Background: an optimization exercise with open tools, aiming at small area, a short achievable clock period and few clock cycles per item. Do not read the settings as production practice.
RTL that was checked went through simulation tests only; none was proved equivalent to the original.
Some runs may be left out. An edit can pass the tests and still lose a function that they never use.
The RTL of runs 2 to 9 was laid out without a check of its function.
Power figures rest on the tool's default switching activity, not on a simulated workload.

Fig. 1: run 1, metal 1
(3 px per µm) Cells faint in the background.
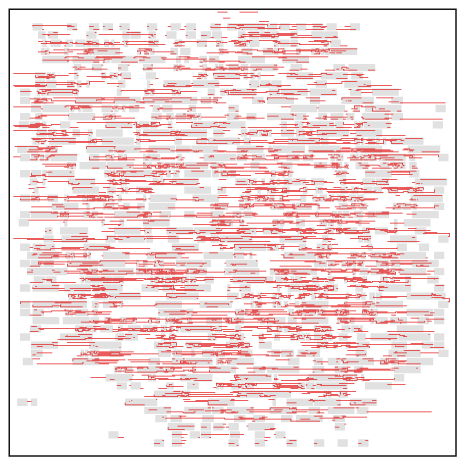
Fig. 2: run 1, signal wires on met2
(4 px per µm) Cells faint in the background.
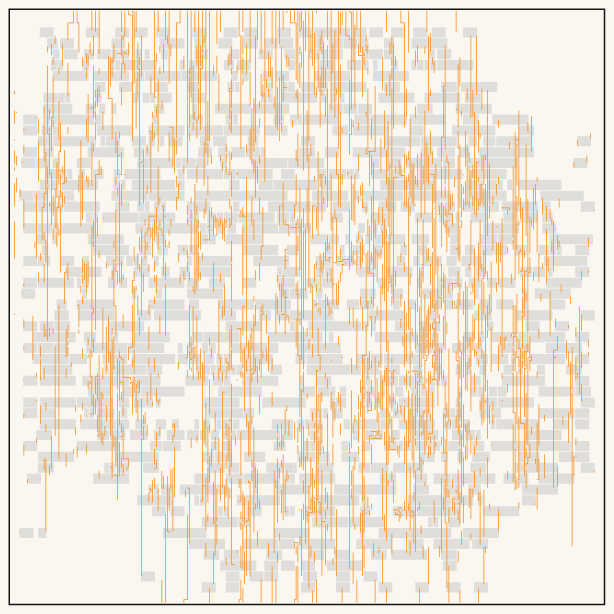
Fig. 3: run 1, signal wires on met3
(2 px per µm) Cells faint in the background.
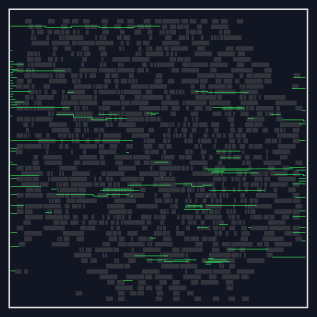
<file path="config.mk">
export PLATFORM = sky130hd
export DESIGN_NAME = CompMul
export DESIGN_NICKNAME = CompMul
export VERILOG_FILES = /design/flow/design.v
export SDC_FILE = /design/flow/constraint.sdc
export NUM_CORES = 4
export LEC_CHECK = 0
export CAP_MARGIN = 20
export CORE_MARGIN = 2
export CORE_UTILIZATION = 40
export SLEW_MARGIN = 20
</file>
<file path="constraint.sdc">
create_clock -name core_clock -period 10.0 [get_ports {clk}]
set_input_delay 2.0000 -clock core_clock [delete_from_list [all_inputs] [get_ports {clk}]]
set_output_delay 2.0000 -clock core_clock [all_outputs]
set_load 0.01 [all_outputs]
</file>
<file path="design.v">
module ALU(
	input clk,  
	input [31:0] Source1,  
	input [31:0] Source2,  
	input [5:0] funct,  
	input [4:0] shamt,  
	output reg [31:0] result,  
	output zero,	 
	output reg carry  
	);
	reg [31:0] result_hold; 
	reg carry_hold; 
	reg [31:0] result_new;
	reg carry_new;
	reg hit;
	assign zero=(result==0)?1:0; 
	always@(*)begin
		hit=1'b1;
		carry_new=carry_hold;
		result_new=result_hold;
		case(funct[5:0]) 
			6'd27: {carry_new,result_new}=Source1+Source2; 
			6'd28: result_new=Source1-Source2; 
			6'd29: result_new=Source1>>shamt; 
			6'd30: result_new=Source1<<shamt; 
			6'd31: result_new=Source1^Source2; 
			6'd32: result_new=Source1&Source2; 
			default: hit=1'b0; 
		endcase
		result=result_new;
		carry=carry_new;
	end
	always@(posedge clk)begin
		if(hit)begin
			result_hold<=result_new;
			carry_hold<=carry_new;
		end
	end
endmodule
module Multiplicand(
	input clk,  
	input [31:0] Multiplicand_input,  
	input rst,  
	input wrctrl,  
	output reg [31:0] Multiplicand_output  
	);
always@(posedge clk or posedge rst)begin
	if(rst)Multiplicand_output<=32'd0; 
	else if(wrctrl)Multiplicand_output<=Multiplicand_input; 
end
endmodule
module Control(
	input run, 
	input rst, 
	input clk, 
	input lsb, 
	output reg ready, 
	output reg strctrl,  
	output reg wrctrl, 
	output reg [5:0] addctrl  
	);
	reg [2:0]state; 
	reg [2:0]next_state; 
	reg strctrl_wait; 
	reg [5:0]i; 
	always@(posedge clk or posedge rst)begin
		if(rst)begin 
			i<=0;
			ready<=0;
			strctrl<=0;
			strctrl_wait<=0;
			wrctrl<=0;
			addctrl<=6'd0;
			state<=3'd0;
			next_state<=3'd0;
		end
		else begin
			ready<=0; 
			strctrl<=0;
			wrctrl<=0;
			addctrl<=6'd0;
			state<=next_state;
			case(next_state)				
				3'd0:begin 
					i<=0;
					if(run) begin
						wrctrl<=1;
						next_state<=3'd1;
					end
				end
				3'd1:next_state<=3'd2;
				3'd2:begin 
					if(lsb) begin
						addctrl<=6'd27;
						strctrl_wait<=1;
					end
					next_state<=3'd3;
				end
				3'd3:begin 
					if(strctrl_wait) begin
						strctrl<=1;
						strctrl_wait<=0;
					end
					next_state<=3'd4;
				end
				3'd4:begin 
					i<=i+1;
					if(i==31) begin
						ready<=1;
						next_state<=3'd5;
					end
					else next_state<=3'd2;
				end
				3'd5:ready<=1; 
				default:;
			endcase
		end		
	end
endmodule
module Product(
	input [63:0] Product_input,  
	input wrctrl, 
	input strctrl, 
	input ready, 
	input rst, 
	input clk, 
	output reg [63:0] Product_output  
	);
	reg [2:0]state; 
	reg [2:0]next_state; 
	always@(posedge clk or posedge rst)begin
		if(rst)begin 
			Product_output<=64'd0;
			state<=3'd0;
	 		next_state<=3'd0;
		end
		else begin
			state<=next_state;
			case(next_state)
				3'd0:begin 
					if(wrctrl) begin
						Product_output[31:0]<=Product_input[31:0];
						Product_output[63:32]<=32'd0;
						next_state<=3'd1;
					end
				end
				3'd1:next_state<=3'd2; 
				3'd2:begin 
					Product_output<=Product_output>>1;
					next_state<=3'd3;
				end
				3'd3:begin 
					if(strctrl) Product_output[63:31]<=Product_input[63:31];
					next_state<=3'd4;
				end
				3'd4:begin 
					if(ready) begin
						Product_output<=Product_output;
						next_state<=3'd5;
					end
					else 	next_state<=3'd2;
				end
				3'd5:Product_output<=Product_output; 
				default:;
			endcase
		end
	end
endmodule
module CompMul(
	input [31:0] Multiplicand_input,  
	input [31:0] Multiplier_input,  
	input run,  
	input rst,  
	input clk,  
	output ready,  
	output [63:0] Product_output  
	);
	wire [31:0]Multiplicand_output; 
	wire [63:0]Product_input; 
	wire [32:0]Product_input_new;
	wire [5:0]addctrl; 
	wire [4:0]shamt=5'd0; 
	wire zero; 
	wire strctrl; 
	wire wrctrl; 
	reg state; 
	reg next_state; 
	assign Product_input=(state)?{Product_input_new[32:0],Product_output[30:0]}:{32'd0,Multiplier_input}; 
	Control ctr(run,rst,clk,Product_output[0],ready,strctrl,wrctrl,addctrl); 
	Multiplicand Mult(clk,Multiplicand_input,rst,wrctrl,Multiplicand_output); 
	Product Product(Product_input,wrctrl,strctrl,ready,rst,clk,Product_output); 
	ALU uut(clk,Multiplicand_output,Product_output[63:32],addctrl,shamt,Product_input_new[31:0],zero,Product_input_new[32]); 
	always@(posedge clk or posedge rst)begin
		if(rst)begin 
			state<=0;
			next_state<=0;
		end
		else begin
			state<=next_state;
			case(next_state)
				1'd0:if(run)next_state<=1'd1; 
				1'd1:if(ready) next_state<=1'd0; 
			endcase
		end
	end
endmodule
</file>
<file path="run.sh">
#!/bin/bash
# synth_recipe.tcl (not shown) runs the flow's synth.tcl, then flattens the netlist and writes it again
# the make line also repeats each setting of config.mk as NAME=value (left out here)
make -C /OpenROAD-flow-scripts/flow DESIGN_CONFIG=/design/flow/config.mk WORK_HOME=/design/flow/orfs CLKGATE_MAP_FILE= SYNTH_SCRIPT=/design/flow/synth_recipe.tcl finish
</file>
==> flow_summary.ini, run 1 <==
[sta]
layout_setup_ws_ps = 6530
finalSetupTns_ps = 0
max_slew_margin_pct = 36.6
fin_crit_sh_pct = 34.7
finalSetupViolations = 0
fin_crit_ps = 3470
worst_slew_pin_slew_ps = 951
final_hold_viol_count = 0
skew_ps = 16.1
drv_slew = 0
max_freq_ghz = 0.288
rsz0062_at_grt = no

[synth]
syn_area_um2 = 8340
synth_fp_nets = 943
synthTopCellsByArea = dfrtp_1, edfxtp_1, mux2_2, ha_1, a21oi_1
synth_cell_type_count = 69
yosysTopAreaCellShare_pct = 34.5
synth-main-ff-cell = dfrtp_1
async_flop_share_pct = 77.7
yosysSeqAreaShare_pct = 46.4
ys.warnings.count = 5
avgSynthCellArea_um2 = 9.91
synth_edf_count = 33
yosys.area.top_type = dfrtp_1
ys_ff_latch = 148
syn_inst = 842

[placed_design]
pre_cts_ws_ps = 6080
port_buffers = 131
place_congestion = 0.845
dp_hpwl_um = 14500

[grt]
grt_pass1_vias = 6436
grt_max_degree = 97
track_usage_pct = 19.6
antenna_found_initial = 0
grt_overflow = 0
grt_pass1_wl_um = 34100

[routing]
drt_iter0_drc = 370
wl_per_cell_um = 17.2
firstDrtPassIters = 5
wl_met1_um = 9920
drc = 0
dr.max_layer_used = met4
viasPerCell = 5.51
wl_met2_um = 10000
wl_met3_um = 978
final_antenna_net_count = 0

[power_and_ir_drop]
power.density_nw_per_um2 = 244
p_sw_w = 0.000991
pwr-share-seq_pct = 31.2
max-vdd-ir-drop_v = 0.000170
clockPowerShare_pct = 27.1
p_comb_share_pct = 41.6
p_leak_nw = 4.37
p_int_w = 0.00158
p_sw_share_pct = 38.5

[clocking]
ctsHoldBuffers = 0
ctsLongestPathBuffers = 2
cts-resized-gates = 0
tritoncts = yes
cts_made_buffers = 17
cts.sinks = 148
cts_root_buf = clkbuf_16
postCtsSetupRepairBufs = 0
clock_latency_ps = 440
cts.clk_slew.worst_paths_ps = 60
cts_max_level = 4

[setup_path]
cp_num_buf_inv = 1
worstPathArrival_ps = 1470
crit_family = buffers and inverters
r2r_end = uut.result_hold[30]
reg2reg_slack_ps = 6930
r2r_cells = 10
startpoint_type = flop
regToRegStartpoint = Product.Product_output[32]
critPathSlowestCell = clkdlybuf4s50_1
critPathMaxFanout = 5
cp.required_ps = 8000
path_cells = clkdlybuf4s50_1
critPathMaxStageDelay_ps = 590
end_kind = output pin
crit_type = reg2out

[floorplan]
ioPinCount = 132
rows = 52
dieArea_um2 = 22000
start_util_pct = 41.0
die_x_um = 148
core_area_um2 = 20400
fp.dieH_um = 148

[min_path]
hp-start = next_state
hold_path.class = reg2reg
hold-path-endpoint = state
hold_depth = 0

[flow_run]
maxCapViolations = 0

[outcome]
status = complete, no violations

[finish]
ff_latch_area_um2 = 3870
n_antenna_cell = 0
multi_input_area_um2 = 4230
nNetsFinal = 1046
n_fill_cell = 1910
drive_above_1_share_pct = 12.3
area_delta_synth_final_pct = 26.3
Testbench counts for the RTL of run 1, summed over its fixed seeds: cycles 235,200, items 2,400.
## Picture notes: Fig. 1
The longest straight run is 40.9 µm. The wires run mostly horizontal. The layer carries 9920 µm of wire. 959 nets have wire on it. The layer holds 47% of the routed length.

## Picture notes: Fig. 2
875 nets have wire on it. The layer holds 47% of the routed length. The layer carries 10000 µm of wire.
DRT Wirelength: 21200 µm
via count of the routed design: 6769

## Picture notes: Fig. 3
82 nets have wire on it. The layer holds 4.6% of the routed length. The layer carries 978 µm of wire. The wires run mostly horizontal.
global routing usage on met3: 4.05%

-- run 1: per-layer routing --
layer,track usage (%),up-vias
li1,-,3292
met1,27.3,3314
met2,31.1,144
met3,4.05,19
met4,5.86,0
met5,0,-
-- run 1: kinds of logic after synthesis --
| kind of cell | Yosys count | synth area share [%] |
|---|---|---|
| and+or+nand+nor | 260 | 15.4 |
| AOI/OAI and AO/OA | 255 | 20.1 |
| DFF | 148 | 46.4 |
| buffers and inverters | 68 | 3.30 |
| muxes | 53 | 7.18 |
| adders and majority gates | 34 | 5.19 |
| xor gates and xnor gates | 24 | 2.52 |
-- run 1: cell type report --
class                   instances  area share (%)
flip-flops and latches        148            36.7
multi-input cells             626            40.1
clock inverters                 8           0.986
repair buffers                141            13.3
inverters                      11           0.416
clock buffers                  24            5.19
well taps                     270            3.21
-- run 1: layout by cell type (no fill, tap or decap), drive strengths merged, types with 28 or more instances in the layout --
cell type / synthesis / layout
clkdlybuf4s50: 0 / 131
ha: 33 / 33
nor2: 66 / 66
nor3b: 33 / 33
a21o: 28 / 28
dfrtp: 115 / 115
nand2: 88 / 88
mux2: 49 / 49
o21ai: 65 / 65
a21oi: 79 / 79
edfxtp: 33 / 33
-- run 1: power groups by stage --
stage               Combinational (W)  Sequential, W  Clock (W)
floorplan                    0.000693       0.000808          0
global placement              0.00104       0.000815          0
detailed placement            0.00105       0.000816          0
CTS                           0.00106       0.000805   0.000710
global route                  0.00118       0.000817   0.000734
finish                        0.00107       0.000804   0.000699
-- run 1: worst max path at each step --
stage               slack, ps                           to       from  depth (start not counted)
global route             6340               ctr.addctrl[3]        rst                          3
CTS                      6480                        ready  ctr.ready                          1
finish                   6530                        ready  ctr.ready                          1
detailed placement       6080               ctr.addctrl[3]        rst                          3
floorplan                4960  Mult.Multiplicand_output[0]        rst                          1
global placement         6050               ctr.addctrl[3]        rst                          3
-- run 1: per-stage QoR --
stage | power, W | cell area (µm²) | cells | hold slack (ps) | utilization (%)
finish | 0.00257 | 10500 | 1228 | 399 | 51.7
floorplan | 0.00150 | 8340 | 842 | 374 | -
detailed placement | 0.00187 | 9860 | 1195 | 388 | 48.4
global route | 0.00274 | 10500 | 1228 | 407 | 51.7
CTS | 0.00257 | 10500 | 1227 | 402 | 51.6
global placement | 0.00186 | 9850 | 1195 | 380 | 48.4
-- run 1: state kept, by name, indices dropped and copies added, names as in the netlist --
signal                    flops
ctr.wrctrl                    1
Product.next_state            3
ctr.i                         6
ctr.strctrl                   1
uut.carry_hold                1
uut.result_hold              32
next_state                    1
state                         1
ctr.next_state                3
Mult.Multiplicand_output     32
Product.Product_output       64
ctr.ready                     1
ctr.addctrl                   1
ctr.strctrl_wait              1
-- run 1: synthesized netlist by cell type, types with 18 or more instances --
cell	n
edfxtp_1	33
nor3b_1	33
dfrtp_1	115
ha_1	33
mux2_2	47
nand3_1	18
a221oi_1	19
clkbuf_1	46
a21o_1	28
a21oi_1	76
nand2_1	86
nor2_1	65
o21ai_0	57
## Run 2: files that changed since run 1, shown whole
==> design.v <==
module CompMul(
	input [31:0] Multiplicand_input,
	input [31:0] Multiplier_input,
	input run,
	input rst,
	input clk,
	output ready,
	output [63:0] Product_output
	);
	reg [31:0] M;         
	reg [31:0] PL;        
	reg [31:0] S;         
	reg [31:0] C;         
	reg [3:0] LC;        
	reg CF;               
	reg iter, fin, done;
	reg [2:0] cnt;
	assign ready = done;
	assign Product_output = {S, PL};
	wire [4:0] lo_sum = {1'b0, PL[31:28]} + {1'b0, LC} + {4'd0, CF};
	wire lo_cout = lo_sum[4];
	wire [32:0] hi_sum = {S, 1'b1} + {C, lo_cout};
	wire [31:0] pp0 = M & {32{PL[0]}};
	wire [31:0] pp1 = M & {32{PL[1]}};
	wire [31:0] pp2 = M & {32{PL[2]}};
	wire [31:0] pp3 = M & {32{PL[3]}};
	wire hs0, hc0;
	HA u_hs0 (.a(C[2]), .b(S[2]), .s(hs0), .co(hc0));
	wire fs0, fc0;
	FA u_fs0 (.a(C[3]), .b(S[3]), .c(pp0[3]), .s(fs0), .co(fc0));
	wire hs1, hc1;
	HA u_hs1 (.a(pp1[2]), .b(pp2[1]), .s(hs1), .co(hc1));
	wire fs1, fc1;
	FA u_fs1 (.a(C[4]), .b(S[4]), .c(pp0[4]), .s(fs1), .co(fc1));
	wire fs2, fc2;
	FA u_fs2 (.a(pp1[3]), .b(pp2[2]), .c(pp3[1]), .s(fs2), .co(fc2));
	wire fs3, fc3;
	FA u_fs3 (.a(C[5]), .b(S[5]), .c(pp0[5]), .s(fs3), .co(fc3));
	wire fs4, fc4;
	FA u_fs4 (.a(pp1[4]), .b(pp2[3]), .c(pp3[2]), .s(fs4), .co(fc4));
	wire fs5, fc5;
	FA u_fs5 (.a(C[6]), .b(S[6]), .c(pp0[6]), .s(fs5), .co(fc5));
	wire fs6, fc6;
	FA u_fs6 (.a(pp1[5]), .b(pp2[4]), .c(pp3[3]), .s(fs6), .co(fc6));
	wire fs7, fc7;
	FA u_fs7 (.a(C[7]), .b(S[7]), .c(pp0[7]), .s(fs7), .co(fc7));
	wire fs8, fc8;
	FA u_fs8 (.a(pp1[6]), .b(pp2[5]), .c(pp3[4]), .s(fs8), .co(fc8));
	wire fs9, fc9;
	FA u_fs9 (.a(C[8]), .b(S[8]), .c(pp0[8]), .s(fs9), .co(fc9));
	wire fs10, fc10;
	FA u_fs10 (.a(pp1[7]), .b(pp2[6]), .c(pp3[5]), .s(fs10), .co(fc10));
	wire fs11, fc11;
	FA u_fs11 (.a(C[9]), .b(S[9]), .c(pp0[9]), .s(fs11), .co(fc11));
	wire fs12, fc12;
	FA u_fs12 (.a(pp1[8]), .b(pp2[7]), .c(pp3[6]), .s(fs12), .co(fc12));
	wire fs13, fc13;
	FA u_fs13 (.a(C[10]), .b(S[10]), .c(pp0[10]), .s(fs13), .co(fc13));
	wire fs14, fc14;
	FA u_fs14 (.a(pp1[9]), .b(pp2[8]), .c(pp3[7]), .s(fs14), .co(fc14));
	wire fs15, fc15;
	FA u_fs15 (.a(C[11]), .b(S[11]), .c(pp0[11]), .s(fs15), .co(fc15));
	wire fs16, fc16;
	FA u_fs16 (.a(pp1[10]), .b(pp2[9]), .c(pp3[8]), .s(fs16), .co(fc16));
	wire fs17, fc17;
	FA u_fs17 (.a(C[12]), .b(S[12]), .c(pp0[12]), .s(fs17), .co(fc17));
	wire fs18, fc18;
	FA u_fs18 (.a(pp1[11]), .b(pp2[10]), .c(pp3[9]), .s(fs18), .co(fc18));
	wire fs19, fc19;
	FA u_fs19 (.a(C[13]), .b(S[13]), .c(pp0[13]), .s(fs19), .co(fc19));
	wire fs20, fc20;
	FA u_fs20 (.a(pp1[12]), .b(pp2[11]), .c(pp3[10]), .s(fs20), .co(fc20));
	wire fs21, fc21;
	FA u_fs21 (.a(C[14]), .b(S[14]), .c(pp0[14]), .s(fs21), .co(fc21));
	wire fs22, fc22;
	FA u_fs22 (.a(pp1[13]), .b(pp2[12]), .c(pp3[11]), .s(fs22), .co(fc22));
	wire fs23, fc23;
	FA u_fs23 (.a(C[15]), .b(S[15]), .c(pp0[15]), .s(fs23), .co(fc23));
	wire fs24, fc24;
	FA u_fs24 (.a(pp1[14]), .b(pp2[13]), .c(pp3[12]), .s(fs24), .co(fc24));
	wire fs25, fc25;
	FA u_fs25 (.a(C[16]), .b(S[16]), .c(pp0[16]), .s(fs25), .co(fc25));
	wire fs26, fc26;
	FA u_fs26 (.a(pp1[15]), .b(pp2[14]), .c(pp3[13]), .s(fs26), .co(fc26));
	wire fs27, fc27;
	FA u_fs27 (.a(C[17]), .b(S[17]), .c(pp0[17]), .s(fs27), .co(fc27));
	wire fs28, fc28;
	FA u_fs28 (.a(pp1[16]), .b(pp2[15]), .c(pp3[14]), .s(fs28), .co(fc28));
	wire fs29, fc29;
	FA u_fs29 (.a(C[18]), .b(S[18]), .c(pp0[18]), .s(fs29), .co(fc29));
	wire fs30, fc30;
	FA u_fs30 (.a(pp1[17]), .b(pp2[16]), .c(pp3[15]), .s(fs30), .co(fc30));
	wire fs31, fc31;
	FA u_fs31 (.a(C[19]), .b(S[19]), .c(pp0[19]), .s(fs31), .co(fc31));
	wire fs32, fc32;
	FA u_fs32 (.a(pp1[18]), .b(pp2[17]), .c(pp3[16]), .s(fs32), .co(fc32));
	wire fs33, fc33;
	FA u_fs33 (.a(C[20]), .b(S[20]), .c(pp0[20]), .s(fs33), .co(fc33));
	wire fs34, fc34;
	FA u_fs34 (.a(pp1[19]), .b(pp2[18]), .c(pp3[17]), .s(fs34), .co(fc34));
	wire fs35, fc35;
	FA u_fs35 (.a(C[21]), .b(S[21]), .c(pp0[21]), .s(fs35), .co(fc35));
	wire fs36, fc36;
	FA u_fs36 (.a(pp1[20]), .b(pp2[19]), .c(pp3[18]), .s(fs36), .co(fc36));
	wire fs37, fc37;
	FA u_fs37 (.a(C[22]), .b(S[22]), .c(pp0[22]), .s(fs37), .co(fc37));
	wire fs38, fc38;
	FA u_fs38 (.a(pp1[21]), .b(pp2[20]), .c(pp3[19]), .s(fs38), .co(fc38));
	wire fs39, fc39;
	FA u_fs39 (.a(C[23]), .b(S[23]), .c(pp0[23]), .s(fs39), .co(fc39));
	wire fs40, fc40;
	FA u_fs40 (.a(pp1[22]), .b(pp2[21]), .c(pp3[20]), .s(fs40), .co(fc40));
	wire fs41, fc41;
	FA u_fs41 (.a(C[24]), .b(S[24]), .c(pp0[24]), .s(fs41), .co(fc41));
	wire fs42, fc42;
	FA u_fs42 (.a(pp1[23]), .b(pp2[22]), .c(pp3[21]), .s(fs42), .co(fc42));
	wire fs43, fc43;
	FA u_fs43 (.a(C[25]), .b(S[25]), .c(pp0[25]), .s(fs43), .co(fc43));
	wire fs44, fc44;
	FA u_fs44 (.a(pp1[24]), .b(pp2[23]), .c(pp3[22]), .s(fs44), .co(fc44));
	wire fs45, fc45;
	FA u_fs45 (.a(C[26]), .b(S[26]), .c(pp0[26]), .s(fs45), .co(fc45));
	wire fs46, fc46;
	FA u_fs46 (.a(pp1[25]), .b(pp2[24]), .c(pp3[23]), .s(fs46), .co(fc46));
	wire fs47, fc47;
	FA u_fs47 (.a(C[27]), .b(S[27]), .c(pp0[27]), .s(fs47), .co(fc47));
	wire fs48, fc48;
	FA u_fs48 (.a(pp1[26]), .b(pp2[25]), .c(pp3[24]), .s(fs48), .co(fc48));
	wire fs49, fc49;
	FA u_fs49 (.a(C[28]), .b(S[28]), .c(pp0[28]), .s(fs49), .co(fc49));
	wire fs50, fc50;
	FA u_fs50 (.a(pp1[27]), .b(pp2[26]), .c(pp3[25]), .s(fs50), .co(fc50));
	wire fs51, fc51;
	FA u_fs51 (.a(C[29]), .b(S[29]), .c(pp0[29]), .s(fs51), .co(fc51));
	wire fs52, fc52;
	FA u_fs52 (.a(pp1[28]), .b(pp2[27]), .c(pp3[26]), .s(fs52), .co(fc52));
	wire fs53, fc53;
	FA u_fs53 (.a(C[30]), .b(S[30]), .c(pp0[30]), .s(fs53), .co(fc53));
	wire fs54, fc54;
	FA u_fs54 (.a(pp1[29]), .b(pp2[28]), .c(pp3[27]), .s(fs54), .co(fc54));
	wire fs55, fc55;
	FA u_fs55 (.a(C[31]), .b(S[31]), .c(pp0[31]), .s(fs55), .co(fc55));
	wire fs56, fc56;
	FA u_fs56 (.a(pp1[30]), .b(pp2[29]), .c(pp3[28]), .s(fs56), .co(fc56));
	wire hs2, hc2;
	HA u_hs2 (.a(pp1[31]), .b(pp2[30]), .s(hs2), .co(hc2));
	wire hs3, hc3;
	HA u_hs3 (.a(C[1]), .b(S[1]), .s(hs3), .co(hc3));
	wire fs57, fc57;
	FA u_fs57 (.a(hs0), .b(pp0[2]), .c(pp1[1]), .s(fs57), .co(fc57));
	wire fs58, fc58;
	FA u_fs58 (.a(hc0), .b(pp3[0]), .c(hs1), .s(fs58), .co(fc58));
	wire fs59, fc59;
	FA u_fs59 (.a(hc1), .b(fc0), .c(fs1), .s(fs59), .co(fc59));
	wire fs60, fc60;
	FA u_fs60 (.a(fc1), .b(fc2), .c(fs3), .s(fs60), .co(fc60));
	wire fs61, fc61;
	FA u_fs61 (.a(fc3), .b(fc4), .c(fs5), .s(fs61), .co(fc61));
	wire fs62, fc62;
	FA u_fs62 (.a(fc5), .b(fc6), .c(fs7), .s(fs62), .co(fc62));
	wire fs63, fc63;
	FA u_fs63 (.a(fc7), .b(fc8), .c(fs10), .s(fs63), .co(fc63));
	wire fs64, fc64;
	FA u_fs64 (.a(fc10), .b(fc9), .c(fs11), .s(fs64), .co(fc64));
	wire fs65, fc65;
	FA u_fs65 (.a(fc11), .b(fc12), .c(fs13), .s(fs65), .co(fc65));
	wire fs66, fc66;
	FA u_fs66 (.a(fc13), .b(fc14), .c(fs15), .s(fs66), .co(fc66));
	wire fs67, fc67;
	FA u_fs67 (.a(fc15), .b(fc16), .c(fs17), .s(fs67), .co(fc67));
	wire fs68, fc68;
	FA u_fs68 (.a(fc17), .b(fc18), .c(fs19), .s(fs68), .co(fc68));
	wire fs69, fc69;
	FA u_fs69 (.a(fc19), .b(fc20), .c(fs21), .s(fs69), .co(fc69));
	wire fs70, fc70;
	FA u_fs70 (.a(fc21), .b(fc22), .c(fs23), .s(fs70), .co(fc70));
	wire fs71, fc71;
	FA u_fs71 (.a(fc23), .b(fc24), .c(fs25), .s(fs71), .co(fc71));
	wire fs72, fc72;
	FA u_fs72 (.a(fc25), .b(fc26), .c(fs27), .s(fs72), .co(fc72));
	wire fs73, fc73;
	FA u_fs73 (.a(fc27), .b(fc28), .c(fs29), .s(fs73), .co(fc73));
	wire fs74, fc74;
	FA u_fs74 (.a(fc29), .b(fc30), .c(fs31), .s(fs74), .co(fc74));
	wire fs75, fc75;
	FA u_fs75 (.a(fc31), .b(fc32), .c(fs33), .s(fs75), .co(fc75));
	wire fs76, fc76;
	FA u_fs76 (.a(fc33), .b(fc34), .c(fs35), .s(fs76), .co(fc76));
	wire fs77, fc77;
	FA u_fs77 (.a(fc35), .b(fc36), .c(fs37), .s(fs77), .co(fc77));
	wire fs78, fc78;
	FA u_fs78 (.a(fc37), .b(fc38), .c(fs39), .s(fs78), .co(fc78));
	wire fs79, fc79;
	FA u_fs79 (.a(fc39), .b(fc40), .c(fs41), .s(fs79), .co(fc79));
	wire fs80, fc80;
	FA u_fs80 (.a(fc41), .b(fc42), .c(fs43), .s(fs80), .co(fc80));
	wire fs81, fc81;
	FA u_fs81 (.a(fc43), .b(fc44), .c(fs45), .s(fs81), .co(fc81));
	wire fs82, fc82;
	FA u_fs82 (.a(fc45), .b(fc46), .c(fs47), .s(fs82), .co(fc82));
	wire fs83, fc83;
	FA u_fs83 (.a(fc47), .b(fc48), .c(fs49), .s(fs83), .co(fc83));
	wire fs84, fc84;
	FA u_fs84 (.a(fc49), .b(fc50), .c(fs51), .s(fs84), .co(fc84));
	wire fs85, fc85;
	FA u_fs85 (.a(fc51), .b(fc52), .c(fs53), .s(fs85), .co(fc85));
	wire fs86, fc86;
	FA u_fs86 (.a(fc53), .b(fc54), .c(fs55), .s(fs86), .co(fc86));
	wire fs87, fc87;
	FA u_fs87 (.a(pp3[29]), .b(hs2), .c(fc55), .s(fs87), .co(fc87));
	wire hs4, hc4;
	HA u_hs4 (.a(pp2[31]), .b(pp3[30]), .s(hs4), .co(hc4));
	wire hs5, hc5;
	HA u_hs5 (.a(C[0]), .b(S[0]), .s(hs5), .co(hc5));
	wire fs88, fc88;
	FA u_fs88 (.a(hs3), .b(pp0[1]), .c(pp1[0]), .s(fs88), .co(fc88));
	wire fs89, fc89;
	FA u_fs89 (.a(hc3), .b(pp2[0]), .c(fs57), .s(fs89), .co(fc89));
	wire fs90, fc90;
	FA u_fs90 (.a(fc57), .b(fs0), .c(fs58), .s(fs90), .co(fc90));
	wire fs91, fc91;
	FA u_fs91 (.a(fs2), .b(fc58), .c(fs59), .s(fs91), .co(fc91));
	wire fs92, fc92;
	FA u_fs92 (.a(fs4), .b(fc59), .c(fs60), .s(fs92), .co(fc92));
	wire fs93, fc93;
	FA u_fs93 (.a(fs6), .b(fc60), .c(fs61), .s(fs93), .co(fc93));
	wire fs94, fc94;
	FA u_fs94 (.a(fs8), .b(fc61), .c(fs62), .s(fs94), .co(fc94));
	wire fs95, fc95;
	FA u_fs95 (.a(fs9), .b(fc62), .c(fs63), .s(fs95), .co(fc95));
	wire fs96, fc96;
	FA u_fs96 (.a(fs12), .b(fc63), .c(fs64), .s(fs96), .co(fc96));
	wire fs97, fc97;
	FA u_fs97 (.a(fs14), .b(fc64), .c(fs65), .s(fs97), .co(fc97));
	wire fs98, fc98;
	FA u_fs98 (.a(fs16), .b(fc65), .c(fs66), .s(fs98), .co(fc98));
	wire fs99, fc99;
	FA u_fs99 (.a(fs18), .b(fc66), .c(fs67), .s(fs99), .co(fc99));
	wire fs100, fc100;
	FA u_fs100 (.a(fs20), .b(fc67), .c(fs68), .s(fs100), .co(fc100));
	wire fs101, fc101;
	FA u_fs101 (.a(fs22), .b(fc68), .c(fs69), .s(fs101), .co(fc101));
	wire fs102, fc102;
	FA u_fs102 (.a(fs24), .b(fc69), .c(fs70), .s(fs102), .co(fc102));
	wire fs103, fc103;
	FA u_fs103 (.a(fs26), .b(fc70), .c(fs71), .s(fs103), .co(fc103));
	wire fs104, fc104;
	FA u_fs104 (.a(fs28), .b(fc71), .c(fs72), .s(fs104), .co(fc104));
	wire fs105, fc105;
	FA u_fs105 (.a(fs30), .b(fc72), .c(fs73), .s(fs105), .co(fc105));
	wire fs106, fc106;
	FA u_fs106 (.a(fs32), .b(fc73), .c(fs74), .s(fs106), .co(fc106));
	wire fs107, fc107;
	FA u_fs107 (.a(fs34), .b(fc74), .c(fs75), .s(fs107), .co(fc107));
	wire fs108, fc108;
	FA u_fs108 (.a(fs36), .b(fc75), .c(fs76), .s(fs108), .co(fc108));
	wire fs109, fc109;
	FA u_fs109 (.a(fs38), .b(fc76), .c(fs77), .s(fs109), .co(fc109));
	wire fs110, fc110;
	FA u_fs110 (.a(fs40), .b(fc77), .c(fs78), .s(fs110), .co(fc110));
	wire fs111, fc111;
	FA u_fs111 (.a(fs42), .b(fc78), .c(fs79), .s(fs111), .co(fc111));
	wire fs112, fc112;
	FA u_fs112 (.a(fs44), .b(fc79), .c(fs80), .s(fs112), .co(fc112));
	wire fs113, fc113;
	FA u_fs113 (.a(fs46), .b(fc80), .c(fs81), .s(fs113), .co(fc113));
	wire fs114, fc114;
	FA u_fs114 (.a(fs48), .b(fc81), .c(fs82), .s(fs114), .co(fc114));
	wire fs115, fc115;
	FA u_fs115 (.a(fs50), .b(fc82), .c(fs83), .s(fs115), .co(fc115));
	wire fs116, fc116;
	FA u_fs116 (.a(fs52), .b(fc83), .c(fs84), .s(fs116), .co(fc116));
	wire fs117, fc117;
	FA u_fs117 (.a(fs54), .b(fc84), .c(fs85), .s(fs117), .co(fc117));
	wire fs118, fc118;
	FA u_fs118 (.a(fs56), .b(fc85), .c(fs86), .s(fs118), .co(fc118));
	wire fs119, fc119;
	FA u_fs119 (.a(fc56), .b(fc86), .c(fs87), .s(fs119), .co(fc119));
	wire fs120, fc120;
	FA u_fs120 (.a(hc2), .b(hs4), .c(fc87), .s(fs120), .co(fc120));
	wire hs6, hc6;
	HA u_hs6 (.a(pp3[31]), .b(hc4), .s(hs6), .co(hc6));
	wire [35:0] TS = {hc6, fc120, fc119, fc118, fc117, fc116, fc115, fc114, fc113, fc112, fc111, fc110, fc109, fc108, fc107, fc106, fc105, fc104, fc103, fc102, fc101, fc100, fc99, fc98, fc97, fc96, fc95, fc94, fc93, fc92, fc91, fc90, fc89, fc88, hc5, hs5};
	wire [35:0] TC = {1'b0, hs6, fs120, fs119, fs118, fs117, fs116, fs115, fs114, fs113, fs112, fs111, fs110, fs109, fs108, fs107, fs106, fs105, fs104, fs103, fs102, fs101, fs100, fs99, fs98, fs97, fs96, fs95, fs94, fs93, fs92, fs91, fs90, fs89, fs88, pp0[0]};
	always @(posedge clk or posedge rst) begin
		if (rst) begin
			iter <= 1'b0;
			fin <= 1'b0;
			done <= 1'b0;
			cnt <= 3'd0;
			S <= 32'd0;
		end else begin
			if (iter) S <= TS[35:4];
			else S <= hi_sum[32:1];
			if (!iter && !fin && !done) begin
				if (run) iter <= 1'b1;
				cnt <= 3'd0;
			end else if (iter) begin
				cnt <= cnt + 3'd1;
				if (cnt == 3'd7) begin
					iter <= 1'b0;
					fin <= 1'b1;
				end
			end else if (fin) begin
				fin <= 1'b0;
				done <= 1'b1;
			end
		end
	end
	always @(posedge clk) begin
		M <= Multiplicand_input;
		C <= iter ? TC[35:4] : 32'd0;
		LC <= iter ? TC[3:0] : 4'd0;
		CF <= iter & lo_cout;
		if (iter) PL <= {TS[3:0], lo_sum[3:0], PL[27:4]};
		else if (fin || done) PL[31:28] <= lo_sum[3:0];
		else PL <= Multiplier_input;
	end
endmodule
module FA(input a, input b, input c, output s, output co);
	assign s = a ^ b ^ c;
	assign co = (a & b) | (a & c) | (b & c);
endmodule
module HA(input a, input b, output s, output co);
	assign s = a ^ b;
	assign co = a & b;
endmodule
==> config.mk <==
export PLATFORM = sky130hd
export DESIGN_NAME = CompMul
export DESIGN_NICKNAME = CompMul
export VERILOG_FILES = /design/flow/design.v
export SDC_FILE = /design/flow/constraint.sdc
export NUM_CORES = 4
export LEC_CHECK = 0
export CAP_MARGIN = 20
export CORE_MARGIN = 2
export CORE_UTILIZATION = 40
export SLEW_MARGIN = 20
export SYNTH_HIERARCHICAL = 1
export SYNTH_MINIMUM_KEEP_SIZE = 0
==> run 2 against run 1 <==
  * Still clean
  * Combinational power down 25%
  * Flip-flop and latch count down 10
  * Clock skew up 3.6 ps
  * Core utilization down 1.2 points
  * Cell count up 7.7%
  * Clock power down 5.9%
  * Routed wire length up 7.6%
  * Critical path depth up 1
  * Register-to-register slack worse by 540 ps
  * Clock-buffer cell count down 7
  * Worst hold slack better by 97 ps
  * Critical endpoint is now Product_output[1]
  * Largest power group unchanged
==> flow_summary.ini, run 2 <==
[finish]
drive_above_1_share_pct = 7.68
largest_registers = M x32, PL x32, S x32
layout_commonest_cell = and2_1
n_antenna_cell = 0
multi_input_area_um2 = 6250
fin_cells = 1322
final_cell_mix = and2_1, clkdlybuf4s50_1, fa_1
n_fill_cell = 2124
area_delta_synth_final_pct = 23.4
nNetsFinal = 1224
ff_latch_area_um2 = 3240

[synth]
ys.warnings.count = 7
avgSynthCellArea_um2 = 11.1
synthTopCellsByCount = and2_1, fa_1, dfxtp_1
syn_inst = 870
ys_ff_latch = 138
synth_cell_type_count = 55
yosysTopAreaCellShare_pct = 25.6
synth_edf_count = 28
synthTopCellsByArea = fa_1, dfxtp_1, and2_1, dfrtp_1, edfxtp_1
yosysMostFrequentCell = and2_1
yosys.area.top_type = fa_1
synth_fp_nets = 1104
async_flop_share_pct = 27.5
syn_area_um2 = 9680
synth-main-ff-cell = dfxtp_1
yosysSeqAreaShare_pct = 33.4

[floorplan]
start_util_pct = 41.0
die_x_um = 160
fp.dieH_um = 160
ioPinCount = 132
core_area_um2 = 23600
rows = 56
dieArea_um2 = 25500

[sta]
fin_crit_ps = 3990
skew_ps = 19.7
max_slew_margin_pct = 48.8
worst_slew_pin_slew_ps = 767
rsz0062_at_grt = no
final_hold_viol_count = 0
drv_slew = 0
max_freq_ghz = 0.251
fin_crit_sh_pct = 39.9
finalSetupTns_ps = 0
finalSetupViolations = 0

[grt]
grt_pass1_vias = 7353
top_usage_layer = met2
grt.met1_usage_pct = 25.5
globalRouteMet2Util_pct = 30.2
antenna_found_initial = 0
met3_usage_pct = 4.79
grt_overflow = 0
grt_max_degree = 70
grt_pass1_wl_um = 38500
track_usage_pct = 18.8

[power_and_ir_drop]
max-vdd-ir-drop_v = 0.0000849
p_leak_nw = 4.99
power.density_nw_per_um2 = 184

[setup_path]
path_cells = buf_16, clkdlybuf4s50_1
critPathMaxFanout = 21
end_kind = output pin
startpoint_type = flop
critPathSlowestCell = edfxtp_1
worstPathArrival_ps = 1990
critPathMaxStageDelay_ps = 770
cp.required_ps = 8000
crit_type = reg2out

[routing]
drt_iter0_drc = 286
viasPerCell = 5.04
wl_per_cell_um = 17.2
final_antenna_net_count = 0
drc = 0
firstDrtPassIters = 5

[outcome]
status = complete, no violations

[clocking]
cts_max_level = 4
cts.sinks = 138
clock_latency_ps = 440
postCtsSetupRepairBufs = 0
cts_made_buffers = 17
tritoncts = yes
cts_root_buf = clkbuf_16
ctsLongestPathBuffers = 2
cts-resized-gates = 0
cts.clk_slew.worst_paths_ps = 70
ctsHoldBuffers = 0

[placed_design]
place_congestion = 0.818
place_inst = 1290
port_buffers = 131
dp_hpwl_um = 17000

[flow_run]
maxCapViolations = 0

[min_path]
hold_path.class = reg2reg
## run 2: final timing paths
path / endpoint / depth (start not counted) / slack [ps] / from
worst max-delay path: Product_output[1] / 2 / 6010 / PL[1]
worst min-delay path: cnt[0] / 1 / 500 / cnt[0]
worst max register to register: S[17] / 14 / 6390 / PL[28]
worst min register to register: cnt[0] / 1 / 500 / cnt[0]
max in group asynchronous: iter / 3 / 7550 / rst
min in group asynchronous: S[8] / 3 / 2010 / rst
## run 2: layer usage
layer	vias to the layer above	wire, µm	share of wire, %
met5	-	0	0
met2	158	10700	47
met1	3277	10500	46
met3	25	1250	5.5
li1	3200	-	-
met4	0	303	1.3
## run 2: cells by family (layout without fill, tap and decap cells)
logic type / Yosys count / after routing / synth area share, %
other cells: 1 / 1 / 0.0387
fa+ha+maj: 167 / 167 / 31.2
flops: 138 / 138 / 33.4
simple gates: 300 / 300 / 16.6
buf+inv: 51 / 184 / 1.99
xor+xnor: 22 / 22 / 1.99
compound gates: 159 / 159 / 11.1
mux: 32 / 32 / 3.68
## run 2: where the power goes
group / internal (W) / switching, W
Combinational: 0.000396 / 0.000407
Clock: 0.000342 / 0.000316
Sequential: 0.000641 / 0.0000935
Total: 0.00138 / 0.000816
## run 2: area by class of cell
class                   count  share of cell area, %
inverters                  15                  0.471
multi-input cells         681                   52.4
repair buffers            137                   11.5
flip-flops and latches    138                   27.1
clock buffers              17                   3.56
well taps                 319                   3.34
clock inverters            15                   1.64
## run 2: critical path: cells and delay by family, from the launching register on
family	cells	cell delay, ps
flip-flops	1	770
buffers and inverters	2	780
## run 2: stage by stage
step / utilization, % / power [W] / hold slack (ps) / setup slack, ps / area, µm²
floorplan: - / 0.00122 / 453 / 6640 / 9680
global placement: 47.8 / 0.00155 / 479 / 6140 / 11300
detailed placement: 47.9 / 0.00155 / 483 / 6430 / 11300
CTS: 50.6 / 0.00223 / 493 / 5990 / 11900
global route: 50.6 / 0.00236 / 507 / 5950 / 11900
finish: 50.6 / 0.00219 / 495 / 6010 / 11900
## run 2: modules after synthesis (local to each module, per instance)
module / copies in the design / cells inside
FA: 121 / 1
CompMul: 1 / 742
HA: 7 / 1
Fig. 4: run 2, the metal 4 layer
(3 px per µm)
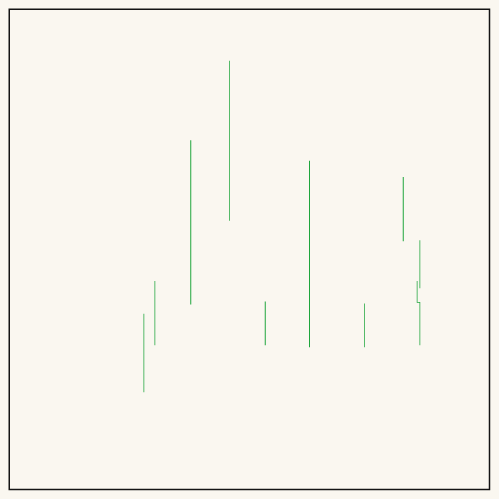
8 nets have wire on it. The wires run mostly vertical. The layer holds 1.3% of the routed length. The longest straight run is 61.9 µm.
DRT Wirelength: 22800 µm
via count of the routed design: 6660

Fig. 5: run 2, signal wires on met3
(2 px per µm) Cells faint in the background.
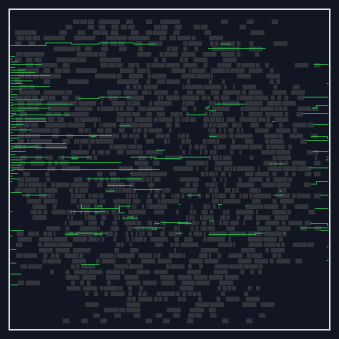
The layer holds 5.5% of the routed length. The layer carries 1250 µm of wire.

==> run 3: a larger rewrite; changed files in full <==
removed: run.sh
==> design.v <==
module CompMul(
	input [31:0] Multiplicand_input,
	input [31:0] Multiplier_input,
	input run,
	input rst,
	input clk,
	output ready,
	output [63:0] Product_output
	);
	reg [31:0] Mn;        
	reg [31:0] PL;        
	reg [31:0] S;         
	reg [31:0] C;         
	reg [5:0] LC;        
	reg CF;               
	reg [5:0] BBn;       
	reg [5:0] BBp;       
	reg iter, fin, done;
	reg [2:0] cnt;
	wire idle = ~(iter | fin | done);
	assign ready = done;
	assign Product_output = {S, PL};
	wire [7:0] lo_sum2 = {1'b0, PL[31:26], 1'b1} + {1'b0, LC, CF};
	wire [6:0] lo_sum = lo_sum2[7:1];
	wire lo_cout = lo_sum[6];
	wire [38:0] fin_sum2 = {S, PL[31:26], 1'b1} + {C, LC, CF};
	wire [31:0] hi_sum = fin_sum2[38:7];
	wire [5:0] fin_lo = fin_sum2[6:1];
	wire [31:0] pp0 = {~Mn[31:16] & {16{BBp[0]}}, ~(Mn[15:0] | {16{BBn[0]}})};
	wire [31:0] pp1 = {~Mn[31:16] & {16{BBp[1]}}, ~(Mn[15:0] | {16{BBn[1]}})};
	wire [31:0] pp2 = {~Mn[31:16] & {16{BBp[2]}}, ~(Mn[15:0] | {16{BBn[2]}})};
	wire [31:0] pp3 = {~Mn[31:16] & {16{BBp[3]}}, ~(Mn[15:0] | {16{BBn[3]}})};
	wire [31:0] pp4 = {~Mn[31:16] & {16{BBp[4]}}, ~(Mn[15:0] | {16{BBn[4]}})};
	wire [31:0] pp5 = {~Mn[31:16] & {16{BBp[5]}}, ~(Mn[15:0] | {16{BBn[5]}})};
	wire hs0, hc0;
	HA u_hs0 (.a(C[4]), .b(S[4]), .s(hs0), .co(hc0));
	wire fs0, fc0;
	FA u_fs0 (.a(C[5]), .b(S[5]), .c(pp0[5]), .s(fs0), .co(fc0));
	wire hs1, hc1;
	HA u_hs1 (.a(pp1[4]), .b(pp2[3]), .s(hs1), .co(hc1));
	wire fs1, fc1;
	FA u_fs1 (.a(C[6]), .b(S[6]), .c(pp0[6]), .s(fs1), .co(fc1));
	wire fs2, fc2;
	FA u_fs2 (.a(pp1[5]), .b(pp2[4]), .c(pp3[3]), .s(fs2), .co(fc2));
	wire fs3, fc3;
	FA u_fs3 (.a(C[7]), .b(S[7]), .c(pp0[7]), .s(fs3), .co(fc3));
	wire fs4, fc4;
	FA u_fs4 (.a(pp1[6]), .b(pp2[5]), .c(pp3[4]), .s(fs4), .co(fc4));
	wire fs5, fc5;
	FA u_fs5 (.a(C[8]), .b(S[8]), .c(pp0[8]), .s(fs5), .co(fc5));
	wire fs6, fc6;
	FA u_fs6 (.a(pp1[7]), .b(pp2[6]), .c(pp3[5]), .s(fs6), .co(fc6));
	wire fs7, fc7;
	FA u_fs7 (.a(C[9]), .b(S[9]), .c(pp0[9]), .s(fs7), .co(fc7));
	wire fs8, fc8;
	FA u_fs8 (.a(pp1[8]), .b(pp2[7]), .c(pp3[6]), .s(fs8), .co(fc8));
	wire fs9, fc9;
	FA u_fs9 (.a(C[10]), .b(S[10]), .c(pp0[10]), .s(fs9), .co(fc9));
	wire fs10, fc10;
	FA u_fs10 (.a(pp1[9]), .b(pp2[8]), .c(pp3[7]), .s(fs10), .co(fc10));
	wire fs11, fc11;
	FA u_fs11 (.a(C[11]), .b(S[11]), .c(pp0[11]), .s(fs11), .co(fc11));
	wire fs12, fc12;
	FA u_fs12 (.a(pp1[10]), .b(pp2[9]), .c(pp3[8]), .s(fs12), .co(fc12));
	wire fs13, fc13;
	FA u_fs13 (.a(C[12]), .b(S[12]), .c(pp0[12]), .s(fs13), .co(fc13));
	wire fs14, fc14;
	FA u_fs14 (.a(pp1[11]), .b(pp2[10]), .c(pp3[9]), .s(fs14), .co(fc14));
	wire fs15, fc15;
	FA u_fs15 (.a(C[13]), .b(S[13]), .c(pp0[13]), .s(fs15), .co(fc15));
	wire fs16, fc16;
	FA u_fs16 (.a(pp1[12]), .b(pp2[11]), .c(pp3[10]), .s(fs16), .co(fc16));
	wire fs17, fc17;
	FA u_fs17 (.a(C[14]), .b(S[14]), .c(pp0[14]), .s(fs17), .co(fc17));
	wire fs18, fc18;
	FA u_fs18 (.a(pp1[13]), .b(pp2[12]), .c(pp3[11]), .s(fs18), .co(fc18));
	wire fs19, fc19;
	FA u_fs19 (.a(C[15]), .b(S[15]), .c(pp0[15]), .s(fs19), .co(fc19));
	wire fs20, fc20;
	FA u_fs20 (.a(pp1[14]), .b(pp2[13]), .c(pp3[12]), .s(fs20), .co(fc20));
	wire fs21, fc21;
	FA u_fs21 (.a(C[16]), .b(S[16]), .c(pp0[16]), .s(fs21), .co(fc21));
	wire fs22, fc22;
	FA u_fs22 (.a(pp1[15]), .b(pp2[14]), .c(pp3[13]), .s(fs22), .co(fc22));
	wire fs23, fc23;
	FA u_fs23 (.a(C[17]), .b(S[17]), .c(pp0[17]), .s(fs23), .co(fc23));
	wire fs24, fc24;
	FA u_fs24 (.a(pp1[16]), .b(pp2[15]), .c(pp3[14]), .s(fs24), .co(fc24));
	wire fs25, fc25;
	FA u_fs25 (.a(C[18]), .b(S[18]), .c(pp0[18]), .s(fs25), .co(fc25));
	wire fs26, fc26;
	FA u_fs26 (.a(pp1[17]), .b(pp2[16]), .c(pp3[15]), .s(fs26), .co(fc26));
	wire fs27, fc27;
	FA u_fs27 (.a(C[19]), .b(S[19]), .c(pp0[19]), .s(fs27), .co(fc27));
	wire fs28, fc28;
	FA u_fs28 (.a(pp1[18]), .b(pp2[17]), .c(pp3[16]), .s(fs28), .co(fc28));
	wire fs29, fc29;
	FA u_fs29 (.a(C[20]), .b(S[20]), .c(pp0[20]), .s(fs29), .co(fc29));
	wire fs30, fc30;
	FA u_fs30 (.a(pp1[19]), .b(pp2[18]), .c(pp3[17]), .s(fs30), .co(fc30));
	wire fs31, fc31;
	FA u_fs31 (.a(C[21]), .b(S[21]), .c(pp0[21]), .s(fs31), .co(fc31));
	wire fs32, fc32;
	FA u_fs32 (.a(pp1[20]), .b(pp2[19]), .c(pp3[18]), .s(fs32), .co(fc32));
	wire fs33, fc33;
	FA u_fs33 (.a(C[22]), .b(S[22]), .c(pp0[22]), .s(fs33), .co(fc33));
	wire fs34, fc34;
	FA u_fs34 (.a(pp1[21]), .b(pp2[20]), .c(pp3[19]), .s(fs34), .co(fc34));
	wire fs35, fc35;
	FA u_fs35 (.a(C[23]), .b(S[23]), .c(pp0[23]), .s(fs35), .co(fc35));
	wire fs36, fc36;
	FA u_fs36 (.a(pp1[22]), .b(pp2[21]), .c(pp3[20]), .s(fs36), .co(fc36));
	wire fs37, fc37;
	FA u_fs37 (.a(C[24]), .b(S[24]), .c(pp0[24]), .s(fs37), .co(fc37));
	wire fs38, fc38;
	FA u_fs38 (.a(pp1[23]), .b(pp2[22]), .c(pp3[21]), .s(fs38), .co(fc38));
	wire fs39, fc39;
	FA u_fs39 (.a(C[25]), .b(S[25]), .c(pp0[25]), .s(fs39), .co(fc39));
	wire fs40, fc40;
	FA u_fs40 (.a(pp1[24]), .b(pp2[23]), .c(pp3[22]), .s(fs40), .co(fc40));
	wire fs41, fc41;
	FA u_fs41 (.a(C[26]), .b(S[26]), .c(pp0[26]), .s(fs41), .co(fc41));
	wire fs42, fc42;
	FA u_fs42 (.a(pp1[25]), .b(pp2[24]), .c(pp3[23]), .s(fs42), .co(fc42));
	wire fs43, fc43;
	FA u_fs43 (.a(C[27]), .b(S[27]), .c(pp0[27]), .s(fs43), .co(fc43));
	wire fs44, fc44;
	FA u_fs44 (.a(pp1[26]), .b(pp2[25]), .c(pp3[24]), .s(fs44), .co(fc44));
	wire fs45, fc45;
	FA u_fs45 (.a(C[28]), .b(S[28]), .c(pp0[28]), .s(fs45), .co(fc45));
	wire fs46, fc46;
	FA u_fs46 (.a(pp1[27]), .b(pp2[26]), .c(pp3[25]), .s(fs46), .co(fc46));
	wire fs47, fc47;
	FA u_fs47 (.a(C[29]), .b(S[29]), .c(pp0[29]), .s(fs47), .co(fc47));
	wire fs48, fc48;
	FA u_fs48 (.a(pp1[28]), .b(pp2[27]), .c(pp3[26]), .s(fs48), .co(fc48));
	wire fs49, fc49;
	FA u_fs49 (.a(C[30]), .b(S[30]), .c(pp0[30]), .s(fs49), .co(fc49));
	wire fs50, fc50;
	FA u_fs50 (.a(pp1[29]), .b(pp2[28]), .c(pp3[27]), .s(fs50), .co(fc50));
	wire fs51, fc51;
	FA u_fs51 (.a(C[31]), .b(S[31]), .c(pp0[31]), .s(fs51), .co(fc51));
	wire fs52, fc52;
	FA u_fs52 (.a(pp1[30]), .b(pp2[29]), .c(pp3[28]), .s(fs52), .co(fc52));
	wire hs2, hc2;
	HA u_hs2 (.a(pp1[31]), .b(pp2[30]), .s(hs2), .co(hc2));
	wire hs3, hc3;
	HA u_hs3 (.a(C[2]), .b(S[2]), .s(hs3), .co(hc3));
	wire fs53, fc53;
	FA u_fs53 (.a(C[3]), .b(S[3]), .c(pp0[3]), .s(fs53), .co(fc53));
	wire hs4, hc4;
	HA u_hs4 (.a(pp1[2]), .b(pp2[1]), .s(hs4), .co(hc4));
	wire fs54, fc54;
	FA u_fs54 (.a(hs0), .b(pp0[4]), .c(pp1[3]), .s(fs54), .co(fc54));
	wire fs55, fc55;
	FA u_fs55 (.a(pp2[2]), .b(pp3[1]), .c(pp4[0]), .s(fs55), .co(fc55));
	wire fs56, fc56;
	FA u_fs56 (.a(hc0), .b(pp3[2]), .c(pp4[1]), .s(fs56), .co(fc56));
	wire fs57, fc57;
	FA u_fs57 (.a(pp5[0]), .b(hs1), .c(fs0), .s(fs57), .co(fc57));
	wire fs58, fc58;
	FA u_fs58 (.a(pp4[2]), .b(pp5[1]), .c(hc1), .s(fs58), .co(fc58));
	wire fs59, fc59;
	FA u_fs59 (.a(fc0), .b(fs1), .c(fs2), .s(fs59), .co(fc59));
	wire fs60, fc60;
	FA u_fs60 (.a(pp4[3]), .b(pp5[2]), .c(fc1), .s(fs60), .co(fc60));
	wire fs61, fc61;
	FA u_fs61 (.a(fc2), .b(fs3), .c(fs4), .s(fs61), .co(fc61));
	wire fs62, fc62;
	FA u_fs62 (.a(pp4[4]), .b(pp5[3]), .c(fc3), .s(fs62), .co(fc62));
	wire fs63, fc63;
	FA u_fs63 (.a(fc4), .b(fs5), .c(fs6), .s(fs63), .co(fc63));
	wire fs64, fc64;
	FA u_fs64 (.a(pp4[5]), .b(pp5[4]), .c(fc5), .s(fs64), .co(fc64));
	wire fs65, fc65;
	FA u_fs65 (.a(fc6), .b(fs7), .c(fs8), .s(fs65), .co(fc65));
	wire fs66, fc66;
	FA u_fs66 (.a(pp4[6]), .b(pp5[5]), .c(fc7), .s(fs66), .co(fc66));
	wire fs67, fc67;
	FA u_fs67 (.a(fc8), .b(fs10), .c(fs9), .s(fs67), .co(fc67));
	wire fs68, fc68;
	FA u_fs68 (.a(pp4[7]), .b(pp5[6]), .c(fc10), .s(fs68), .co(fc68));
	wire fs69, fc69;
	FA u_fs69 (.a(fc9), .b(fs11), .c(fs12), .s(fs69), .co(fc69));
	wire fs70, fc70;
	FA u_fs70 (.a(pp4[8]), .b(pp5[7]), .c(fc11), .s(fs70), .co(fc70));
	wire fs71, fc71;
	FA u_fs71 (.a(fc12), .b(fs13), .c(fs14), .s(fs71), .co(fc71));
	wire fs72, fc72;
	FA u_fs72 (.a(pp4[9]), .b(pp5[8]), .c(fc13), .s(fs72), .co(fc72));
	wire fs73, fc73;
	FA u_fs73 (.a(fc14), .b(fs15), .c(fs16), .s(fs73), .co(fc73));
	wire fs74, fc74;
	FA u_fs74 (.a(pp4[10]), .b(pp5[9]), .c(fc15), .s(fs74), .co(fc74));
	wire fs75, fc75;
	FA u_fs75 (.a(fc16), .b(fs17), .c(fs18), .s(fs75), .co(fc75));
	wire fs76, fc76;
	FA u_fs76 (.a(pp4[11]), .b(pp5[10]), .c(fc17), .s(fs76), .co(fc76));
	wire fs77, fc77;
	FA u_fs77 (.a(fc18), .b(fs19), .c(fs20), .s(fs77), .co(fc77));
	wire fs78, fc78;
	FA u_fs78 (.a(pp4[12]), .b(pp5[11]), .c(fc19), .s(fs78), .co(fc78));
	wire fs79, fc79;
	FA u_fs79 (.a(fc20), .b(fs21), .c(fs22), .s(fs79), .co(fc79));
	wire fs80, fc80;
	FA u_fs80 (.a(pp4[13]), .b(pp5[12]), .c(fc21), .s(fs80), .co(fc80));
	wire fs81, fc81;
	FA u_fs81 (.a(fc22), .b(fs23), .c(fs24), .s(fs81), .co(fc81));
	wire fs82, fc82;
	FA u_fs82 (.a(pp4[14]), .b(pp5[13]), .c(fc23), .s(fs82), .co(fc82));
	wire fs83, fc83;
	FA u_fs83 (.a(fc24), .b(fs25), .c(fs26), .s(fs83), .co(fc83));
	wire fs84, fc84;
	FA u_fs84 (.a(pp4[15]), .b(pp5[14]), .c(fc25), .s(fs84), .co(fc84));
	wire fs85, fc85;
	FA u_fs85 (.a(fc26), .b(fs27), .c(fs28), .s(fs85), .co(fc85));
	wire fs86, fc86;
	FA u_fs86 (.a(pp4[16]), .b(pp5[15]), .c(fc27), .s(fs86), .co(fc86));
	wire fs87, fc87;
	FA u_fs87 (.a(fc28), .b(fs29), .c(fs30), .s(fs87), .co(fc87));
	wire fs88, fc88;
	FA u_fs88 (.a(pp4[17]), .b(pp5[16]), .c(fc29), .s(fs88), .co(fc88));
	wire fs89, fc89;
	FA u_fs89 (.a(fc30), .b(fs31), .c(fs32), .s(fs89), .co(fc89));
	wire fs90, fc90;
	FA u_fs90 (.a(pp4[18]), .b(pp5[17]), .c(fc31), .s(fs90), .co(fc90));
	wire fs91, fc91;
	FA u_fs91 (.a(fc32), .b(fs33), .c(fs34), .s(fs91), .co(fc91));
	wire fs92, fc92;
	FA u_fs92 (.a(pp4[19]), .b(pp5[18]), .c(fc33), .s(fs92), .co(fc92));
	wire fs93, fc93;
	FA u_fs93 (.a(fc34), .b(fs35), .c(fs36), .s(fs93), .co(fc93));
	wire fs94, fc94;
	FA u_fs94 (.a(pp4[20]), .b(pp5[19]), .c(fc35), .s(fs94), .co(fc94));
	wire fs95, fc95;
	FA u_fs95 (.a(fc36), .b(fs37), .c(fs38), .s(fs95), .co(fc95));
	wire fs96, fc96;
	FA u_fs96 (.a(pp4[21]), .b(pp5[20]), .c(fc37), .s(fs96), .co(fc96));
	wire fs97, fc97;
	FA u_fs97 (.a(fc38), .b(fs39), .c(fs40), .s(fs97), .co(fc97));
	wire fs98, fc98;
	FA u_fs98 (.a(pp4[22]), .b(pp5[21]), .c(fc39), .s(fs98), .co(fc98));
	wire fs99, fc99;
	FA u_fs99 (.a(fc40), .b(fs41), .c(fs42), .s(fs99), .co(fc99));
	wire fs100, fc100;
	FA u_fs100 (.a(pp4[23]), .b(pp5[22]), .c(fc41), .s(fs100), .co(fc100));
	wire fs101, fc101;
	FA u_fs101 (.a(fc42), .b(fs43), .c(fs44), .s(fs101), .co(fc101));
	wire fs102, fc102;
	FA u_fs102 (.a(pp4[24]), .b(pp5[23]), .c(fc43), .s(fs102), .co(fc102));
	wire fs103, fc103;
	FA u_fs103 (.a(fc44), .b(fs45), .c(fs46), .s(fs103), .co(fc103));
	wire fs104, fc104;
	FA u_fs104 (.a(pp4[25]), .b(pp5[24]), .c(fc45), .s(fs104), .co(fc104));
	wire fs105, fc105;
	FA u_fs105 (.a(fc46), .b(fs47), .c(fs48), .s(fs105), .co(fc105));
	wire fs106, fc106;
	FA u_fs106 (.a(pp4[26]), .b(pp5[25]), .c(fc47), .s(fs106), .co(fc106));
	wire fs107, fc107;
	FA u_fs107 (.a(fc48), .b(fs49), .c(fs50), .s(fs107), .co(fc107));
	wire fs108, fc108;
	FA u_fs108 (.a(pp4[27]), .b(pp5[26]), .c(fc49), .s(fs108), .co(fc108));
	wire fs109, fc109;
	FA u_fs109 (.a(fc50), .b(fs51), .c(fs52), .s(fs109), .co(fc109));
	wire fs110, fc110;
	FA u_fs110 (.a(pp3[29]), .b(pp4[28]), .c(pp5[27]), .s(fs110), .co(fc110));
	wire fs111, fc111;
	FA u_fs111 (.a(hs2), .b(fc51), .c(fc52), .s(fs111), .co(fc111));
	wire fs112, fc112;
	FA u_fs112 (.a(pp2[31]), .b(pp3[30]), .c(pp4[29]), .s(fs112), .co(fc112));
	wire hs5, hc5;
	HA u_hs5 (.a(pp5[28]), .b(hc2), .s(hs5), .co(hc5));
	wire hs6, hc6;
	HA u_hs6 (.a(pp3[31]), .b(pp4[30]), .s(hs6), .co(hc6));
	wire hs7, hc7;
	HA u_hs7 (.a(C[1]), .b(S[1]), .s(hs7), .co(hc7));
	wire fs113, fc113;
	FA u_fs113 (.a(hs3), .b(pp0[2]), .c(pp1[1]), .s(fs113), .co(fc113));
	wire fs114, fc114;
	FA u_fs114 (.a(hc3), .b(pp3[0]), .c(hs4), .s(fs114), .co(fc114));
	wire fs115, fc115;
	FA u_fs115 (.a(hc4), .b(fc53), .c(fs54), .s(fs115), .co(fc115));
	wire fs116, fc116;
	FA u_fs116 (.a(fc54), .b(fc55), .c(fs56), .s(fs116), .co(fc116));
	wire fs117, fc117;
	FA u_fs117 (.a(fc56), .b(fs58), .c(fc57), .s(fs117), .co(fc117));
	wire fs118, fc118;
	FA u_fs118 (.a(fc58), .b(fc59), .c(fs60), .s(fs118), .co(fc118));
	wire fs119, fc119;
	FA u_fs119 (.a(fc60), .b(fc61), .c(fs62), .s(fs119), .co(fc119));
	wire fs120, fc120;
	FA u_fs120 (.a(fc62), .b(fc63), .c(fs64), .s(fs120), .co(fc120));
	wire fs121, fc121;
	FA u_fs121 (.a(fc64), .b(fc65), .c(fs66), .s(fs121), .co(fc121));
	wire fs122, fc122;
	FA u_fs122 (.a(fc66), .b(fc67), .c(fs68), .s(fs122), .co(fc122));
	wire fs123, fc123;
	FA u_fs123 (.a(fc68), .b(fc69), .c(fs70), .s(fs123), .co(fc123));
	wire fs124, fc124;
	FA u_fs124 (.a(fc70), .b(fc71), .c(fs72), .s(fs124), .co(fc124));
	wire fs125, fc125;
	FA u_fs125 (.a(fc72), .b(fc73), .c(fs74), .s(fs125), .co(fc125));
	wire fs126, fc126;
	FA u_fs126 (.a(fc74), .b(fc75), .c(fs76), .s(fs126), .co(fc126));
	wire fs127, fc127;
	FA u_fs127 (.a(fc76), .b(fc77), .c(fs78), .s(fs127), .co(fc127));
	wire fs128, fc128;
	FA u_fs128 (.a(fc78), .b(fc79), .c(fs80), .s(fs128), .co(fc128));
	wire fs129, fc129;
	FA u_fs129 (.a(fc80), .b(fc81), .c(fs82), .s(fs129), .co(fc129));
	wire fs130, fc130;
	FA u_fs130 (.a(fc82), .b(fc83), .c(fs84), .s(fs130), .co(fc130));
	wire fs131, fc131;
	FA u_fs131 (.a(fc84), .b(fc85), .c(fs86), .s(fs131), .co(fc131));
	wire fs132, fc132;
	FA u_fs132 (.a(fc86), .b(fc87), .c(fs88), .s(fs132), .co(fc132));
	wire fs133, fc133;
	FA u_fs133 (.a(fc88), .b(fc89), .c(fs90), .s(fs133), .co(fc133));
	wire fs134, fc134;
	FA u_fs134 (.a(fc90), .b(fc91), .c(fs92), .s(fs134), .co(fc134));
	wire fs135, fc135;
	FA u_fs135 (.a(fc92), .b(fc93), .c(fs94), .s(fs135), .co(fc135));
	wire fs136, fc136;
	FA u_fs136 (.a(fc94), .b(fc95), .c(fs96), .s(fs136), .co(fc136));
	wire fs137, fc137;
	FA u_fs137 (.a(fc96), .b(fc97), .c(fs98), .s(fs137), .co(fc137));
	wire fs138, fc138;
	FA u_fs138 (.a(fc98), .b(fc99), .c(fs100), .s(fs138), .co(fc138));
	wire fs139, fc139;
	FA u_fs139 (.a(fc100), .b(fc101), .c(fs102), .s(fs139), .co(fc139));
	wire fs140, fc140;
	FA u_fs140 (.a(fc102), .b(fc103), .c(fs104), .s(fs140), .co(fc140));
	wire fs141, fc141;
	FA u_fs141 (.a(fc104), .b(fc105), .c(fs106), .s(fs141), .co(fc141));
	wire fs142, fc142;
	FA u_fs142 (.a(fc106), .b(fc107), .c(fs108), .s(fs142), .co(fc142));
	wire fs143, fc143;
	FA u_fs143 (.a(fs110), .b(fc108), .c(fc109), .s(fs143), .co(fc143));
	wire fs144, fc144;
	FA u_fs144 (.a(fc110), .b(fs112), .c(hs5), .s(fs144), .co(fc144));
	wire fs145, fc145;
	FA u_fs145 (.a(pp5[29]), .b(hs6), .c(fc112), .s(fs145), .co(fc145));
	wire hs8, hc8;
	HA u_hs8 (.a(pp4[31]), .b(pp5[30]), .s(hs8), .co(hc8));
	wire hs9, hc9;
	HA u_hs9 (.a(C[0]), .b(S[0]), .s(hs9), .co(hc9));
	wire fs146, fc146;
	FA u_fs146 (.a(hs7), .b(pp0[1]), .c(pp1[0]), .s(fs146), .co(fc146));
	wire fs147, fc147;
	FA u_fs147 (.a(hc7), .b(pp2[0]), .c(fs113), .s(fs147), .co(fc147));
	wire fs148, fc148;
	FA u_fs148 (.a(fc113), .b(fs53), .c(fs114), .s(fs148), .co(fc148));
	wire fs149, fc149;
	FA u_fs149 (.a(fs55), .b(fc114), .c(fs115), .s(fs149), .co(fc149));
	wire fs150, fc150;
	FA u_fs150 (.a(fc115), .b(fs116), .c(fs57), .s(fs150), .co(fc150));
	wire fs151, fc151;
	FA u_fs151 (.a(fc116), .b(fs59), .c(fs117), .s(fs151), .co(fc151));
	wire fs152, fc152;
	FA u_fs152 (.a(fs61), .b(fc117), .c(fs118), .s(fs152), .co(fc152));
	wire fs153, fc153;
	FA u_fs153 (.a(fs63), .b(fc118), .c(fs119), .s(fs153), .co(fc153));
	wire fs154, fc154;
	FA u_fs154 (.a(fs65), .b(fc119), .c(fs120), .s(fs154), .co(fc154));
	wire fs155, fc155;
	FA u_fs155 (.a(fs67), .b(fc120), .c(fs121), .s(fs155), .co(fc155));
	wire fs156, fc156;
	FA u_fs156 (.a(fs69), .b(fc121), .c(fs122), .s(fs156), .co(fc156));
	wire fs157, fc157;
	FA u_fs157 (.a(fs71), .b(fc122), .c(fs123), .s(fs157), .co(fc157));
	wire fs158, fc158;
	FA u_fs158 (.a(fs73), .b(fc123), .c(fs124), .s(fs158), .co(fc158));
	wire fs159, fc159;
	FA u_fs159 (.a(fs75), .b(fc124), .c(fs125), .s(fs159), .co(fc159));
	wire fs160, fc160;
	FA u_fs160 (.a(fs77), .b(fc125), .c(fs126), .s(fs160), .co(fc160));
	wire fs161, fc161;
	FA u_fs161 (.a(fs79), .b(fc126), .c(fs127), .s(fs161), .co(fc161));
	wire fs162, fc162;
	FA u_fs162 (.a(fs81), .b(fc127), .c(fs128), .s(fs162), .co(fc162));
	wire fs163, fc163;
	FA u_fs163 (.a(fs83), .b(fc128), .c(fs129), .s(fs163), .co(fc163));
	wire fs164, fc164;
	FA u_fs164 (.a(fs85), .b(fc129), .c(fs130), .s(fs164), .co(fc164));
	wire fs165, fc165;
	FA u_fs165 (.a(fs87), .b(fc130), .c(fs131), .s(fs165), .co(fc165));
	wire fs166, fc166;
	FA u_fs166 (.a(fs89), .b(fc131), .c(fs132), .s(fs166), .co(fc166));
	wire fs167, fc167;
	FA u_fs167 (.a(fs91), .b(fc132), .c(fs133), .s(fs167), .co(fc167));
	wire fs168, fc168;
	FA u_fs168 (.a(fs93), .b(fc133), .c(fs134), .s(fs168), .co(fc168));
	wire fs169, fc169;
	FA u_fs169 (.a(fs95), .b(fc134), .c(fs135), .s(fs169), .co(fc169));
	wire fs170, fc170;
	FA u_fs170 (.a(fs97), .b(fc135), .c(fs136), .s(fs170), .co(fc170));
	wire fs171, fc171;
	FA u_fs171 (.a(fs99), .b(fc136), .c(fs137), .s(fs171), .co(fc171));
	wire fs172, fc172;
	FA u_fs172 (.a(fs101), .b(fc137), .c(fs138), .s(fs172), .co(fc172));
	wire fs173, fc173;
	FA u_fs173 (.a(fs103), .b(fc138), .c(fs139), .s(fs173), .co(fc173));
	wire fs174, fc174;
	FA u_fs174 (.a(fs105), .b(fc139), .c(fs140), .s(fs174), .co(fc174));
	wire fs175, fc175;
	FA u_fs175 (.a(fs107), .b(fc140), .c(fs141), .s(fs175), .co(fc175));
	wire fs176, fc176;
	FA u_fs176 (.a(fs109), .b(fc141), .c(fs142), .s(fs176), .co(fc176));
	wire fs177, fc177;
	FA u_fs177 (.a(fs111), .b(fc142), .c(fs143), .s(fs177), .co(fc177));
	wire fs178, fc178;
	FA u_fs178 (.a(fc111), .b(fs144), .c(fc143), .s(fs178), .co(fc178));
	wire fs179, fc179;
	FA u_fs179 (.a(hc5), .b(fs145), .c(fc144), .s(fs179), .co(fc179));
	wire fs180, fc180;
	FA u_fs180 (.a(hc6), .b(hs8), .c(fc145), .s(fs180), .co(fc180));
	wire hs10, hc10;
	HA u_hs10 (.a(pp5[31]), .b(hc8), .s(hs10), .co(hc10));
	wire [37:0] TS = {hc10, fc180, fc179, fc178, fc177, fc176, fc175, fc174, fc173, fc172, fc171, fc170, fc169, fc168, fc167, fc166, fc165, fc164, fc163, fc162, fc161, fc160, fc159, fc158, fc157, fc156, fc155, fc154, fc153, fc152, fc151, fc150, fc149, fc148, fc147, fc146, hc9, hs9};
	wire [37:0] TC = {1'b0, hs10, fs180, fs179, fs178, fs177, fs176, fs175, fs174, fs173, fs172, fs171, fs170, fs169, fs168, fs167, fs166, fs165, fs164, fs163, fs162, fs161, fs160, fs159, fs158, fs157, fs156, fs155, fs154, fs153, fs152, fs151, fs150, fs149, fs148, fs147, fs146, pp0[0]};
	always @(posedge clk or posedge rst) begin
		if (rst) begin
			iter <= 1'b0;
			fin <= 1'b0;
			done <= 1'b0;
			cnt <= 3'd0;
		end else begin
			if (idle) begin
				if (run) iter <= 1'b1;
				cnt <= 3'd0;
			end else if (iter) begin
				cnt <= cnt + 3'd1;
				if (cnt == 3'd4) begin
					iter <= 1'b0;
					fin <= 1'b1;
				end
			end else if (fin) begin
				fin <= 1'b0;
				done <= 1'b1;
			end
		end
	end
	always @(posedge clk) begin
		Mn <= ~Multiplicand_input;
		BBn <= idle ? ~Multiplier_input[7:2] : ~PL[11:6];
		BBp <= idle ? Multiplier_input[7:2] : PL[11:6];
		if (iter) begin
			S <= TS[37:6];
			C <= TC[37:6];
			LC <= TC[5:0];
			CF <= lo_cout;
			PL <= {TS[5:0], lo_sum[5:0], PL[25:6]};
		end else if (idle) begin
			S <= {2'b00, Multiplicand_input[31:2] & {30{Multiplier_input[0]}}};
			C <= {1'b0, Multiplicand_input[31:1] & {31{Multiplier_input[1]}}};
			LC <= {Multiplicand_input[0] & Multiplier_input[1], 5'd0};
			CF <= 1'b0;
			PL <= {Multiplicand_input[1] & Multiplier_input[0], Multiplicand_input[0] & Multiplier_input[0], Multiplier_input[31:2]};
		end else begin
			S <= hi_sum;
			C <= 32'd0;
			LC <= 6'd0;
			CF <= 1'b0;
			PL[31:26] <= fin_lo;
		end
	end
endmodule
module FA(input a, input b, input c, output s, output co);
	assign s = a ^ b ^ c;
	assign co = (a & b) | (a & c) | (b & c);
endmodule
module HA(input a, input b, output s, output co);
	assign s = a ^ b;
	assign co = a & b;
endmodule
==> flow/run.sh <==
#!/bin/bash
# Own layout flow: the standard layout (standard.sh), with two changes:
#  - the port buffers that buffer_ports inserts are of the cell named in flow/knobs
#    (PORT_BUF) instead of the default pick;
#  - repair_timing aims for the setup margin named in flow/knobs (SETUP_MARGIN).
# Each make run writes its full output to a log file in this folder; ORFS's own
# per-step logs stay under orfs/logs/.
set -euo pipefail
source flow/knobs
bash standard.sh \
  "BUFFER_PORTS_ARGS=-buffer_cell $PORT_BUF" \
  "SETUP_SLACK_MARGIN=$SETUP_MARGIN" \
  finish > make_finish.log 2>&1
==> flow/knobs <==
PORT_BUF=sky130_fd_sc_hd__buf_2
SETUP_MARGIN=6.5
==> standard.sh <==
#!/bin/bash
# synth_recipe.tcl (not shown) runs the flow's synth.tcl, then flattens the netlist and writes it again
# the make line also repeats each setting of config.mk as NAME=value (left out here)
make -C /OpenROAD-flow-scripts/flow DESIGN_CONFIG=/design/flow/config.mk WORK_HOME=/design/flow/orfs CLKGATE_MAP_FILE= SYNTH_SCRIPT=/design/flow/synth_recipe.tcl "${@:-finish}"
==> config.mk <==
export PLATFORM = sky130hd
export DESIGN_NAME = CompMul
export DESIGN_NICKNAME = CompMul
export VERILOG_FILES = /design/flow/design.v
export SDC_FILE = /design/flow/constraint.sdc
export NUM_CORES = 4
export LEC_CHECK = 0
export CAP_MARGIN = 20
export CORE_MARGIN = 2
export CORE_UTILIZATION = 40
export CTS_BUF_LIST = sky130_fd_sc_hd__clkbuf_4 sky130_fd_sc_hd__clkbuf_8
export SLEW_MARGIN = 20
export SYNTH_HIERARCHICAL = 1
export SYNTH_MINIMUM_KEEP_SIZE = 0
==> run 3 against run 2 <==
  * Area after synthesis up 21%
  * Largest cell class unchanged
  * Critical path type is now reg2reg
  * Via count up 27%
  * Worst hold slack better by 11 ps
  * Routed wire length up 38%
  * Flip-flop and latch count up 14
  * Sequential power up 14%
==> flow_summary.ini, run 3 <==
[outcome]
status = complete, no violations

[grt]
grt_overflow = 0
grt_pass1_vias = 9171
antenna_found_initial = 0
grt_max_degree = 60
grt_pass1_wl_um = 50600
track_usage_pct = 21.3

[sta]
final_hold_viol_count = 0
max_freq_ghz = 0.303
worst_slew_pin_slew_ps = 837
fin_crit_ps = 3300
skew_ps = 21.1
drv_slew = 0
fin_crit_sh_pct = 33.0
finalSetupViolations = 0
max_slew_margin_pct = 44.1
rsz0062_at_grt = no
finalSetupTns_ps = 0

[floorplan]
ioPinCount = 132
fp.dieH_um = 175
die_x_um = 175
rows = 62
dieArea_um2 = 30700
core_area_um2 = 28800
start_util_pct = 40.8

[setup_path]
path_cells = nor2b_1, fa_1, fa_1, fa_1, fa_1, a22oi_1, o21ai_0
crit_family = adder cells
cp_num_buf_inv = 0
critPathMaxFanout = 16
worstPathArrival_ps = 3640
cp_common_cell = fa_1
crit_type = reg2reg
startpoint_type = flop
critPathMaxStageDelay_ps = 830
end_kind = flop
cp.required_ps = 10340
critPathSlowestCell = dfxtp_1

[synth]
synth_fp_nets = 1390
synth_fa_ha_area_share_pct = 36.4
synth_compound_area_share_pct = 12.8
synth_edf_count = 26
yosysSeqAreaShare_pct = 28.4
synth_cell_type_count = 62
avgSynthCellArea_um2 = 10.8
synthTopCellsByCount = fa_1, dfxtp_1, nor2_1
synth.area.mux_share_pct = 3.18
yosys.area.top_type = fa_1
syn_inst = 1091
ys.warnings.count = 7
async_flop_share_pct = 3.95
synth-main-ff-cell = dfxtp_1
yosys.area_share.xor_xnor_pct = 2.76
synth_top_family_by_area = adder cells
synthTopCellsByArea = fa_1, dfxtp_1, edfxtp_1, ha_1, nor2b_1
yosys.area_share.simple_pct = 13.0
ys_ff_latch = 152
syn_area_um2 = 11700
yosysTopAreaCellShare_pct = 31.1
yosysMostFrequentCell = fa_1

[finish]
nNetsFinal = 1493
area_delta_synth_final_pct = 12.4
largest_registers = Mn x32, PL x32, S x32
final_cell_mix = fa_1, buf_2, dfxtp_1
fin_area_um2 = 13200
layout_commonest_cell = fa_1
drive_above_1_share_pct = 17.1

[clocking]
cts_max_level = 4
clock_latency_ps = 480
tritoncts = yes
cts_root_buf = clkbuf_8
postCtsSetupRepairBufs = 0
cts.clk_slew.worst_paths_ps = 90
cts.sinks = 152
cts-resized-gates = 0
ctsHoldBuffers = 0
cts_made_buffers = 17
ctsLongestPathBuffers = 2

[min_path]
hold_path.class = reg2reg

[routing]
drt_iter0_drc = 640
wl_per_cell_um = 19.7
final_antenna_net_count = 0
firstDrtPassIters = 5
vias = 8475
drc = 0
viasPerCell = 5.32

[power_and_ir_drop]
p_leak_nw = 5.81
power.density_nw_per_um2 = 192
max-vdd-ir-drop_v = 0.0000995

[flow_run]
maxCapViolations = 0

[placed_design]
place_congestion = 0.847
place_area_um2 = 12700
port_buffers = 131
dp_hpwl_um = 24100
[run 3: power by group]
| part | total (W) | leakage (nW) | internal [W] | switching, W |
|---|---|---|---|---|
| logic | 0.00111 | 4.28 | 0.000500 | 0.000611 |
| clock network | 0.000582 | 0.229 | 0.000317 | 0.000265 |
| registers | 0.000837 | 1.30 | 0.000712 | 0.000125 |
[run 3: kinds of logic (layout without fill, tap and decap cells)]
family	after synthesis	count (layout)
simple gates	307	307
fa+ha+maj	232	232
compound gates	224	224
flops	152	152
buf+inv	104	220
xor+xnor	37	37
mux	34	34
other cells	1	2
[run 3: per-stage QoR]
step                hold slack, ps  instances  total power (W)  util [%]  setup slack (ps)
CTS                            504       1591          0.00256      45.8              6700
global placement               474       1559          0.00197      44.2              6530
finish                         506       1592          0.00253      45.8              6700
global route                   537       1591          0.00274      45.8              6550
detailed placement             484       1559          0.00197      44.2              6410
floorplan                      475       1091          0.00157         -              6940
[run 3: layer usage]
metal	vias up	GRT usage [%]	part of all wire, %
li1	3894	-	-
met1	4362	29.2	46
met2	184	35.5	49
met3	35	3.46	3.9
met4	0	5.17	1.3
met5	-	0	0
[run 3: worst paths after layout]
kind / cells past startpoint / from / slack (ps) / to
setup reg to reg: 7 / BBp[1] / 6700 / S[25]
max in group asynchronous: 2 / rst / 8310 / iter
setup / recovery: 7 / BBp[1] / 6700 / S[25]
hold / removal: 1 / done / 510 / done
min in group asynchronous: 2 / rst / 1440 / cnt[0]
hold reg to reg: 1 / done / 510 / done
[run 3: cell type report]
type                       instances  area (µm²)
antenna                            1        2.50
clock buffer                      21         277
clock inverter                    11         195
fill                            2729       15600
inverter                          53         199
multi-input combinational        835        8010
sequential                       152        3340
tap                              384         480
timing repair buffer             135         686
[run 3: modules after synthesis (local to each module, per instance)]
module / flip-flops and latches / copies in the design / cell area [µm²]
CompMul: 152 / 1 / 7970
HA: 0 / 11 / 12.5
FA: 0 / 181 / 20.0
[run 3: worst reg2reg max path, cell delays in order, from the launching register on]
cell	delay (ps)
dfxtp_1	830
nor2b_1	300
fa_1	430
fa_1	400
fa_1	450
fa_1	430
a22oi_1	220
o21ai_0	110
Fig. 6: run 3, metal 1
(3 px per µm) Cells faint in the background.
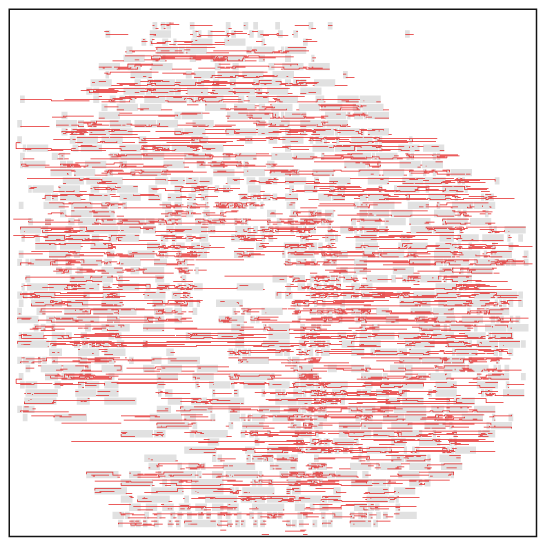
The wires run mostly horizontal. The longest straight run is 92.5 µm.

Fig. 7: run 3, signal wires on met2
(3 px per µm) Cells faint in the background.
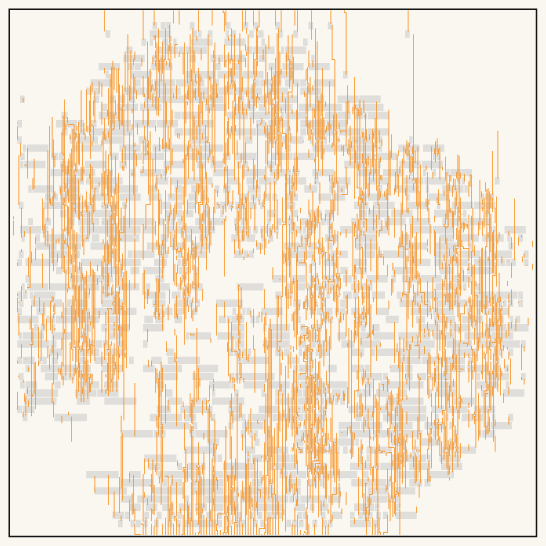
The longest straight run is 65.3 µm. 1306 nets have wire on it.
Global Route met2 Usage: 35.5%
DRT Wirelength: 31400 µm

==> run 3 -> run 4 <==
==> flow/knobs (replaced) <==
PORT_BUF=sky130_fd_sc_hd__buf_2
SETUP_MARGIN=7.0
==> run 4 against run 3 <==
  * Sequential power is 2.6% higher
  * Register-to-register slack better by 360 ps
  * Sequential share of layout area is 0.60 points lower
  * Highest routed layer unchanged
  * Clock power is 14% lower
==> flow_summary.ini, run 4 <==
[sta]
whs_ps = 527
max_freq_ghz = 0.327
drv_slew = 0
finalSetupTns_ps = 0
max_slew_margin_pct = 55.2
worst_slew_pin_slew_ps = 673
rsz0062_at_grt = yes

[floorplan]
start_util_pct = 40.8
dieArea_um2 = 30700
fp.dieH_um = 175
core_area_um2 = 28800
die_x_um = 175

[synth]
yosysTopAreaCellShare_pct = 31.1
syn_area_um2 = 11700
synth-main-ff-cell = dfxtp_1
ys.warnings.count = 7
synth_cell_type_count = 62
yosys.area.top_type = fa_1
ys_ff_latch = 152
yosysMostFrequentCell = fa_1
synth_edf_count = 26
yosysSeqAreaShare_pct = 28.4
syn_inst = 1091
synth_fp_nets = 1390
avgSynthCellArea_um2 = 10.8
synthTopCellsByCount = fa_1, dfxtp_1, nor2_1

[clocking]
cts_made_buffers = 17
cts.sinks = 152
cts_root_buf = clkbuf_8
cts.clk_slew.worst_paths_ps = 90

[grt]
grt_max_degree = 59
grt_overflow = 0
track_usage_pct = 21.8
grt_pass1_wl_um = 51200

[placed_design]
dp_hpwl_um = 24100
place_congestion = 0.836
port_buffers = 131

[finish]
layout_commonest_cell = fa_1
post-route-util_pct = 49.1
drive_above_1_share_pct = 29.2
largest_registers = Mn x32, PL x32, S x32
nNetsFinal = 1548

[setup_path]
startpoint_type = flop
critPathMaxStageDelay_ps = 420
r2r_cells = 8
end_kind = output pin
worstPathArrival_ps = 1060
crit_type = reg2out
regToRegStartpoint = BBp[1]
critPathMaxFanout = 2
cp.required_ps = 8000

[min_path]
hold_path.class = reg2reg
hold_depth = 1

[power_and_ir_drop]
p_leak_nw = 6.14
p_comb_share_pct = 50.2
p_sw_w = 0.00107
power.density_nw_per_um2 = 193
pwr-share-seq_pct = 31.5

[flow_run]
maxCapViolations = 0

[routing]
drc = 0
wl_per_cell_um = 19.9
final_antenna_net_count = 0
firstDrtPassIters = 5

[outcome]
status = complete, no violations
## run 4: cell type report
cell class	count	area, µm²
clock buffers	19	255
flip-flops and latches	152	3490
repair buffers	190	1350
inverters	53	199
clock inverters	13	145
well taps	384	480
fillers	2631	14600
diodes	1	2.50
multi-input cells	835	8210
## run 4: cells by family (layout without fill, tap and decap cells)
group                    count (synthesis)  in the layout  share of synthesized area (%)
buffers and inverters                  104            275                           3.37
XOR/XNOR                                37             37                           2.76
AO/OA/AOI/OAI                          224            224                           12.8
multiplexers                            34             34                           3.18
other                                    1              2                         0.0320
AND/OR/NAND/NOR                        307            307                           13.0
adder cells (fa/ha/maj)                232            232                           36.4
flip-flops                             152            152                           28.4
## run 4: metrics by stage
stage | area, µm² | cells | power, W
4_1_cts | 13700 | 1630 | 0.00270
6_report | 14100 | 1647 | 0.00273
3_5_place_dp | 12700 | 1559 | 0.00198
3_3_place_gp | 12700 | 1559 | 0.00198
2_1_floorplan | 11700 | 1091 | 0.00157
5_1_grt | 14100 | 1647 | 0.00293
## run 4: modules after synthesis, one instance, submodules excluded
module | cell area [µm²] | times used | cells inside
CompMul | 7970 | 1 | 899
HA | 12.5 | 11 | 1
FA | 20.0 | 181 | 1
## run 4: power groups by stage
stage / combinational [W] / sequential (W) / clock (W)
detailed placement: 0.00112 / 0.000855 / 0
global placement: 0.00112 / 0.000856 / 0
finish: 0.00137 / 0.000859 / 0.000500
floorplan: 0.000729 / 0.000845 / 0
CTS: 0.00133 / 0.000854 / 0.000512
global route: 0.00152 / 0.000869 / 0.000539
## run 4: how the worst max path moves through the flow
| stage | from | end | slack [ps] | cells past startpoint |
|---|---|---|---|---|
| 4_1_cts | PL[6] | Product_output[6] | 6900 | 1 |
| 5_1_grt | PL[24] | Product_output[24] | 6900 | 1 |
| 6_report | PL[20] | Product_output[20] | 6940 | 1 |
| 3_5_place_dp | Multiplier_input[0] | S[0] | 6380 | 4 |
| 2_1_floorplan | BBn[3] | C[5] | 7010 | 8 |
| 3_3_place_gp | Multiplier_input[0] | S[15] | 6510 | 4 |
## run 4: metal layers
layer	GRT usage (%)	wire length, µm
met5	0	0
met4	6.67	638
met3	4.44	1360
met2	35.8	16200
met1	29.2	14600
## run 4: timing repair
action	4_1_cts	5_1_grt
endpoints found under the setup margin	120	107
pin swaps	0	11
resized for setup	103	93
hold buffers	0	0
setup buffers	39	16
Fig. 8: run 4, the metal 4 layer
(3 px per µm)
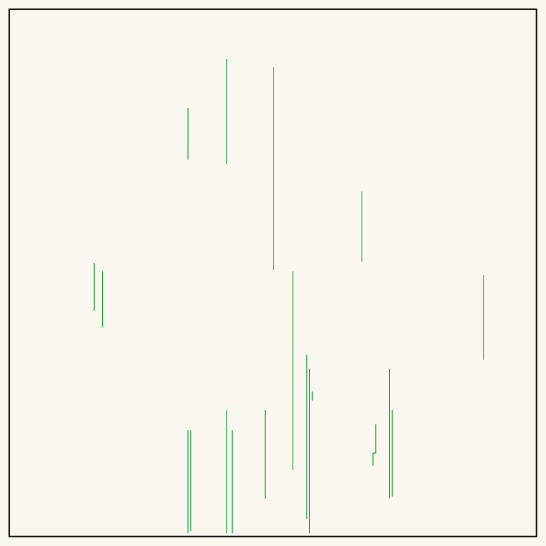
16 nets have wire on it. The layer holds 2.0% of the routed length. The layer carries 639 µm of wire. The longest straight run is 67.3 µm.
DRT Wirelength: 32800 µm
via count of the routed design: 8665

Fig. 9: run 4, signal wires on met2
(3 px per µm) Cells faint in the background.
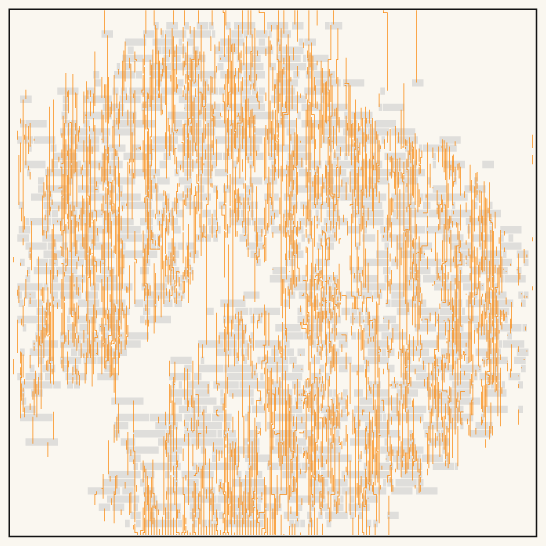
The layer carries 16200 µm of wire. 1351 nets have wire on it.

==> run 4 -> run 5 <==
--- a/config.mk
+++ b/config.mk
@@ -8,7 +8,9 @@
 export CAP_MARGIN = 20
 export CORE_MARGIN = 2
 export CORE_UTILIZATION = 40
-export CTS_BUF_LIST = sky130_fd_sc_hd__clkbuf_4 sky130_fd_sc_hd__clkbuf_8
+export CTS_BUF_LIST = sky130_fd_sc_hd__clkbuf_16
+export CTS_CLUSTER_DIAMETER = 300
+export CTS_CLUSTER_SIZE = 40
 export SLEW_MARGIN = 20
 export SYNTH_HIERARCHICAL = 1
 export SYNTH_MINIMUM_KEEP_SIZE = 0
==> run 5 against run 4 <==
  * Clock-buffer cell count is the same
  * Clock skew shrank 3.7 ps
  * Total power shrank 3.3%
  * Cell count shrank 2.1%
  * Clock power grew 26%
  * Global-route usage shrank 0.70 points
  * Die area is the same
  * Worst hold slack lost 2.4 ps
  * First-iteration DRC count grew 5.9%
  * Synthesized cell count is the same
  * Largest cell class unchanged
==> flow_summary.ini, run 5 <==
[outcome]
status = complete, no violations

[finish]
largest_registers = Mn x32, PL x32, S x32
final_cell_mix = fa_1, buf_2, nor2_1
n_fill_cell = 2656
nNetsFinal = 1514
fin_cells = 1613
layout_commonest_cell = fa_1
multi_input_area_um2 = 8170
area_delta_synth_final_pct = 17.2
post-route-util_pct = 47.8
fin_area_um2 = 13700
drive_above_1_share_pct = 25.7
ff_latch_area_um2 = 3430

[min_path]
hp-start = cnt[0]
hold_path.class = reg2reg

[clocking]
cts.sinks = 152
cts_made_buffers = 17
ctsLongestPathBuffers = 2
cts.clk_slew.worst_paths_ps = 70
clock_latency_ps = 440
tritoncts = yes
cts_root_buf = clkbuf_16
ctsHoldBuffers = 0
cts_max_level = 4

[sta]
skew_ps = 13.3
fin_crit_ps = 3030
layout_setup_ws_ps = 6970
rsz0062_at_grt = yes
final_hold_viol_count = 0
fin_crit_sh_pct = 30.3
finalSetupViolations = 0
finalSetupTns_ps = 0
drv_slew = 0
worst_slew_pin_slew_ps = 798
max_slew_margin_pct = 46.7
max_freq_ghz = 0.330

[floorplan]
fp.dieH_um = 175
core_area_um2 = 28800
dieArea_um2 = 30700
die_x_um = 175
ioPinCount = 132
rows = 62
start_util_pct = 40.8

[placed_design]
place_area_um2 = 12700
port_buffers = 131
place_congestion = 0.836
pre_cts_ws_ps = 6380
place_inst = 1559
dp_hpwl_um = 24100

[setup_path]
regToRegStartpoint = BBp[0]
crit_family = flip-flops
worstPathArrival_ps = 1030
critPathSlowestCell = edfxtp_1
path_cells = buf_6
cp.required_ps = 8000
cp_num_buf_inv = 1
end_kind = output pin
critPathMaxFanout = 3
startpoint_type = flop
crit_type = reg2out
critPathMaxStageDelay_ps = 440
crit_start = PL[6]

[routing]
firstDrtPassIters = 4
drt_iter0_drc = 501
viasPerCell = 5.24
drc = 0
wl_per_cell_um = 19.8
final_antenna_net_count = 0

[synth]
avgSynthCellArea_um2 = 10.8
synth-main-ff-cell = dfxtp_1
synthTopCellsByArea = fa_1, dfxtp_1, edfxtp_1, ha_1, nor2b_1
syn_inst = 1091
yosys.area.top_type = fa_1
ys.warnings.count = 7
synth_fp_nets = 1390
ys_ff_latch = 152
yosysTopAreaCellShare_pct = 31.1
synthTopCellsByCount = fa_1, dfxtp_1, nor2_1
synth_edf_count = 26
synth_cell_type_count = 62
yosysMostFrequentCell = fa_1
syn_area_um2 = 11700
yosysSeqAreaShare_pct = 28.4
async_flop_share_pct = 3.95

[flow_run]
maxCapViolations = 0

[grt]
antenna_found_initial = 1
grt_pass1_vias = 8942
track_usage_pct = 21.1
grt_overflow = 0
grt_pass1_wl_um = 49900
grt_max_degree = 59

[power_and_ir_drop]
power.density_nw_per_um2 = 192
max-vdd-ir-drop_v = 0.000107
p_leak_nw = 5.98
==> run 5: final timing paths <==
check                                    end  cells after the start  slack, ps
setup / recovery           Product_output[6]                      1       6970
hold / removal                        cnt[0]                      1        520
setup reg to reg                       C[12]                      7       7080
hold reg to reg                       cnt[0]                      1        520
max in group asynchronous               iter                      2       8260
min in group asynchronous               iter                      2       1510
==> run 5: logic make-up after synthesis <==
| family | after synthesis | share of synthesized area [%] |
|---|---|---|
| other | 1 | 0.0320 |
| XOR/XNOR | 37 | 2.76 |
| multiplexers | 34 | 3.18 |
| adder cells (fa/ha/maj) | 232 | 36.4 |
| AO/OA/AOI/OAI | 224 | 12.8 |
| flip-flops | 152 | 28.4 |
| buffers and inverters | 104 | 3.37 |
| AND/OR/NAND/NOR | 307 | 13.0 |
==> run 5: timing repair <==
| action | CTS | global route |
|---|---|---|
| cloned | 0 | 0 |
| setup buffers | 6 | 15 |
| endpoints found under the setup margin | 100 | 77 |
| resized for setup | 46 | 71 |
| pin swaps | 0 | 15 |
==> run 5: layout make-up <==
class,instances,area share (%)
Multi-Input combinational cell,835,59.4
Sequential cell,152,24.9
Timing Repair Buffer,156,6.53
Tap cell,384,3.49
Clock buffer,19,3.46
Inverter,53,1.45
Clock inverter,13,0.673
Antenna cell,1,0.0182
==> run 5: Yosys stat by module (local to each module, per instance) <==
module   cells  flops+latches  times used  area, µm²
HA           1              0          11       12.5
FA           1              0         181       20.0
CompMul    899            152           1       7970
==> run 5: per-layer routing <==
layer,wire [µm],global-route usage [%]
met4,599,4.90
met3,1240,4.26
met1,14400,28.3
met2,15700,35.3
met5,0,0
==> run 5: power breakdown <==
group          internal (W)  total [W]  switching (W)
Combinational      0.000520    0.00115       0.000627
Sequential         0.000734   0.000859       0.000126
Clock              0.000348   0.000632       0.000284
Total               0.00160    0.00264        0.00104
==> run 5: worst register-to-register path: stages (launching register included) <==
cell and delay, ps:
dfxtp_4 390, buf_8 160, nor2b_2 160, fa_1 430, fa_2 550, fa_2 440
fa_1 450, a22o_1 230
==> run 5: metrics by stage <==
| stage | power [W] | hold slack, ps |
|---|---|---|
| 2_1_floorplan | 0.00157 | 475 |
| 3_3_place_gp | 0.00198 | 475 |
| 3_5_place_dp | 0.00198 | 483 |
| 4_1_cts | 0.00264 | 521 |
| 5_1_grt | 0.00283 | 562 |
| 6_report | 0.00264 | 524 |
Fig. 10: run 5, the metal 4 layer
(3 px per µm)
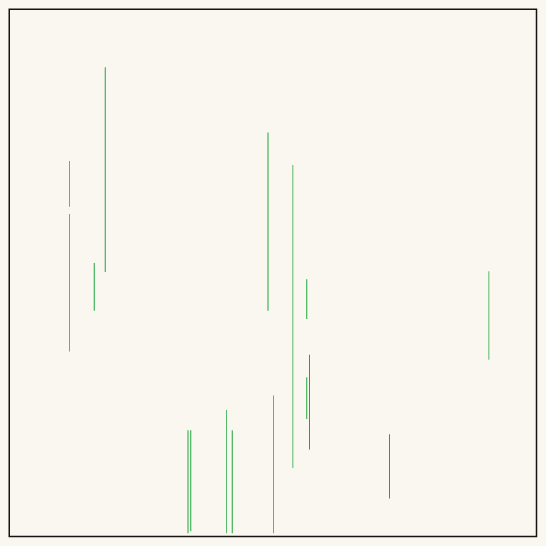
The layer carries 600 µm of wire. 16 nets have wire on it. The wires run mostly vertical.
DRT Wirelength: 32000 µm
via count of the routed design: 8456

Fig. 11: run 5, signal wires on met2
(3 px per µm) Cells faint in the background.
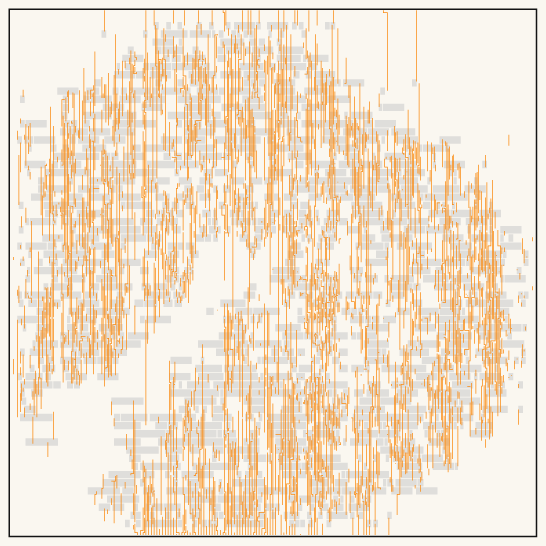
The layer holds 49% of the routed length. The layer carries 15700 µm of wire.

==> run 5 -> run 6 <==
==> flow/knobs (replaced) <==
PORT_BUF=sky130_fd_sc_hd__buf_1
SETUP_MARGIN=7.0
==> run 6 against run 5 <==
  * Sequential share of layout area rose by 0.25 points
  * Still clean
  * Non-clock buffer count rose by 2
  * Critical path type unchanged
  * Clock power down 1%
  * Design area decreased by 1.2%
==> flow_summary.ini, run 6 <==
[sta]
drv_slew = 0
fin_crit_sh_pct = 30.0
finalSetupViolations = 0
rsz0062_at_grt = yes
max_freq_ghz = 0.333
skew_ps = 13.4
final_hold_viol_count = 0
worst_slew_pin_slew_ps = 798

[finish]
n_fill_cell = 2739
area_delta_synth_final_pct = 15.8
multi_input_area_um2 = 8090
n_antenna_cell = 0
drive_above_1_share_pct = 16.3
nNetsFinal = 1516
ff_latch_area_um2 = 3420
layout_commonest_cell = fa_1
final_cell_mix = fa_1, nor2_1, buf_1
largest_registers = Mn x32, PL x32, S x32
fin_cells = 1614

[grt]
grt_max_degree = 65
grt_overflow = 0
grt_pass1_wl_um = 50300
antenna_found_initial = 0
track_usage_pct = 21.1
grt_pass1_vias = 9150

[synth]
synth_fp_nets = 1390
yosysSeqAreaShare_pct = 28.4
yosysTopAreaCellShare_pct = 31.1
synth_edf_count = 26
yosys.area.top_type = fa_1
yosysMostFrequentCell = fa_1
synth_cell_type_count = 62
synthTopCellsByCount = fa_1, dfxtp_1, nor2_1
syn_area_um2 = 11700
async_flop_share_pct = 3.95
ys_ff_latch = 152
avgSynthCellArea_um2 = 10.8
synth-main-ff-cell = dfxtp_1
syn_inst = 1091
ys.warnings.count = 7
synthTopCellsByArea = fa_1, dfxtp_1, edfxtp_1, ha_1, nor2b_1

[floorplan]
die_x_um = 175
rows = 62
ioPinCount = 132
core_area_um2 = 28800
start_util_pct = 40.8
dieArea_um2 = 30700
fp.dieH_um = 175

[power_and_ir_drop]
power.density_nw_per_um2 = 193
p_leak_nw = 5.75
max-vdd-ir-drop_v = 0.000108

[setup_path]
path_cells = buf_6
critPathCapture = Product_output[6]
cp_num_cells = 1
crit_start = PL[6]
critPathMaxStageDelay_ps = 420
worstPathArrival_ps = 1000
crit_type = reg2out
startpoint_type = flop
r2r_end = S[28]
cp_num_buf_inv = 1
cp.required_ps = 8000
r2r_cells = 10
regToRegStartpoint = PL[29]
crit_family = flip-flops
critPathMaxFanout = 2

[routing]
vias = 8600
totalWireLength_um = 32100
firstDrtPassIters = 5
drt_iter0_drc = 539
drc = 0
wl_per_cell_um = 19.9
final_antenna_net_count = 0
viasPerCell = 5.33

[min_path]
hold_path.class = reg2reg

[clocking]
ctsLongestPathBuffers = 2
cts_made_buffers = 17
cts_max_level = 4
tritoncts = yes
cts_root_buf = clkbuf_16
cts.clk_slew.worst_paths_ps = 70
clock_latency_ps = 430
cts.sinks = 152

[placed_design]
place_congestion = 0.852
port_buffers = 131
place_inst = 1559
dp_hpwl_um = 24200

[flow_run]
maxCapViolations = 0

[outcome]
status = complete, no violations
## run 6: report_power, final
part	internal, W	switching (W)	total [W]
registers	0.000733	0.000126	0.000859
logic	0.000506	0.000628	0.00113
clock network	0.000342	0.000281	0.000623
## run 6: per-layer routing
layer	global-route usage, %	vias up	share of wire (%)
li1	-	3934	-
met1	28.4	4430	44
met4	5.56	0	1.6
met2	35.5	205	50
met3	3.38	31	3.8
met5	0	-	0
## run 6: worst min path at each step
stage | from | to | cells after the start
final | cnt[0] | cnt[0] | 1
after global placement | done | done | 1
after detailed placement | done | done | 1
after floorplan | cnt[0] | cnt[0] | 1
after CTS | cnt[0] | cnt[0] | 1
after global routing | cnt[0] | cnt[0] | 1
## run 6: cell type report
type / instances / area share [%]
flip-flops and latches: 152 / 25.2
repair buffers: 158 / 6.17
clock buffers: 17 / 3.13
inverters: 53 / 1.46
clock inverters: 15 / 0.949
well taps: 384 / 3.54
multi-input cells: 835 / 59.5
## run 6: repair_timing
action | CTS | global route
pin swaps | 0 | 3
buffers inserted | 5 | 18
setup endpoints to repair | 101 | 83
gates resized for setup | 68 | 64
## run 6: cells by family after synthesis
kind of cell | synth area share (%)
muxes | 3.18
DFF | 28.4
and+or+nand+nor | 13.0
other | 0.0320
AOI/OAI and AO/OA | 12.8
xor gates and xnor gates | 2.76
buffers and inverters | 3.37
adders and majority gates | 36.4
## run 6: Yosys stat by module (local to each module, per instance)
module / copies in the design / area [µm²]
HA: 11 / 12.5
FA: 181 / 20.0
CompMul: 1 / 7970
## run 6: metrics by stage
step                setup WS [ps]  instance area, µm²  hold WS (ps)
global placement             6360               12500           476
detailed placement           6170               12500           488
finish                       7000               13600           517
global route                 6960               13600           538
floorplan                    7010               11700           475
CTS                          6950               13200           520
Fig. 12: run 6, metal 1
(3 px per µm) Cells faint in the background.
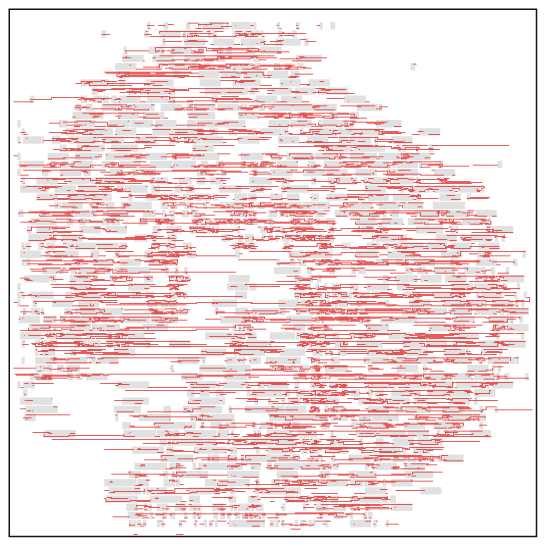
The layer carries 14200 µm of wire. 1357 nets have wire on it. The longest straight run is 82.3 µm. The layer holds 44% of the routed length. The wires run mostly horizontal.

Fig. 13: run 6, the worst timing path
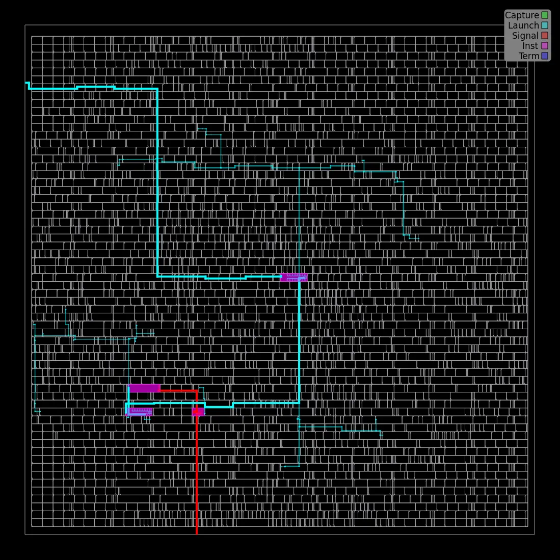
final worst path period need: 3000 ps
Util after Layout: 47.2%
setup tns final: 0 ps

==> run 6 -> run 7 <==
==> flow/knobs (replaced) <==
PORT_BUF=sky130_fd_sc_hd__buf_2
SETUP_MARGIN=7.0
--- a/config.mk
+++ b/config.mk
@@ -7,10 +7,10 @@
 export LEC_CHECK = 0
 export CAP_MARGIN = 20
 export CORE_MARGIN = 2
-export CORE_UTILIZATION = 40
+export CORE_UTILIZATION = 60
 export CTS_BUF_LIST = sky130_fd_sc_hd__clkbuf_16
-export CTS_CLUSTER_DIAMETER = 300
-export CTS_CLUSTER_SIZE = 40
+export CTS_CLUSTER_DIAMETER = 500
+export CTS_CLUSTER_SIZE = 50
 export SLEW_MARGIN = 20
 export SYNTH_HIERARCHICAL = 1
 export SYNTH_MINIMUM_KEEP_SIZE = 0
==> run 7 against run 6 <==
  * Largest power group unchanged
  * Total power grew 2.4%
  * Combinational power is essentially flat
  * Sequential share of layout area increased by 0.11 points
  * Clock power is 6.9% higher
  * Synthesized cell count unchanged
  * Flip-flop and latch count stayed put
  * Core utilization is 23 points higher
  * Critical path type unchanged
  * First-iteration DRC count is 4.5% lower
==> flow_summary.ini, run 7 <==
[placed_design]
port_buffers = 131
place_area_um2 = 12600
place_congestion = 0.873
place_inst = 1440
dp_hpwl_um = 23100

[setup_path]
r2r_cells = 9
cp.required_ps = 8000
critPathMaxFanout = 2
critPathMaxStageDelay_ps = 450
worstPathArrival_ps = 1070
cp_num_buf_inv = 1
startpoint_type = flop
regToRegStartpoint = BBp[2]
path_cells = buf_2
r2r_end = S[19]
crit_family = flip-flops
crit_type = reg2out

[synth]
yosys.area.top_type = fa_1
synth_fp_nets = 1390
synth-main-ff-cell = dfxtp_1
yosysMostFrequentCell = fa_1
avgSynthCellArea_um2 = 10.8
yosysSeqAreaShare_pct = 28.4
syn_inst = 1091
synth_cell_type_count = 62
synthTopCellsByArea = fa_1, dfxtp_1, edfxtp_1, ha_1, nor2b_1
yosysTopAreaCellShare_pct = 31.1
ys_ff_latch = 152
async_flop_share_pct = 3.95
synthTopCellsByCount = fa_1, dfxtp_1, nor2_1
ys.warnings.count = 7
syn_area_um2 = 11700
synth_edf_count = 26

[finish]
final_cell_mix = fa_1, buf_2, nor2_1
n_fill_cell = 1502
n_antenna_cell = 0
layout_commonest_cell = fa_1
largest_registers = Mn x32, PL x32, S x32
fin_cells = 1498
fin_area_um2 = 13600
area_delta_synth_final_pct = 16.1
drive_above_1_share_pct = 24.5
nNetsFinal = 1519

[clocking]
cts.clk_slew.worst_paths_ps = 70
cts_max_level = 4
ctsLongestPathBuffers = 2
cts_made_buffers = 17
cts.sinks = 152
clock_latency_ps = 450
cts_root_buf = clkbuf_16
tritoncts = yes

[sta]
rsz0062_at_grt = yes
fin_crit_sh_pct = 30.7
skew_ps = 15.6
fin_crit_ps = 3070
drv_slew = 0
finalSetupTns_ps = 0
worst_slew_pin_slew_ps = 876
whs_ps = 530
final_hold_viol_count = 0
finalSetupViolations = 0
max_freq_ghz = 0.326

[min_path]
hold-path-endpoint = cnt[0]
hp-start = cnt[0]
hold_depth = 1
hold_path.class = reg2reg

[routing]
drt_iter0_drc = 515
firstDrtPassIters = 5
drc = 0
wl_per_cell_um = 20.5
final_antenna_net_count = 0
viasPerCell = 5.78

[grt]
grt_max_degree = 80
grt.met1_usage_pct = 42.1
grt_pass1_wl_um = 48400
top_usage_layer = met2
grt_overflow = 0
grt_pass1_vias = 8971
track_usage_pct = 31.0
antenna_found_initial = 0
globalRouteMet2Util_pct = 49.9

[power_and_ir_drop]
power.density_nw_per_um2 = 197
max-vdd-ir-drop_v = 0.000140
p_leak_nw = 6.02

[floorplan]
core_area_um2 = 19300
ioPinCount = 132
dieArea_um2 = 20700
start_util_pct = 60.7
fp.dieH_um = 144
rows = 51
die_x_um = 144

[outcome]
status = complete, no violations

[flow_run]
maxCapViolations = 0
## run 7: worst max-delay path by stage
| stage | depth (start not counted) | startpoint | end | slack (ps) |
|---|---|---|---|---|
| final | 1 | PL[24] | Product_output[24] | 6930 |
| after global routing | 8 | BBp[2] | S[23] | 6920 |
| after CTS | 1 | PL[24] | Product_output[24] | 6940 |
| after detailed placement | 4 | Multiplier_input[0] | S[7] | 6450 |
| after global placement | 4 | Multiplier_input[0] | S[15] | 6580 |
| after floorplan | 8 | BBn[3] | C[5] | 7010 |
## run 7: modules after synthesis (local to each module, per instance)
module   flip-flops and latches  cells  cell area (µm²)
CompMul                     152    899             7970
FA                            0      1             20.0
HA                            0      1             12.5
## run 7: per-stage QoR
stage | setup WS [ps] | total power [W] | utilization [%]
floorplan | 7010 | 0.00157 | -
global placement | 6580 | 0.00197 | 65.0
detailed placement | 6450 | 0.00197 | 65.0
CTS | 6940 | 0.00266 | 68.9
global route | 6920 | 0.00288 | 70.5
finish | 6930 | 0.00268 | 70.5
## run 7: kinds of logic (layout without fill, tap and decap cells)
logic type	after synthesis	in the layout	synth area share [%]
XOR/XNOR	37	37	2.76
flip-flops	152	152	28.4
adder cells (fa/ha/maj)	232	232	36.4
AO/OA/AOI/OAI	224	224	12.8
AND/OR/NAND/NOR	307	307	13.0
buffers and inverters	104	246	3.37
multiplexers	34	34	3.18
other	1	1	0.0320
## run 7: area by class of cell
type / instances / area (µm²) / area share (%)
timing repair buffer: 161 / 931 / 6.83
inverter: 53 / 199 / 1.46
clock inverter: 15 / 203 / 1.49
clock buffer: 17 / 425 / 3.12
multi-input combinational: 835 / 8090 / 59.4
tap: 265 / 332 / 2.43
sequential: 152 / 3450 / 25.3
## run 7: what timing repair did
action | 4_1_cts | 5_1_grt
setup buffers | 11 | 15
gates resized for setup | 43 | 55
pin swaps | 0 | 6
setup endpoints to repair | 110 | 89
hold buffers | 0 | 0
## run 7: layer usage
layer,part of all wire (%),up-vias
met4,1.9,0
met1,44,4406
met2,48,252
met3,5.8,50
met5,0,-
li1,-,3947
## run 7: power by group
group	total (W)	switching (W)	internal, W
logic	0.00114	0.000628	0.000516
registers	0.000868	0.000128	0.000740
clock network	0.000666	0.000325	0.000341
total	0.00268	0.00108	0.00160
Fig. 14: run 7, signal wires on met3
(2 px per µm) Cells faint in the background.
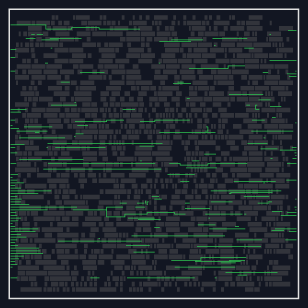
The wires run mostly horizontal. 136 nets have wire on it.
via count of the routed design: 8655
DRT Wirelength: 30700 µm
global routing usage on met3: 7.16%

Fig. 15: run 7, the metal 4 layer
(3 px per µm)
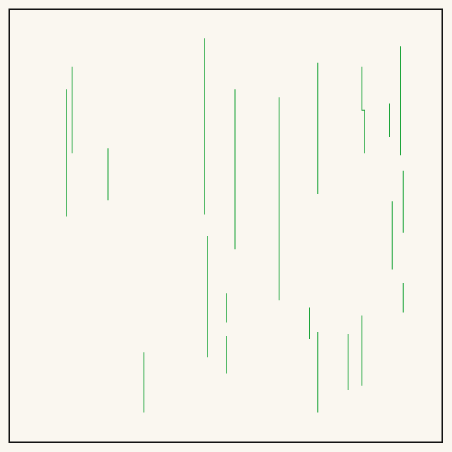
The wires run mostly vertical. The layer carries 599 µm of wire. The layer holds 2.0% of the routed length. 18 nets have wire on it.

==> run 8: too many edits to list; what changed since run 7 <==
design.v: 475 -> 608 lines; modules unchanged: 2
  CompMul: edited, 467 -> 600 lines
--- a/config.mk
+++ b/config.mk
@@ -8,8 +8,6 @@
 export CAP_MARGIN = 20
 export CORE_MARGIN = 2
-export CORE_UTILIZATION = 60
-export CTS_BUF_LIST = sky130_fd_sc_hd__clkbuf_16
-export CTS_CLUSTER_DIAMETER = 500
-export CTS_CLUSTER_SIZE = 50
+export CORE_UTILIZATION = 40
+export CTS_BUF_LIST = sky130_fd_sc_hd__clkbuf_4 sky130_fd_sc_hd__clkbuf_8
 export SLEW_MARGIN = 20
 export SYNTH_HIERARCHICAL = 1
==> run 8 against run 7 <==
  * Still clean on timing, DRC and antenna
  * Clock power is 22% lower
  * First-iteration DRC count is 11% lower
  * Core utilization is 22 points lower
  * Global-route usage is 9.3 points lower
  * Sequential power is 6.3% higher
  * Clock skew is 4.1 ps higher
  * Clock-buffer cell count stayed put
  * Critical endpoint is now C[12]
==> flow_summary.ini, run 8 <==
[power_and_ir_drop]
design_power_total_w = 0.00293
max-vdd-ir-drop_v = 0.000118
p_leak_nw = 6.81
power.density_nw_per_um2 = 182

[floorplan]
rows = 67
die_x_um = 188
fp.dieH_um = 188
dieArea_um2 = 35300
core_area_um2 = 33400
start_util_pct = 40.5
ioPinCount = 132

[sta]
finalSetupTns_ps = 0
max_freq_ghz = 0.311
skew_ps = 19.7
rsz0062_at_grt = yes
worst_slew_pin_slew_ps = 897
max_slew_margin_pct = 40.0
drv_slew = 0
fin_crit_sh_pct = 32.2
finalSetupViolations = 0
final_hold_viol_count = 0

[setup_path]
cp.required_ps = 10390
startpoint_type = flop
end_kind = flop
r2r_cells = 8
reg2reg_slack_ps = 6780
r2r_end = C[12]
regToRegStartpoint = B0nz
worstPathArrival_ps = 3610
crit_type = reg2reg
critPathMaxFanout = 8

[routing]
vias = 9573
drt_iter0_drc = 460
final_antenna_net_count = 0
viasPerCell = 5.18
wl_per_cell_um = 19.9
drc = 0
totalWireLength_um = 36800
firstDrtPassIters = 5

[min_path]
hold-path-endpoint = cnt[0]
hold_depth = 1
hold_path.class = reg2reg
hp-start = cnt[0]

[grt]
grt_overflow = 0
grt_pass1_vias = 10505
grt_max_degree = 88
track_usage_pct = 21.7
grt_pass1_wl_um = 58900
antenna_found_initial = 3

[synth]
synth_fp_nets = 1644
ys.warnings.count = 7
avgSynthCellArea_um2 = 10.6
synthTopCellsByArea = fa_1, dfxtp_1, nor2b_1, edfxtp_1, ha_1
yosysMostFrequentCell = fa_1
synth_cell_type_count = 57
synth-main-ff-cell = dfxtp_1
synthTopCellsByCount = fa_1, nor2_1, nor2b_1
async_flop_share_pct = 3.16
ys_ff_latch = 158
yosysTopAreaCellShare_pct = 35.8
syn_inst = 1281
yosysSeqAreaShare_pct = 25.3
syn_area_um2 = 13500
synth_edf_count = 24
yosys.area.top_type = fa_1

[placed_design]
port_buffers = 131
dp_hpwl_um = 27700
place_inst = 1788
place_congestion = 0.880

[finish]
multi_input_area_um2 = 10200
nNetsFinal = 1749
drive_above_1_share_pct = 33.9
area_delta_synth_final_pct = 19.3
final_cell_mix = nor2_1, fa_2, fa_1
n_fill_cell = 3063
largest_registers = Mn x32, PL x32, S x32
layout_commonest_cell = nor2_1
ff_latch_area_um2 = 3680

[clocking]
cts.clk_slew.worst_paths_ps = 110
cts_max_level = 4
clock_latency_ps = 500
cts_root_buf = clkbuf_8
tritoncts = yes
ctsLongestPathBuffers = 2
cts_made_buffers = 17
cts.sinks = 158

[outcome]
status = complete, no violations

[flow_run]
maxCapViolations = 0
run 8: kinds of logic (layout without fill, tap and decap cells):
| kind of cell | Yosys count | in the layout | share of synthesized area (%) |
|---|---|---|---|
| simple gates | 441 | 441 | 16.3 |
| fa+ha+maj | 296 | 296 | 40.8 |
| compound gates | 190 | 190 | 9.16 |
| flops | 158 | 158 | 25.3 |
| buf+inv | 127 | 245 | 3.53 |
| mux | 36 | 36 | 2.87 |
| xor+xnor | 32 | 32 | 2.07 |
| other cells | 1 | 2 | 0.0277 |
run 8: metal layers:
layer  wire (µm)  track usage, %  share of wire, %
met1       16300            29.4                44
met2       18200            36.2                50
met3        1550            3.61               4.2
met5           0               0                 0
met4         701            5.78               1.9
run 8: critical path, cell delays in order, from the launching register on:
cell and delay, ps:
dfxtp_4 460, buf_6 130, nor2_4 30, fa_1 520, fa_2 460, fa_2 380, fa_2 560, fa_2 420
and2_1 140
run 8: where the power goes:
part           switching [W]  total [W]  internal (W)
Combinational       0.000758    0.00149      0.000730
Sequential          0.000149   0.000923      0.000775
Clock               0.000305   0.000521      0.000216
run 8: metrics by stage:
step	hold slack, ps	cell area (µm²)	utilization (%)	worst slack, ps
floorplan	468	13900	-	6970
global placement	479	14800	44.2	6640
detailed placement	483	14800	44.2	6610
CTS	529	15900	47.6	6800
global route	563	16100	48.3	6710
finish	526	16100	48.3	6780
run 8: per-module statistics from Yosys, one instance, submodules excluded:
module | cell area (µm²) | cells inside | times used | flops+latches
FA | 20.0 | 1 | 242 | 0
CompMul | 8520 | 1025 | 1 | 158
HA | 12.5 | 1 | 14 | 0
run 8: layout make-up:
class                           count  share of cell area, %
Multi-Input combinational cell    996                   62.9
Antenna cell                        1                 0.0155
Clock inverter                     15                   1.21
Inverter                           54                   1.27
Sequential cell                   158                   22.8
Timing Repair Buffer              159                   6.86
Tap cell                          448                   3.47
Clock buffer                       17                   1.45
run 8: repair_timing:
item                                    4_1_cts  5_1_grt
hold buffers                                  0        0
resized for setup                           220       58
cloned                                        0        0
setup buffers                                15       12
endpoints found under the setup margin      124      120
endpoints found under the hold margin         0        0
pin swaps                                    79       22
run 8: how the worst max path moves through the flow:
stage,slack [ps],cells after the start,endpoint,startpoint
after CTS,6800,7,C[1],BBp[0]
after detailed placement,6610,8,S[16],B0nz
after floorplan,6970,7,S[22],B0pz
final,6780,8,C[12],B0nz
after global placement,6640,8,S[17],B0nz
after global routing,6710,7,S[22],B0pz
Fig. 16: run 8, the worst timing path
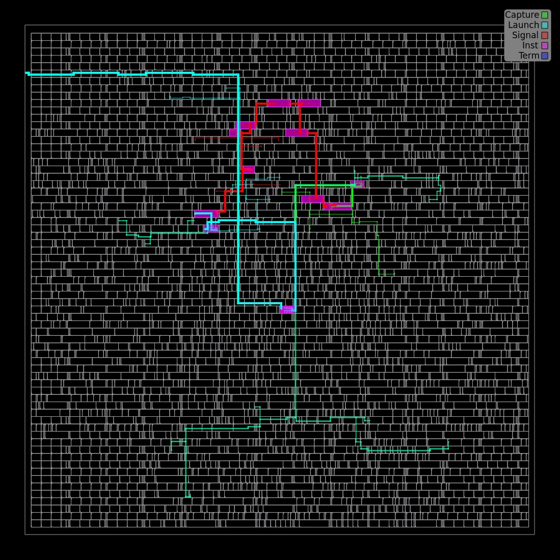
Final Non-Filler Cells: 1848
final worst path period need: 3220 ps
Util after Layout: 48.3%
fin worst setup slack: 6780 ps

Fig. 17: run 8, signal wires on met3
(2 px per µm) Cells faint in the background.
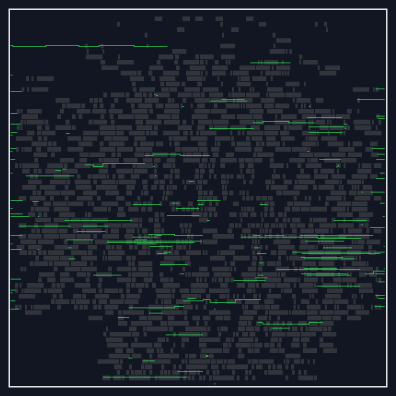
The layer holds 4.2% of the routed length. The wires run mostly horizontal. The longest straight run is 46.9 µm. The layer carries 1550 µm of wire.

--- run 9: outline of the changes from run 8 ---
design.v: 608 -> 556 lines; modules unchanged: 2
  CompMul: edited, 600 -> 548 lines
==> flow/knobs (replaced) <==
PORT_BUF=sky130_fd_sc_hd__buf_1
SETUP_MARGIN=7.0
--- a/config.mk
+++ b/config.mk
@@ -9,5 +9,7 @@
 export CORE_MARGIN = 2
 export CORE_UTILIZATION = 40
-export CTS_BUF_LIST = sky130_fd_sc_hd__clkbuf_4 sky130_fd_sc_hd__clkbuf_8
+export CTS_BUF_LIST = sky130_fd_sc_hd__clkbuf_16
+export CTS_CLUSTER_DIAMETER = 300
+export CTS_CLUSTER_SIZE = 40
 export SLEW_MARGIN = 20
 export SYNTH_HIERARCHICAL = 1
==> run 9 against run 8 <==
  * Worst setup slack better by 47 ps
  * Sequential power increased by 2.6%
  * Combinational power shrank 8%
  * Sequential share of layout area fell by 3.6 points
  * Via count increased by 34%
  * Non-clock buffer count grew 68
  * Clock skew fell by 3.6 ps
  * Largest cell class unchanged
==> flow_summary.ini, run 9 <==
[finish]
ff_latch_area_um2 = 3740
largest_reg_flops = 33
area_delta_synth_final_pct = 25.4
largest-register = S
final_cell_mix = fa_1, xnor2_1, a22oi_2
layout_commonest_cell = fa_1
n_fill_cell = 3383
drive_above_1_share_pct = 36.2
multi_input_area_um2 = 12500
nNetsFinal = 1910

[grt]
grt_max_degree = 86
antenna_found_initial = 1
grt_pass1_vias = 12987
grt_pass1_wl_um = 83600
grt_overflow = 0
track_usage_pct = 27.5

[setup_path]
crit_start = ONE[1]
path_cells = buf_12, a22oi_2, xnor2_1, fa_2, fa_2, fa_1, fa_2, a22o_1
critPathMaxFanout = 8
critPathMaxStageDelay_ps = 520
r2r_cells = 8
reg2reg_slack_ps = 6830
startpoint_type = flop
end_kind = flop
cp_common_cell = fa_2
crit_family = adder cells
cp_num_cells = 8
critPathSlowestCell = fa_2
cp_num_buf_inv = 1
worstPathArrival_ps = 3510
cp.required_ps = 10340
r2r_end = C[8]
critPathCapture = C[8]
crit_type = reg2reg
regToRegStartpoint = ONE[1]

[routing]
firstDrtPassIters = 7
viasPerCell = 6.13
drc = 0
drt_iter0_drc = 1471
wl_per_cell_um = 27.3
final_antenna_net_count = 0

[power_and_ir_drop]
p_leak_nw = 7.60
power.density_nw_per_um2 = 155
max-vdd-ir-drop_v = 0.000101

[clocking]
cts_made_buffers = 17
tritoncts = yes
clock_latency_ps = 460
cts.sinks = 162
ctsHoldBuffers = 0
cts_root_buf = clkbuf_16
cts_max_level = 4
ctsLongestPathBuffers = 2
cts.clk_slew.worst_paths_ps = 70

[synth]
synthTopCellsByArea = fa_1, dfxtp_1, xnor2_1, a22oi_1, ha_1
async_flop_share_pct = 3.09
synth_edf_count = 22
ys.warnings.count = 7
synth_fp_nets = 1823
synth_fa_ha_area_share_pct = 32.2
yosys.area_share.xor_xnor_pct = 11.4
synth_top_family_by_area = adder cells
avgSynthCellArea_um2 = 10.5
syn_inst = 1479
yosys.area.top_type = fa_1
synth_compound_area_share_pct = 18.9
yosysMostFrequentCell = fa_1
syn_area_um2 = 15500
synth.area.mux_share_pct = 2.91
yosys.area_share.simple_pct = 6.46
synthTopCellsByCount = fa_1, xnor2_1, a22oi_1
synth_cell_type_count = 72
yosysTopAreaCellShare_pct = 26.3
synth-main-ff-cell = dfxtp_1
ys_ff_latch = 162
yosysSeqAreaShare_pct = 22.4

[flow_run]
maxCapViolations = 0

[placed_design]
dp_hpwl_um = 37300
port_buffers = 131
pre_cts_ws_ps = 6290
place_congestion = 0.873

[sta]
drv_slew = 0
finalSetupViolations = 0
fin_crit_sh_pct = 31.7
skew_ps = 16.1
final_hold_viol_count = 0
worst_slew_pin_slew_ps = 1090
max_freq_ghz = 0.315
layout_setup_ws_ps = 6830
rsz0062_at_grt = yes
finalSetupTns_ps = 0
fin_crit_ps = 3170
max_slew_margin_pct = 26.9

[floorplan]
fp.dieH_um = 201
rows = 72
core_area_um2 = 38500
ioPinCount = 132
start_util_pct = 40.4
dieArea_um2 = 40500
die_x_um = 201

[min_path]
hold_path.class = reg2reg

[outcome]
status = complete, no violations
[run 9: cell count changes in the layout (fill, tap and decap cells not counted), sizes merged, moves of 11 or more]
| cell | before | now |
|---|---|---|
| buf | 159 | 200 |
| a22oi | 1 | 177 |
| inv | 62 | 33 |
| nor2b | 132 | 6 |
| nand3 | 9 | 20 |
| a22o | 1 | 32 |
| fa | 242 | 204 |
| xnor2 | 21 | 187 |
| nor2 | 154 | 28 |
| clkbuf | 17 | 41 |
| ha | 54 | 73 |
[run 9: worst min path at each step]
stage	cells after the start	to	from	slack, ps
after floorplan	1	cnt[0]	cnt[0]	480
after global placement	1	done	done	490
after detailed placement	1	done	done	490
after CTS	1	cnt[0]	cnt[0]	530
after global routing	1	cnt[0]	cnt[0]	560
final	1	cnt[0]	cnt[0]	520
[run 9: repair_timing]
| action | CTS | global route |
|---|---|---|
| gates resized for setup | 303 | 226 |
| pin swaps | 85 | 113 |
| endpoints found under the setup margin | 115 | 100 |
| hold endpoints to repair | 0 | 0 |
| setup buffers | 38 | 21 |
| gates cloned | 12 | 4 |
[run 9: routing by layer]
layer	wire length, µm	track usage (%)	vias up
met3	5200	4.91	172
met1	22500	36.3	6557
li1	-	-	5376
met5	0	0	-
met4	2940	12.4	0
met2	26700	44.3	758
[run 9: layout make-up]
type	instances	area share, %
antenna	1	0.0128
clock buffer	17	2.18
clock inverter	15	0.802
inverter	28	0.539
multi-input combinational	1130	64.2
sequential	162	19.2
tap	518	3.33
timing repair buffer	227	9.78
[run 9: stage by stage]
step                std cells  total power, W  cell area (µm²)  hold WS, ps  utilization (%)
floorplan                1479         0.00176            15600          475                -
global placement         1989         0.00211            16100          491             41.8
detailed placement       1989         0.00212            16100          495             41.8
CTS                      2071         0.00290            18200          528             47.4
global route             2098         0.00320            19500          555             50.7
finish                   2098         0.00301            19500          518             50.7
[run 9: cells by family after synthesis]
group | after synthesis
fa+ha+maj | 277
flops | 162
buf+inv | 187
mux | 42
compound gates | 409
simple gates | 199
other cells | 1
xor+xnor | 202
[run 9: power breakdown]
group	internal, W	switching [W]	total [W]
registers	0.000785	0.000162	0.000947
logic	0.000619	0.000750	0.00137
clock network	0.000371	0.000326	0.000697
[run 9: modules after synthesis (local to each module, per instance)]
module / cells / times used / flip-flops and latches
CompMul: 1251 / 1 / 162
FA: 1 / 203 / 0
HA: 1 / 25 / 0
Fig. 18: run 9, signal wires on met3
(2 px per µm) Cells faint in the background.
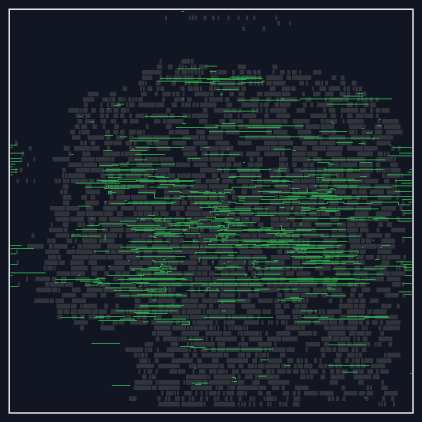
The longest straight run is 68.3 µm. The layer holds 9.1% of the routed length.

Fig. 19: run 9, metal 1
(2 px per µm) Cells faint in the background.
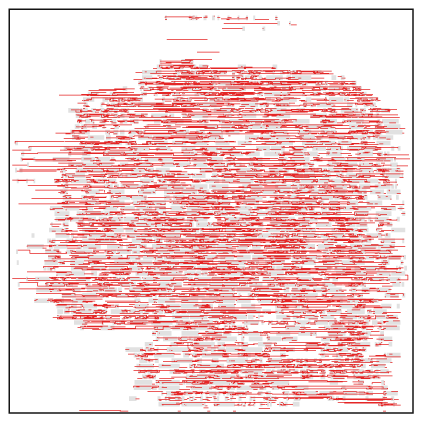
The wires run mostly horizontal. 1733 nets have wire on it. The layer carries 22.5 mm of wire.
via count of the routed design: 12863
M1 GR Usage: 36.3%
DRT Wirelength: 57400 µm

==> what the ideal ports hide <==
In the flow no input, the clock included, has a driving cell. The finished layouts below were timed again as built, in two steps.
Step 1 sets driving cells, clkbuf_16 on the clock port and buf_2 on the other inputs (assumed; they add their load-dependent delay and slew).
Step 2 also shifts input and output timing later by t, the mid clock arrival at the registers, as if the neighbouring blocks saw the same clock.
Slacks: ideal ports / drivers / drivers and shift; pairs: ideal ports / drivers.
run | t (ns) | setup slack, ns | worst hold slack (ns) | cell pins on the clock port's net
run 1 | 0.477 | 6.525 / 6.476 / 6.225 | 0.399 / 0.399 / 0.399 | 1
run 2 | 0.476 | 6.013 / 5.967 / 6.395 | 0.495 / 0.495 / 0.495 | 1
run 3 | 0.518 | 6.700 / 6.700 / 6.700 | 0.506 / 0.506 / 0.506 | 1
run 4 | 0.530 | 6.940 / 6.892 / 6.770 | 0.527 / 0.527 / 0.527 | 1
run 5 | 0.478 | 6.974 / 6.924 / 6.807 | 0.524 / 0.524 / 0.524 | 1
run 6 | 0.478 | 7.001 / 6.952 / 6.736 | 0.517 / 0.517 / 0.517 | 1
run 7 | 0.491 | 6.930 / 6.882 / 6.804 | 0.530 / 0.530 / 0.530 | 1
run 8 | 0.536 | 6.780 / 6.780 / 6.780 | 0.526 / 0.526 / 0.526 | 1
run 9 | 0.504 | 6.827 / 6.827 / 6.553 | 0.518 / 0.518 / 0.518 | 1
After both steps setup and hold are still met in every run listed. For run 1, which loses most, drivers alone change the setup slack by -0.049 ns; drivers and shift together by -0.300 ns. Setup slack includes reset recovery checks.
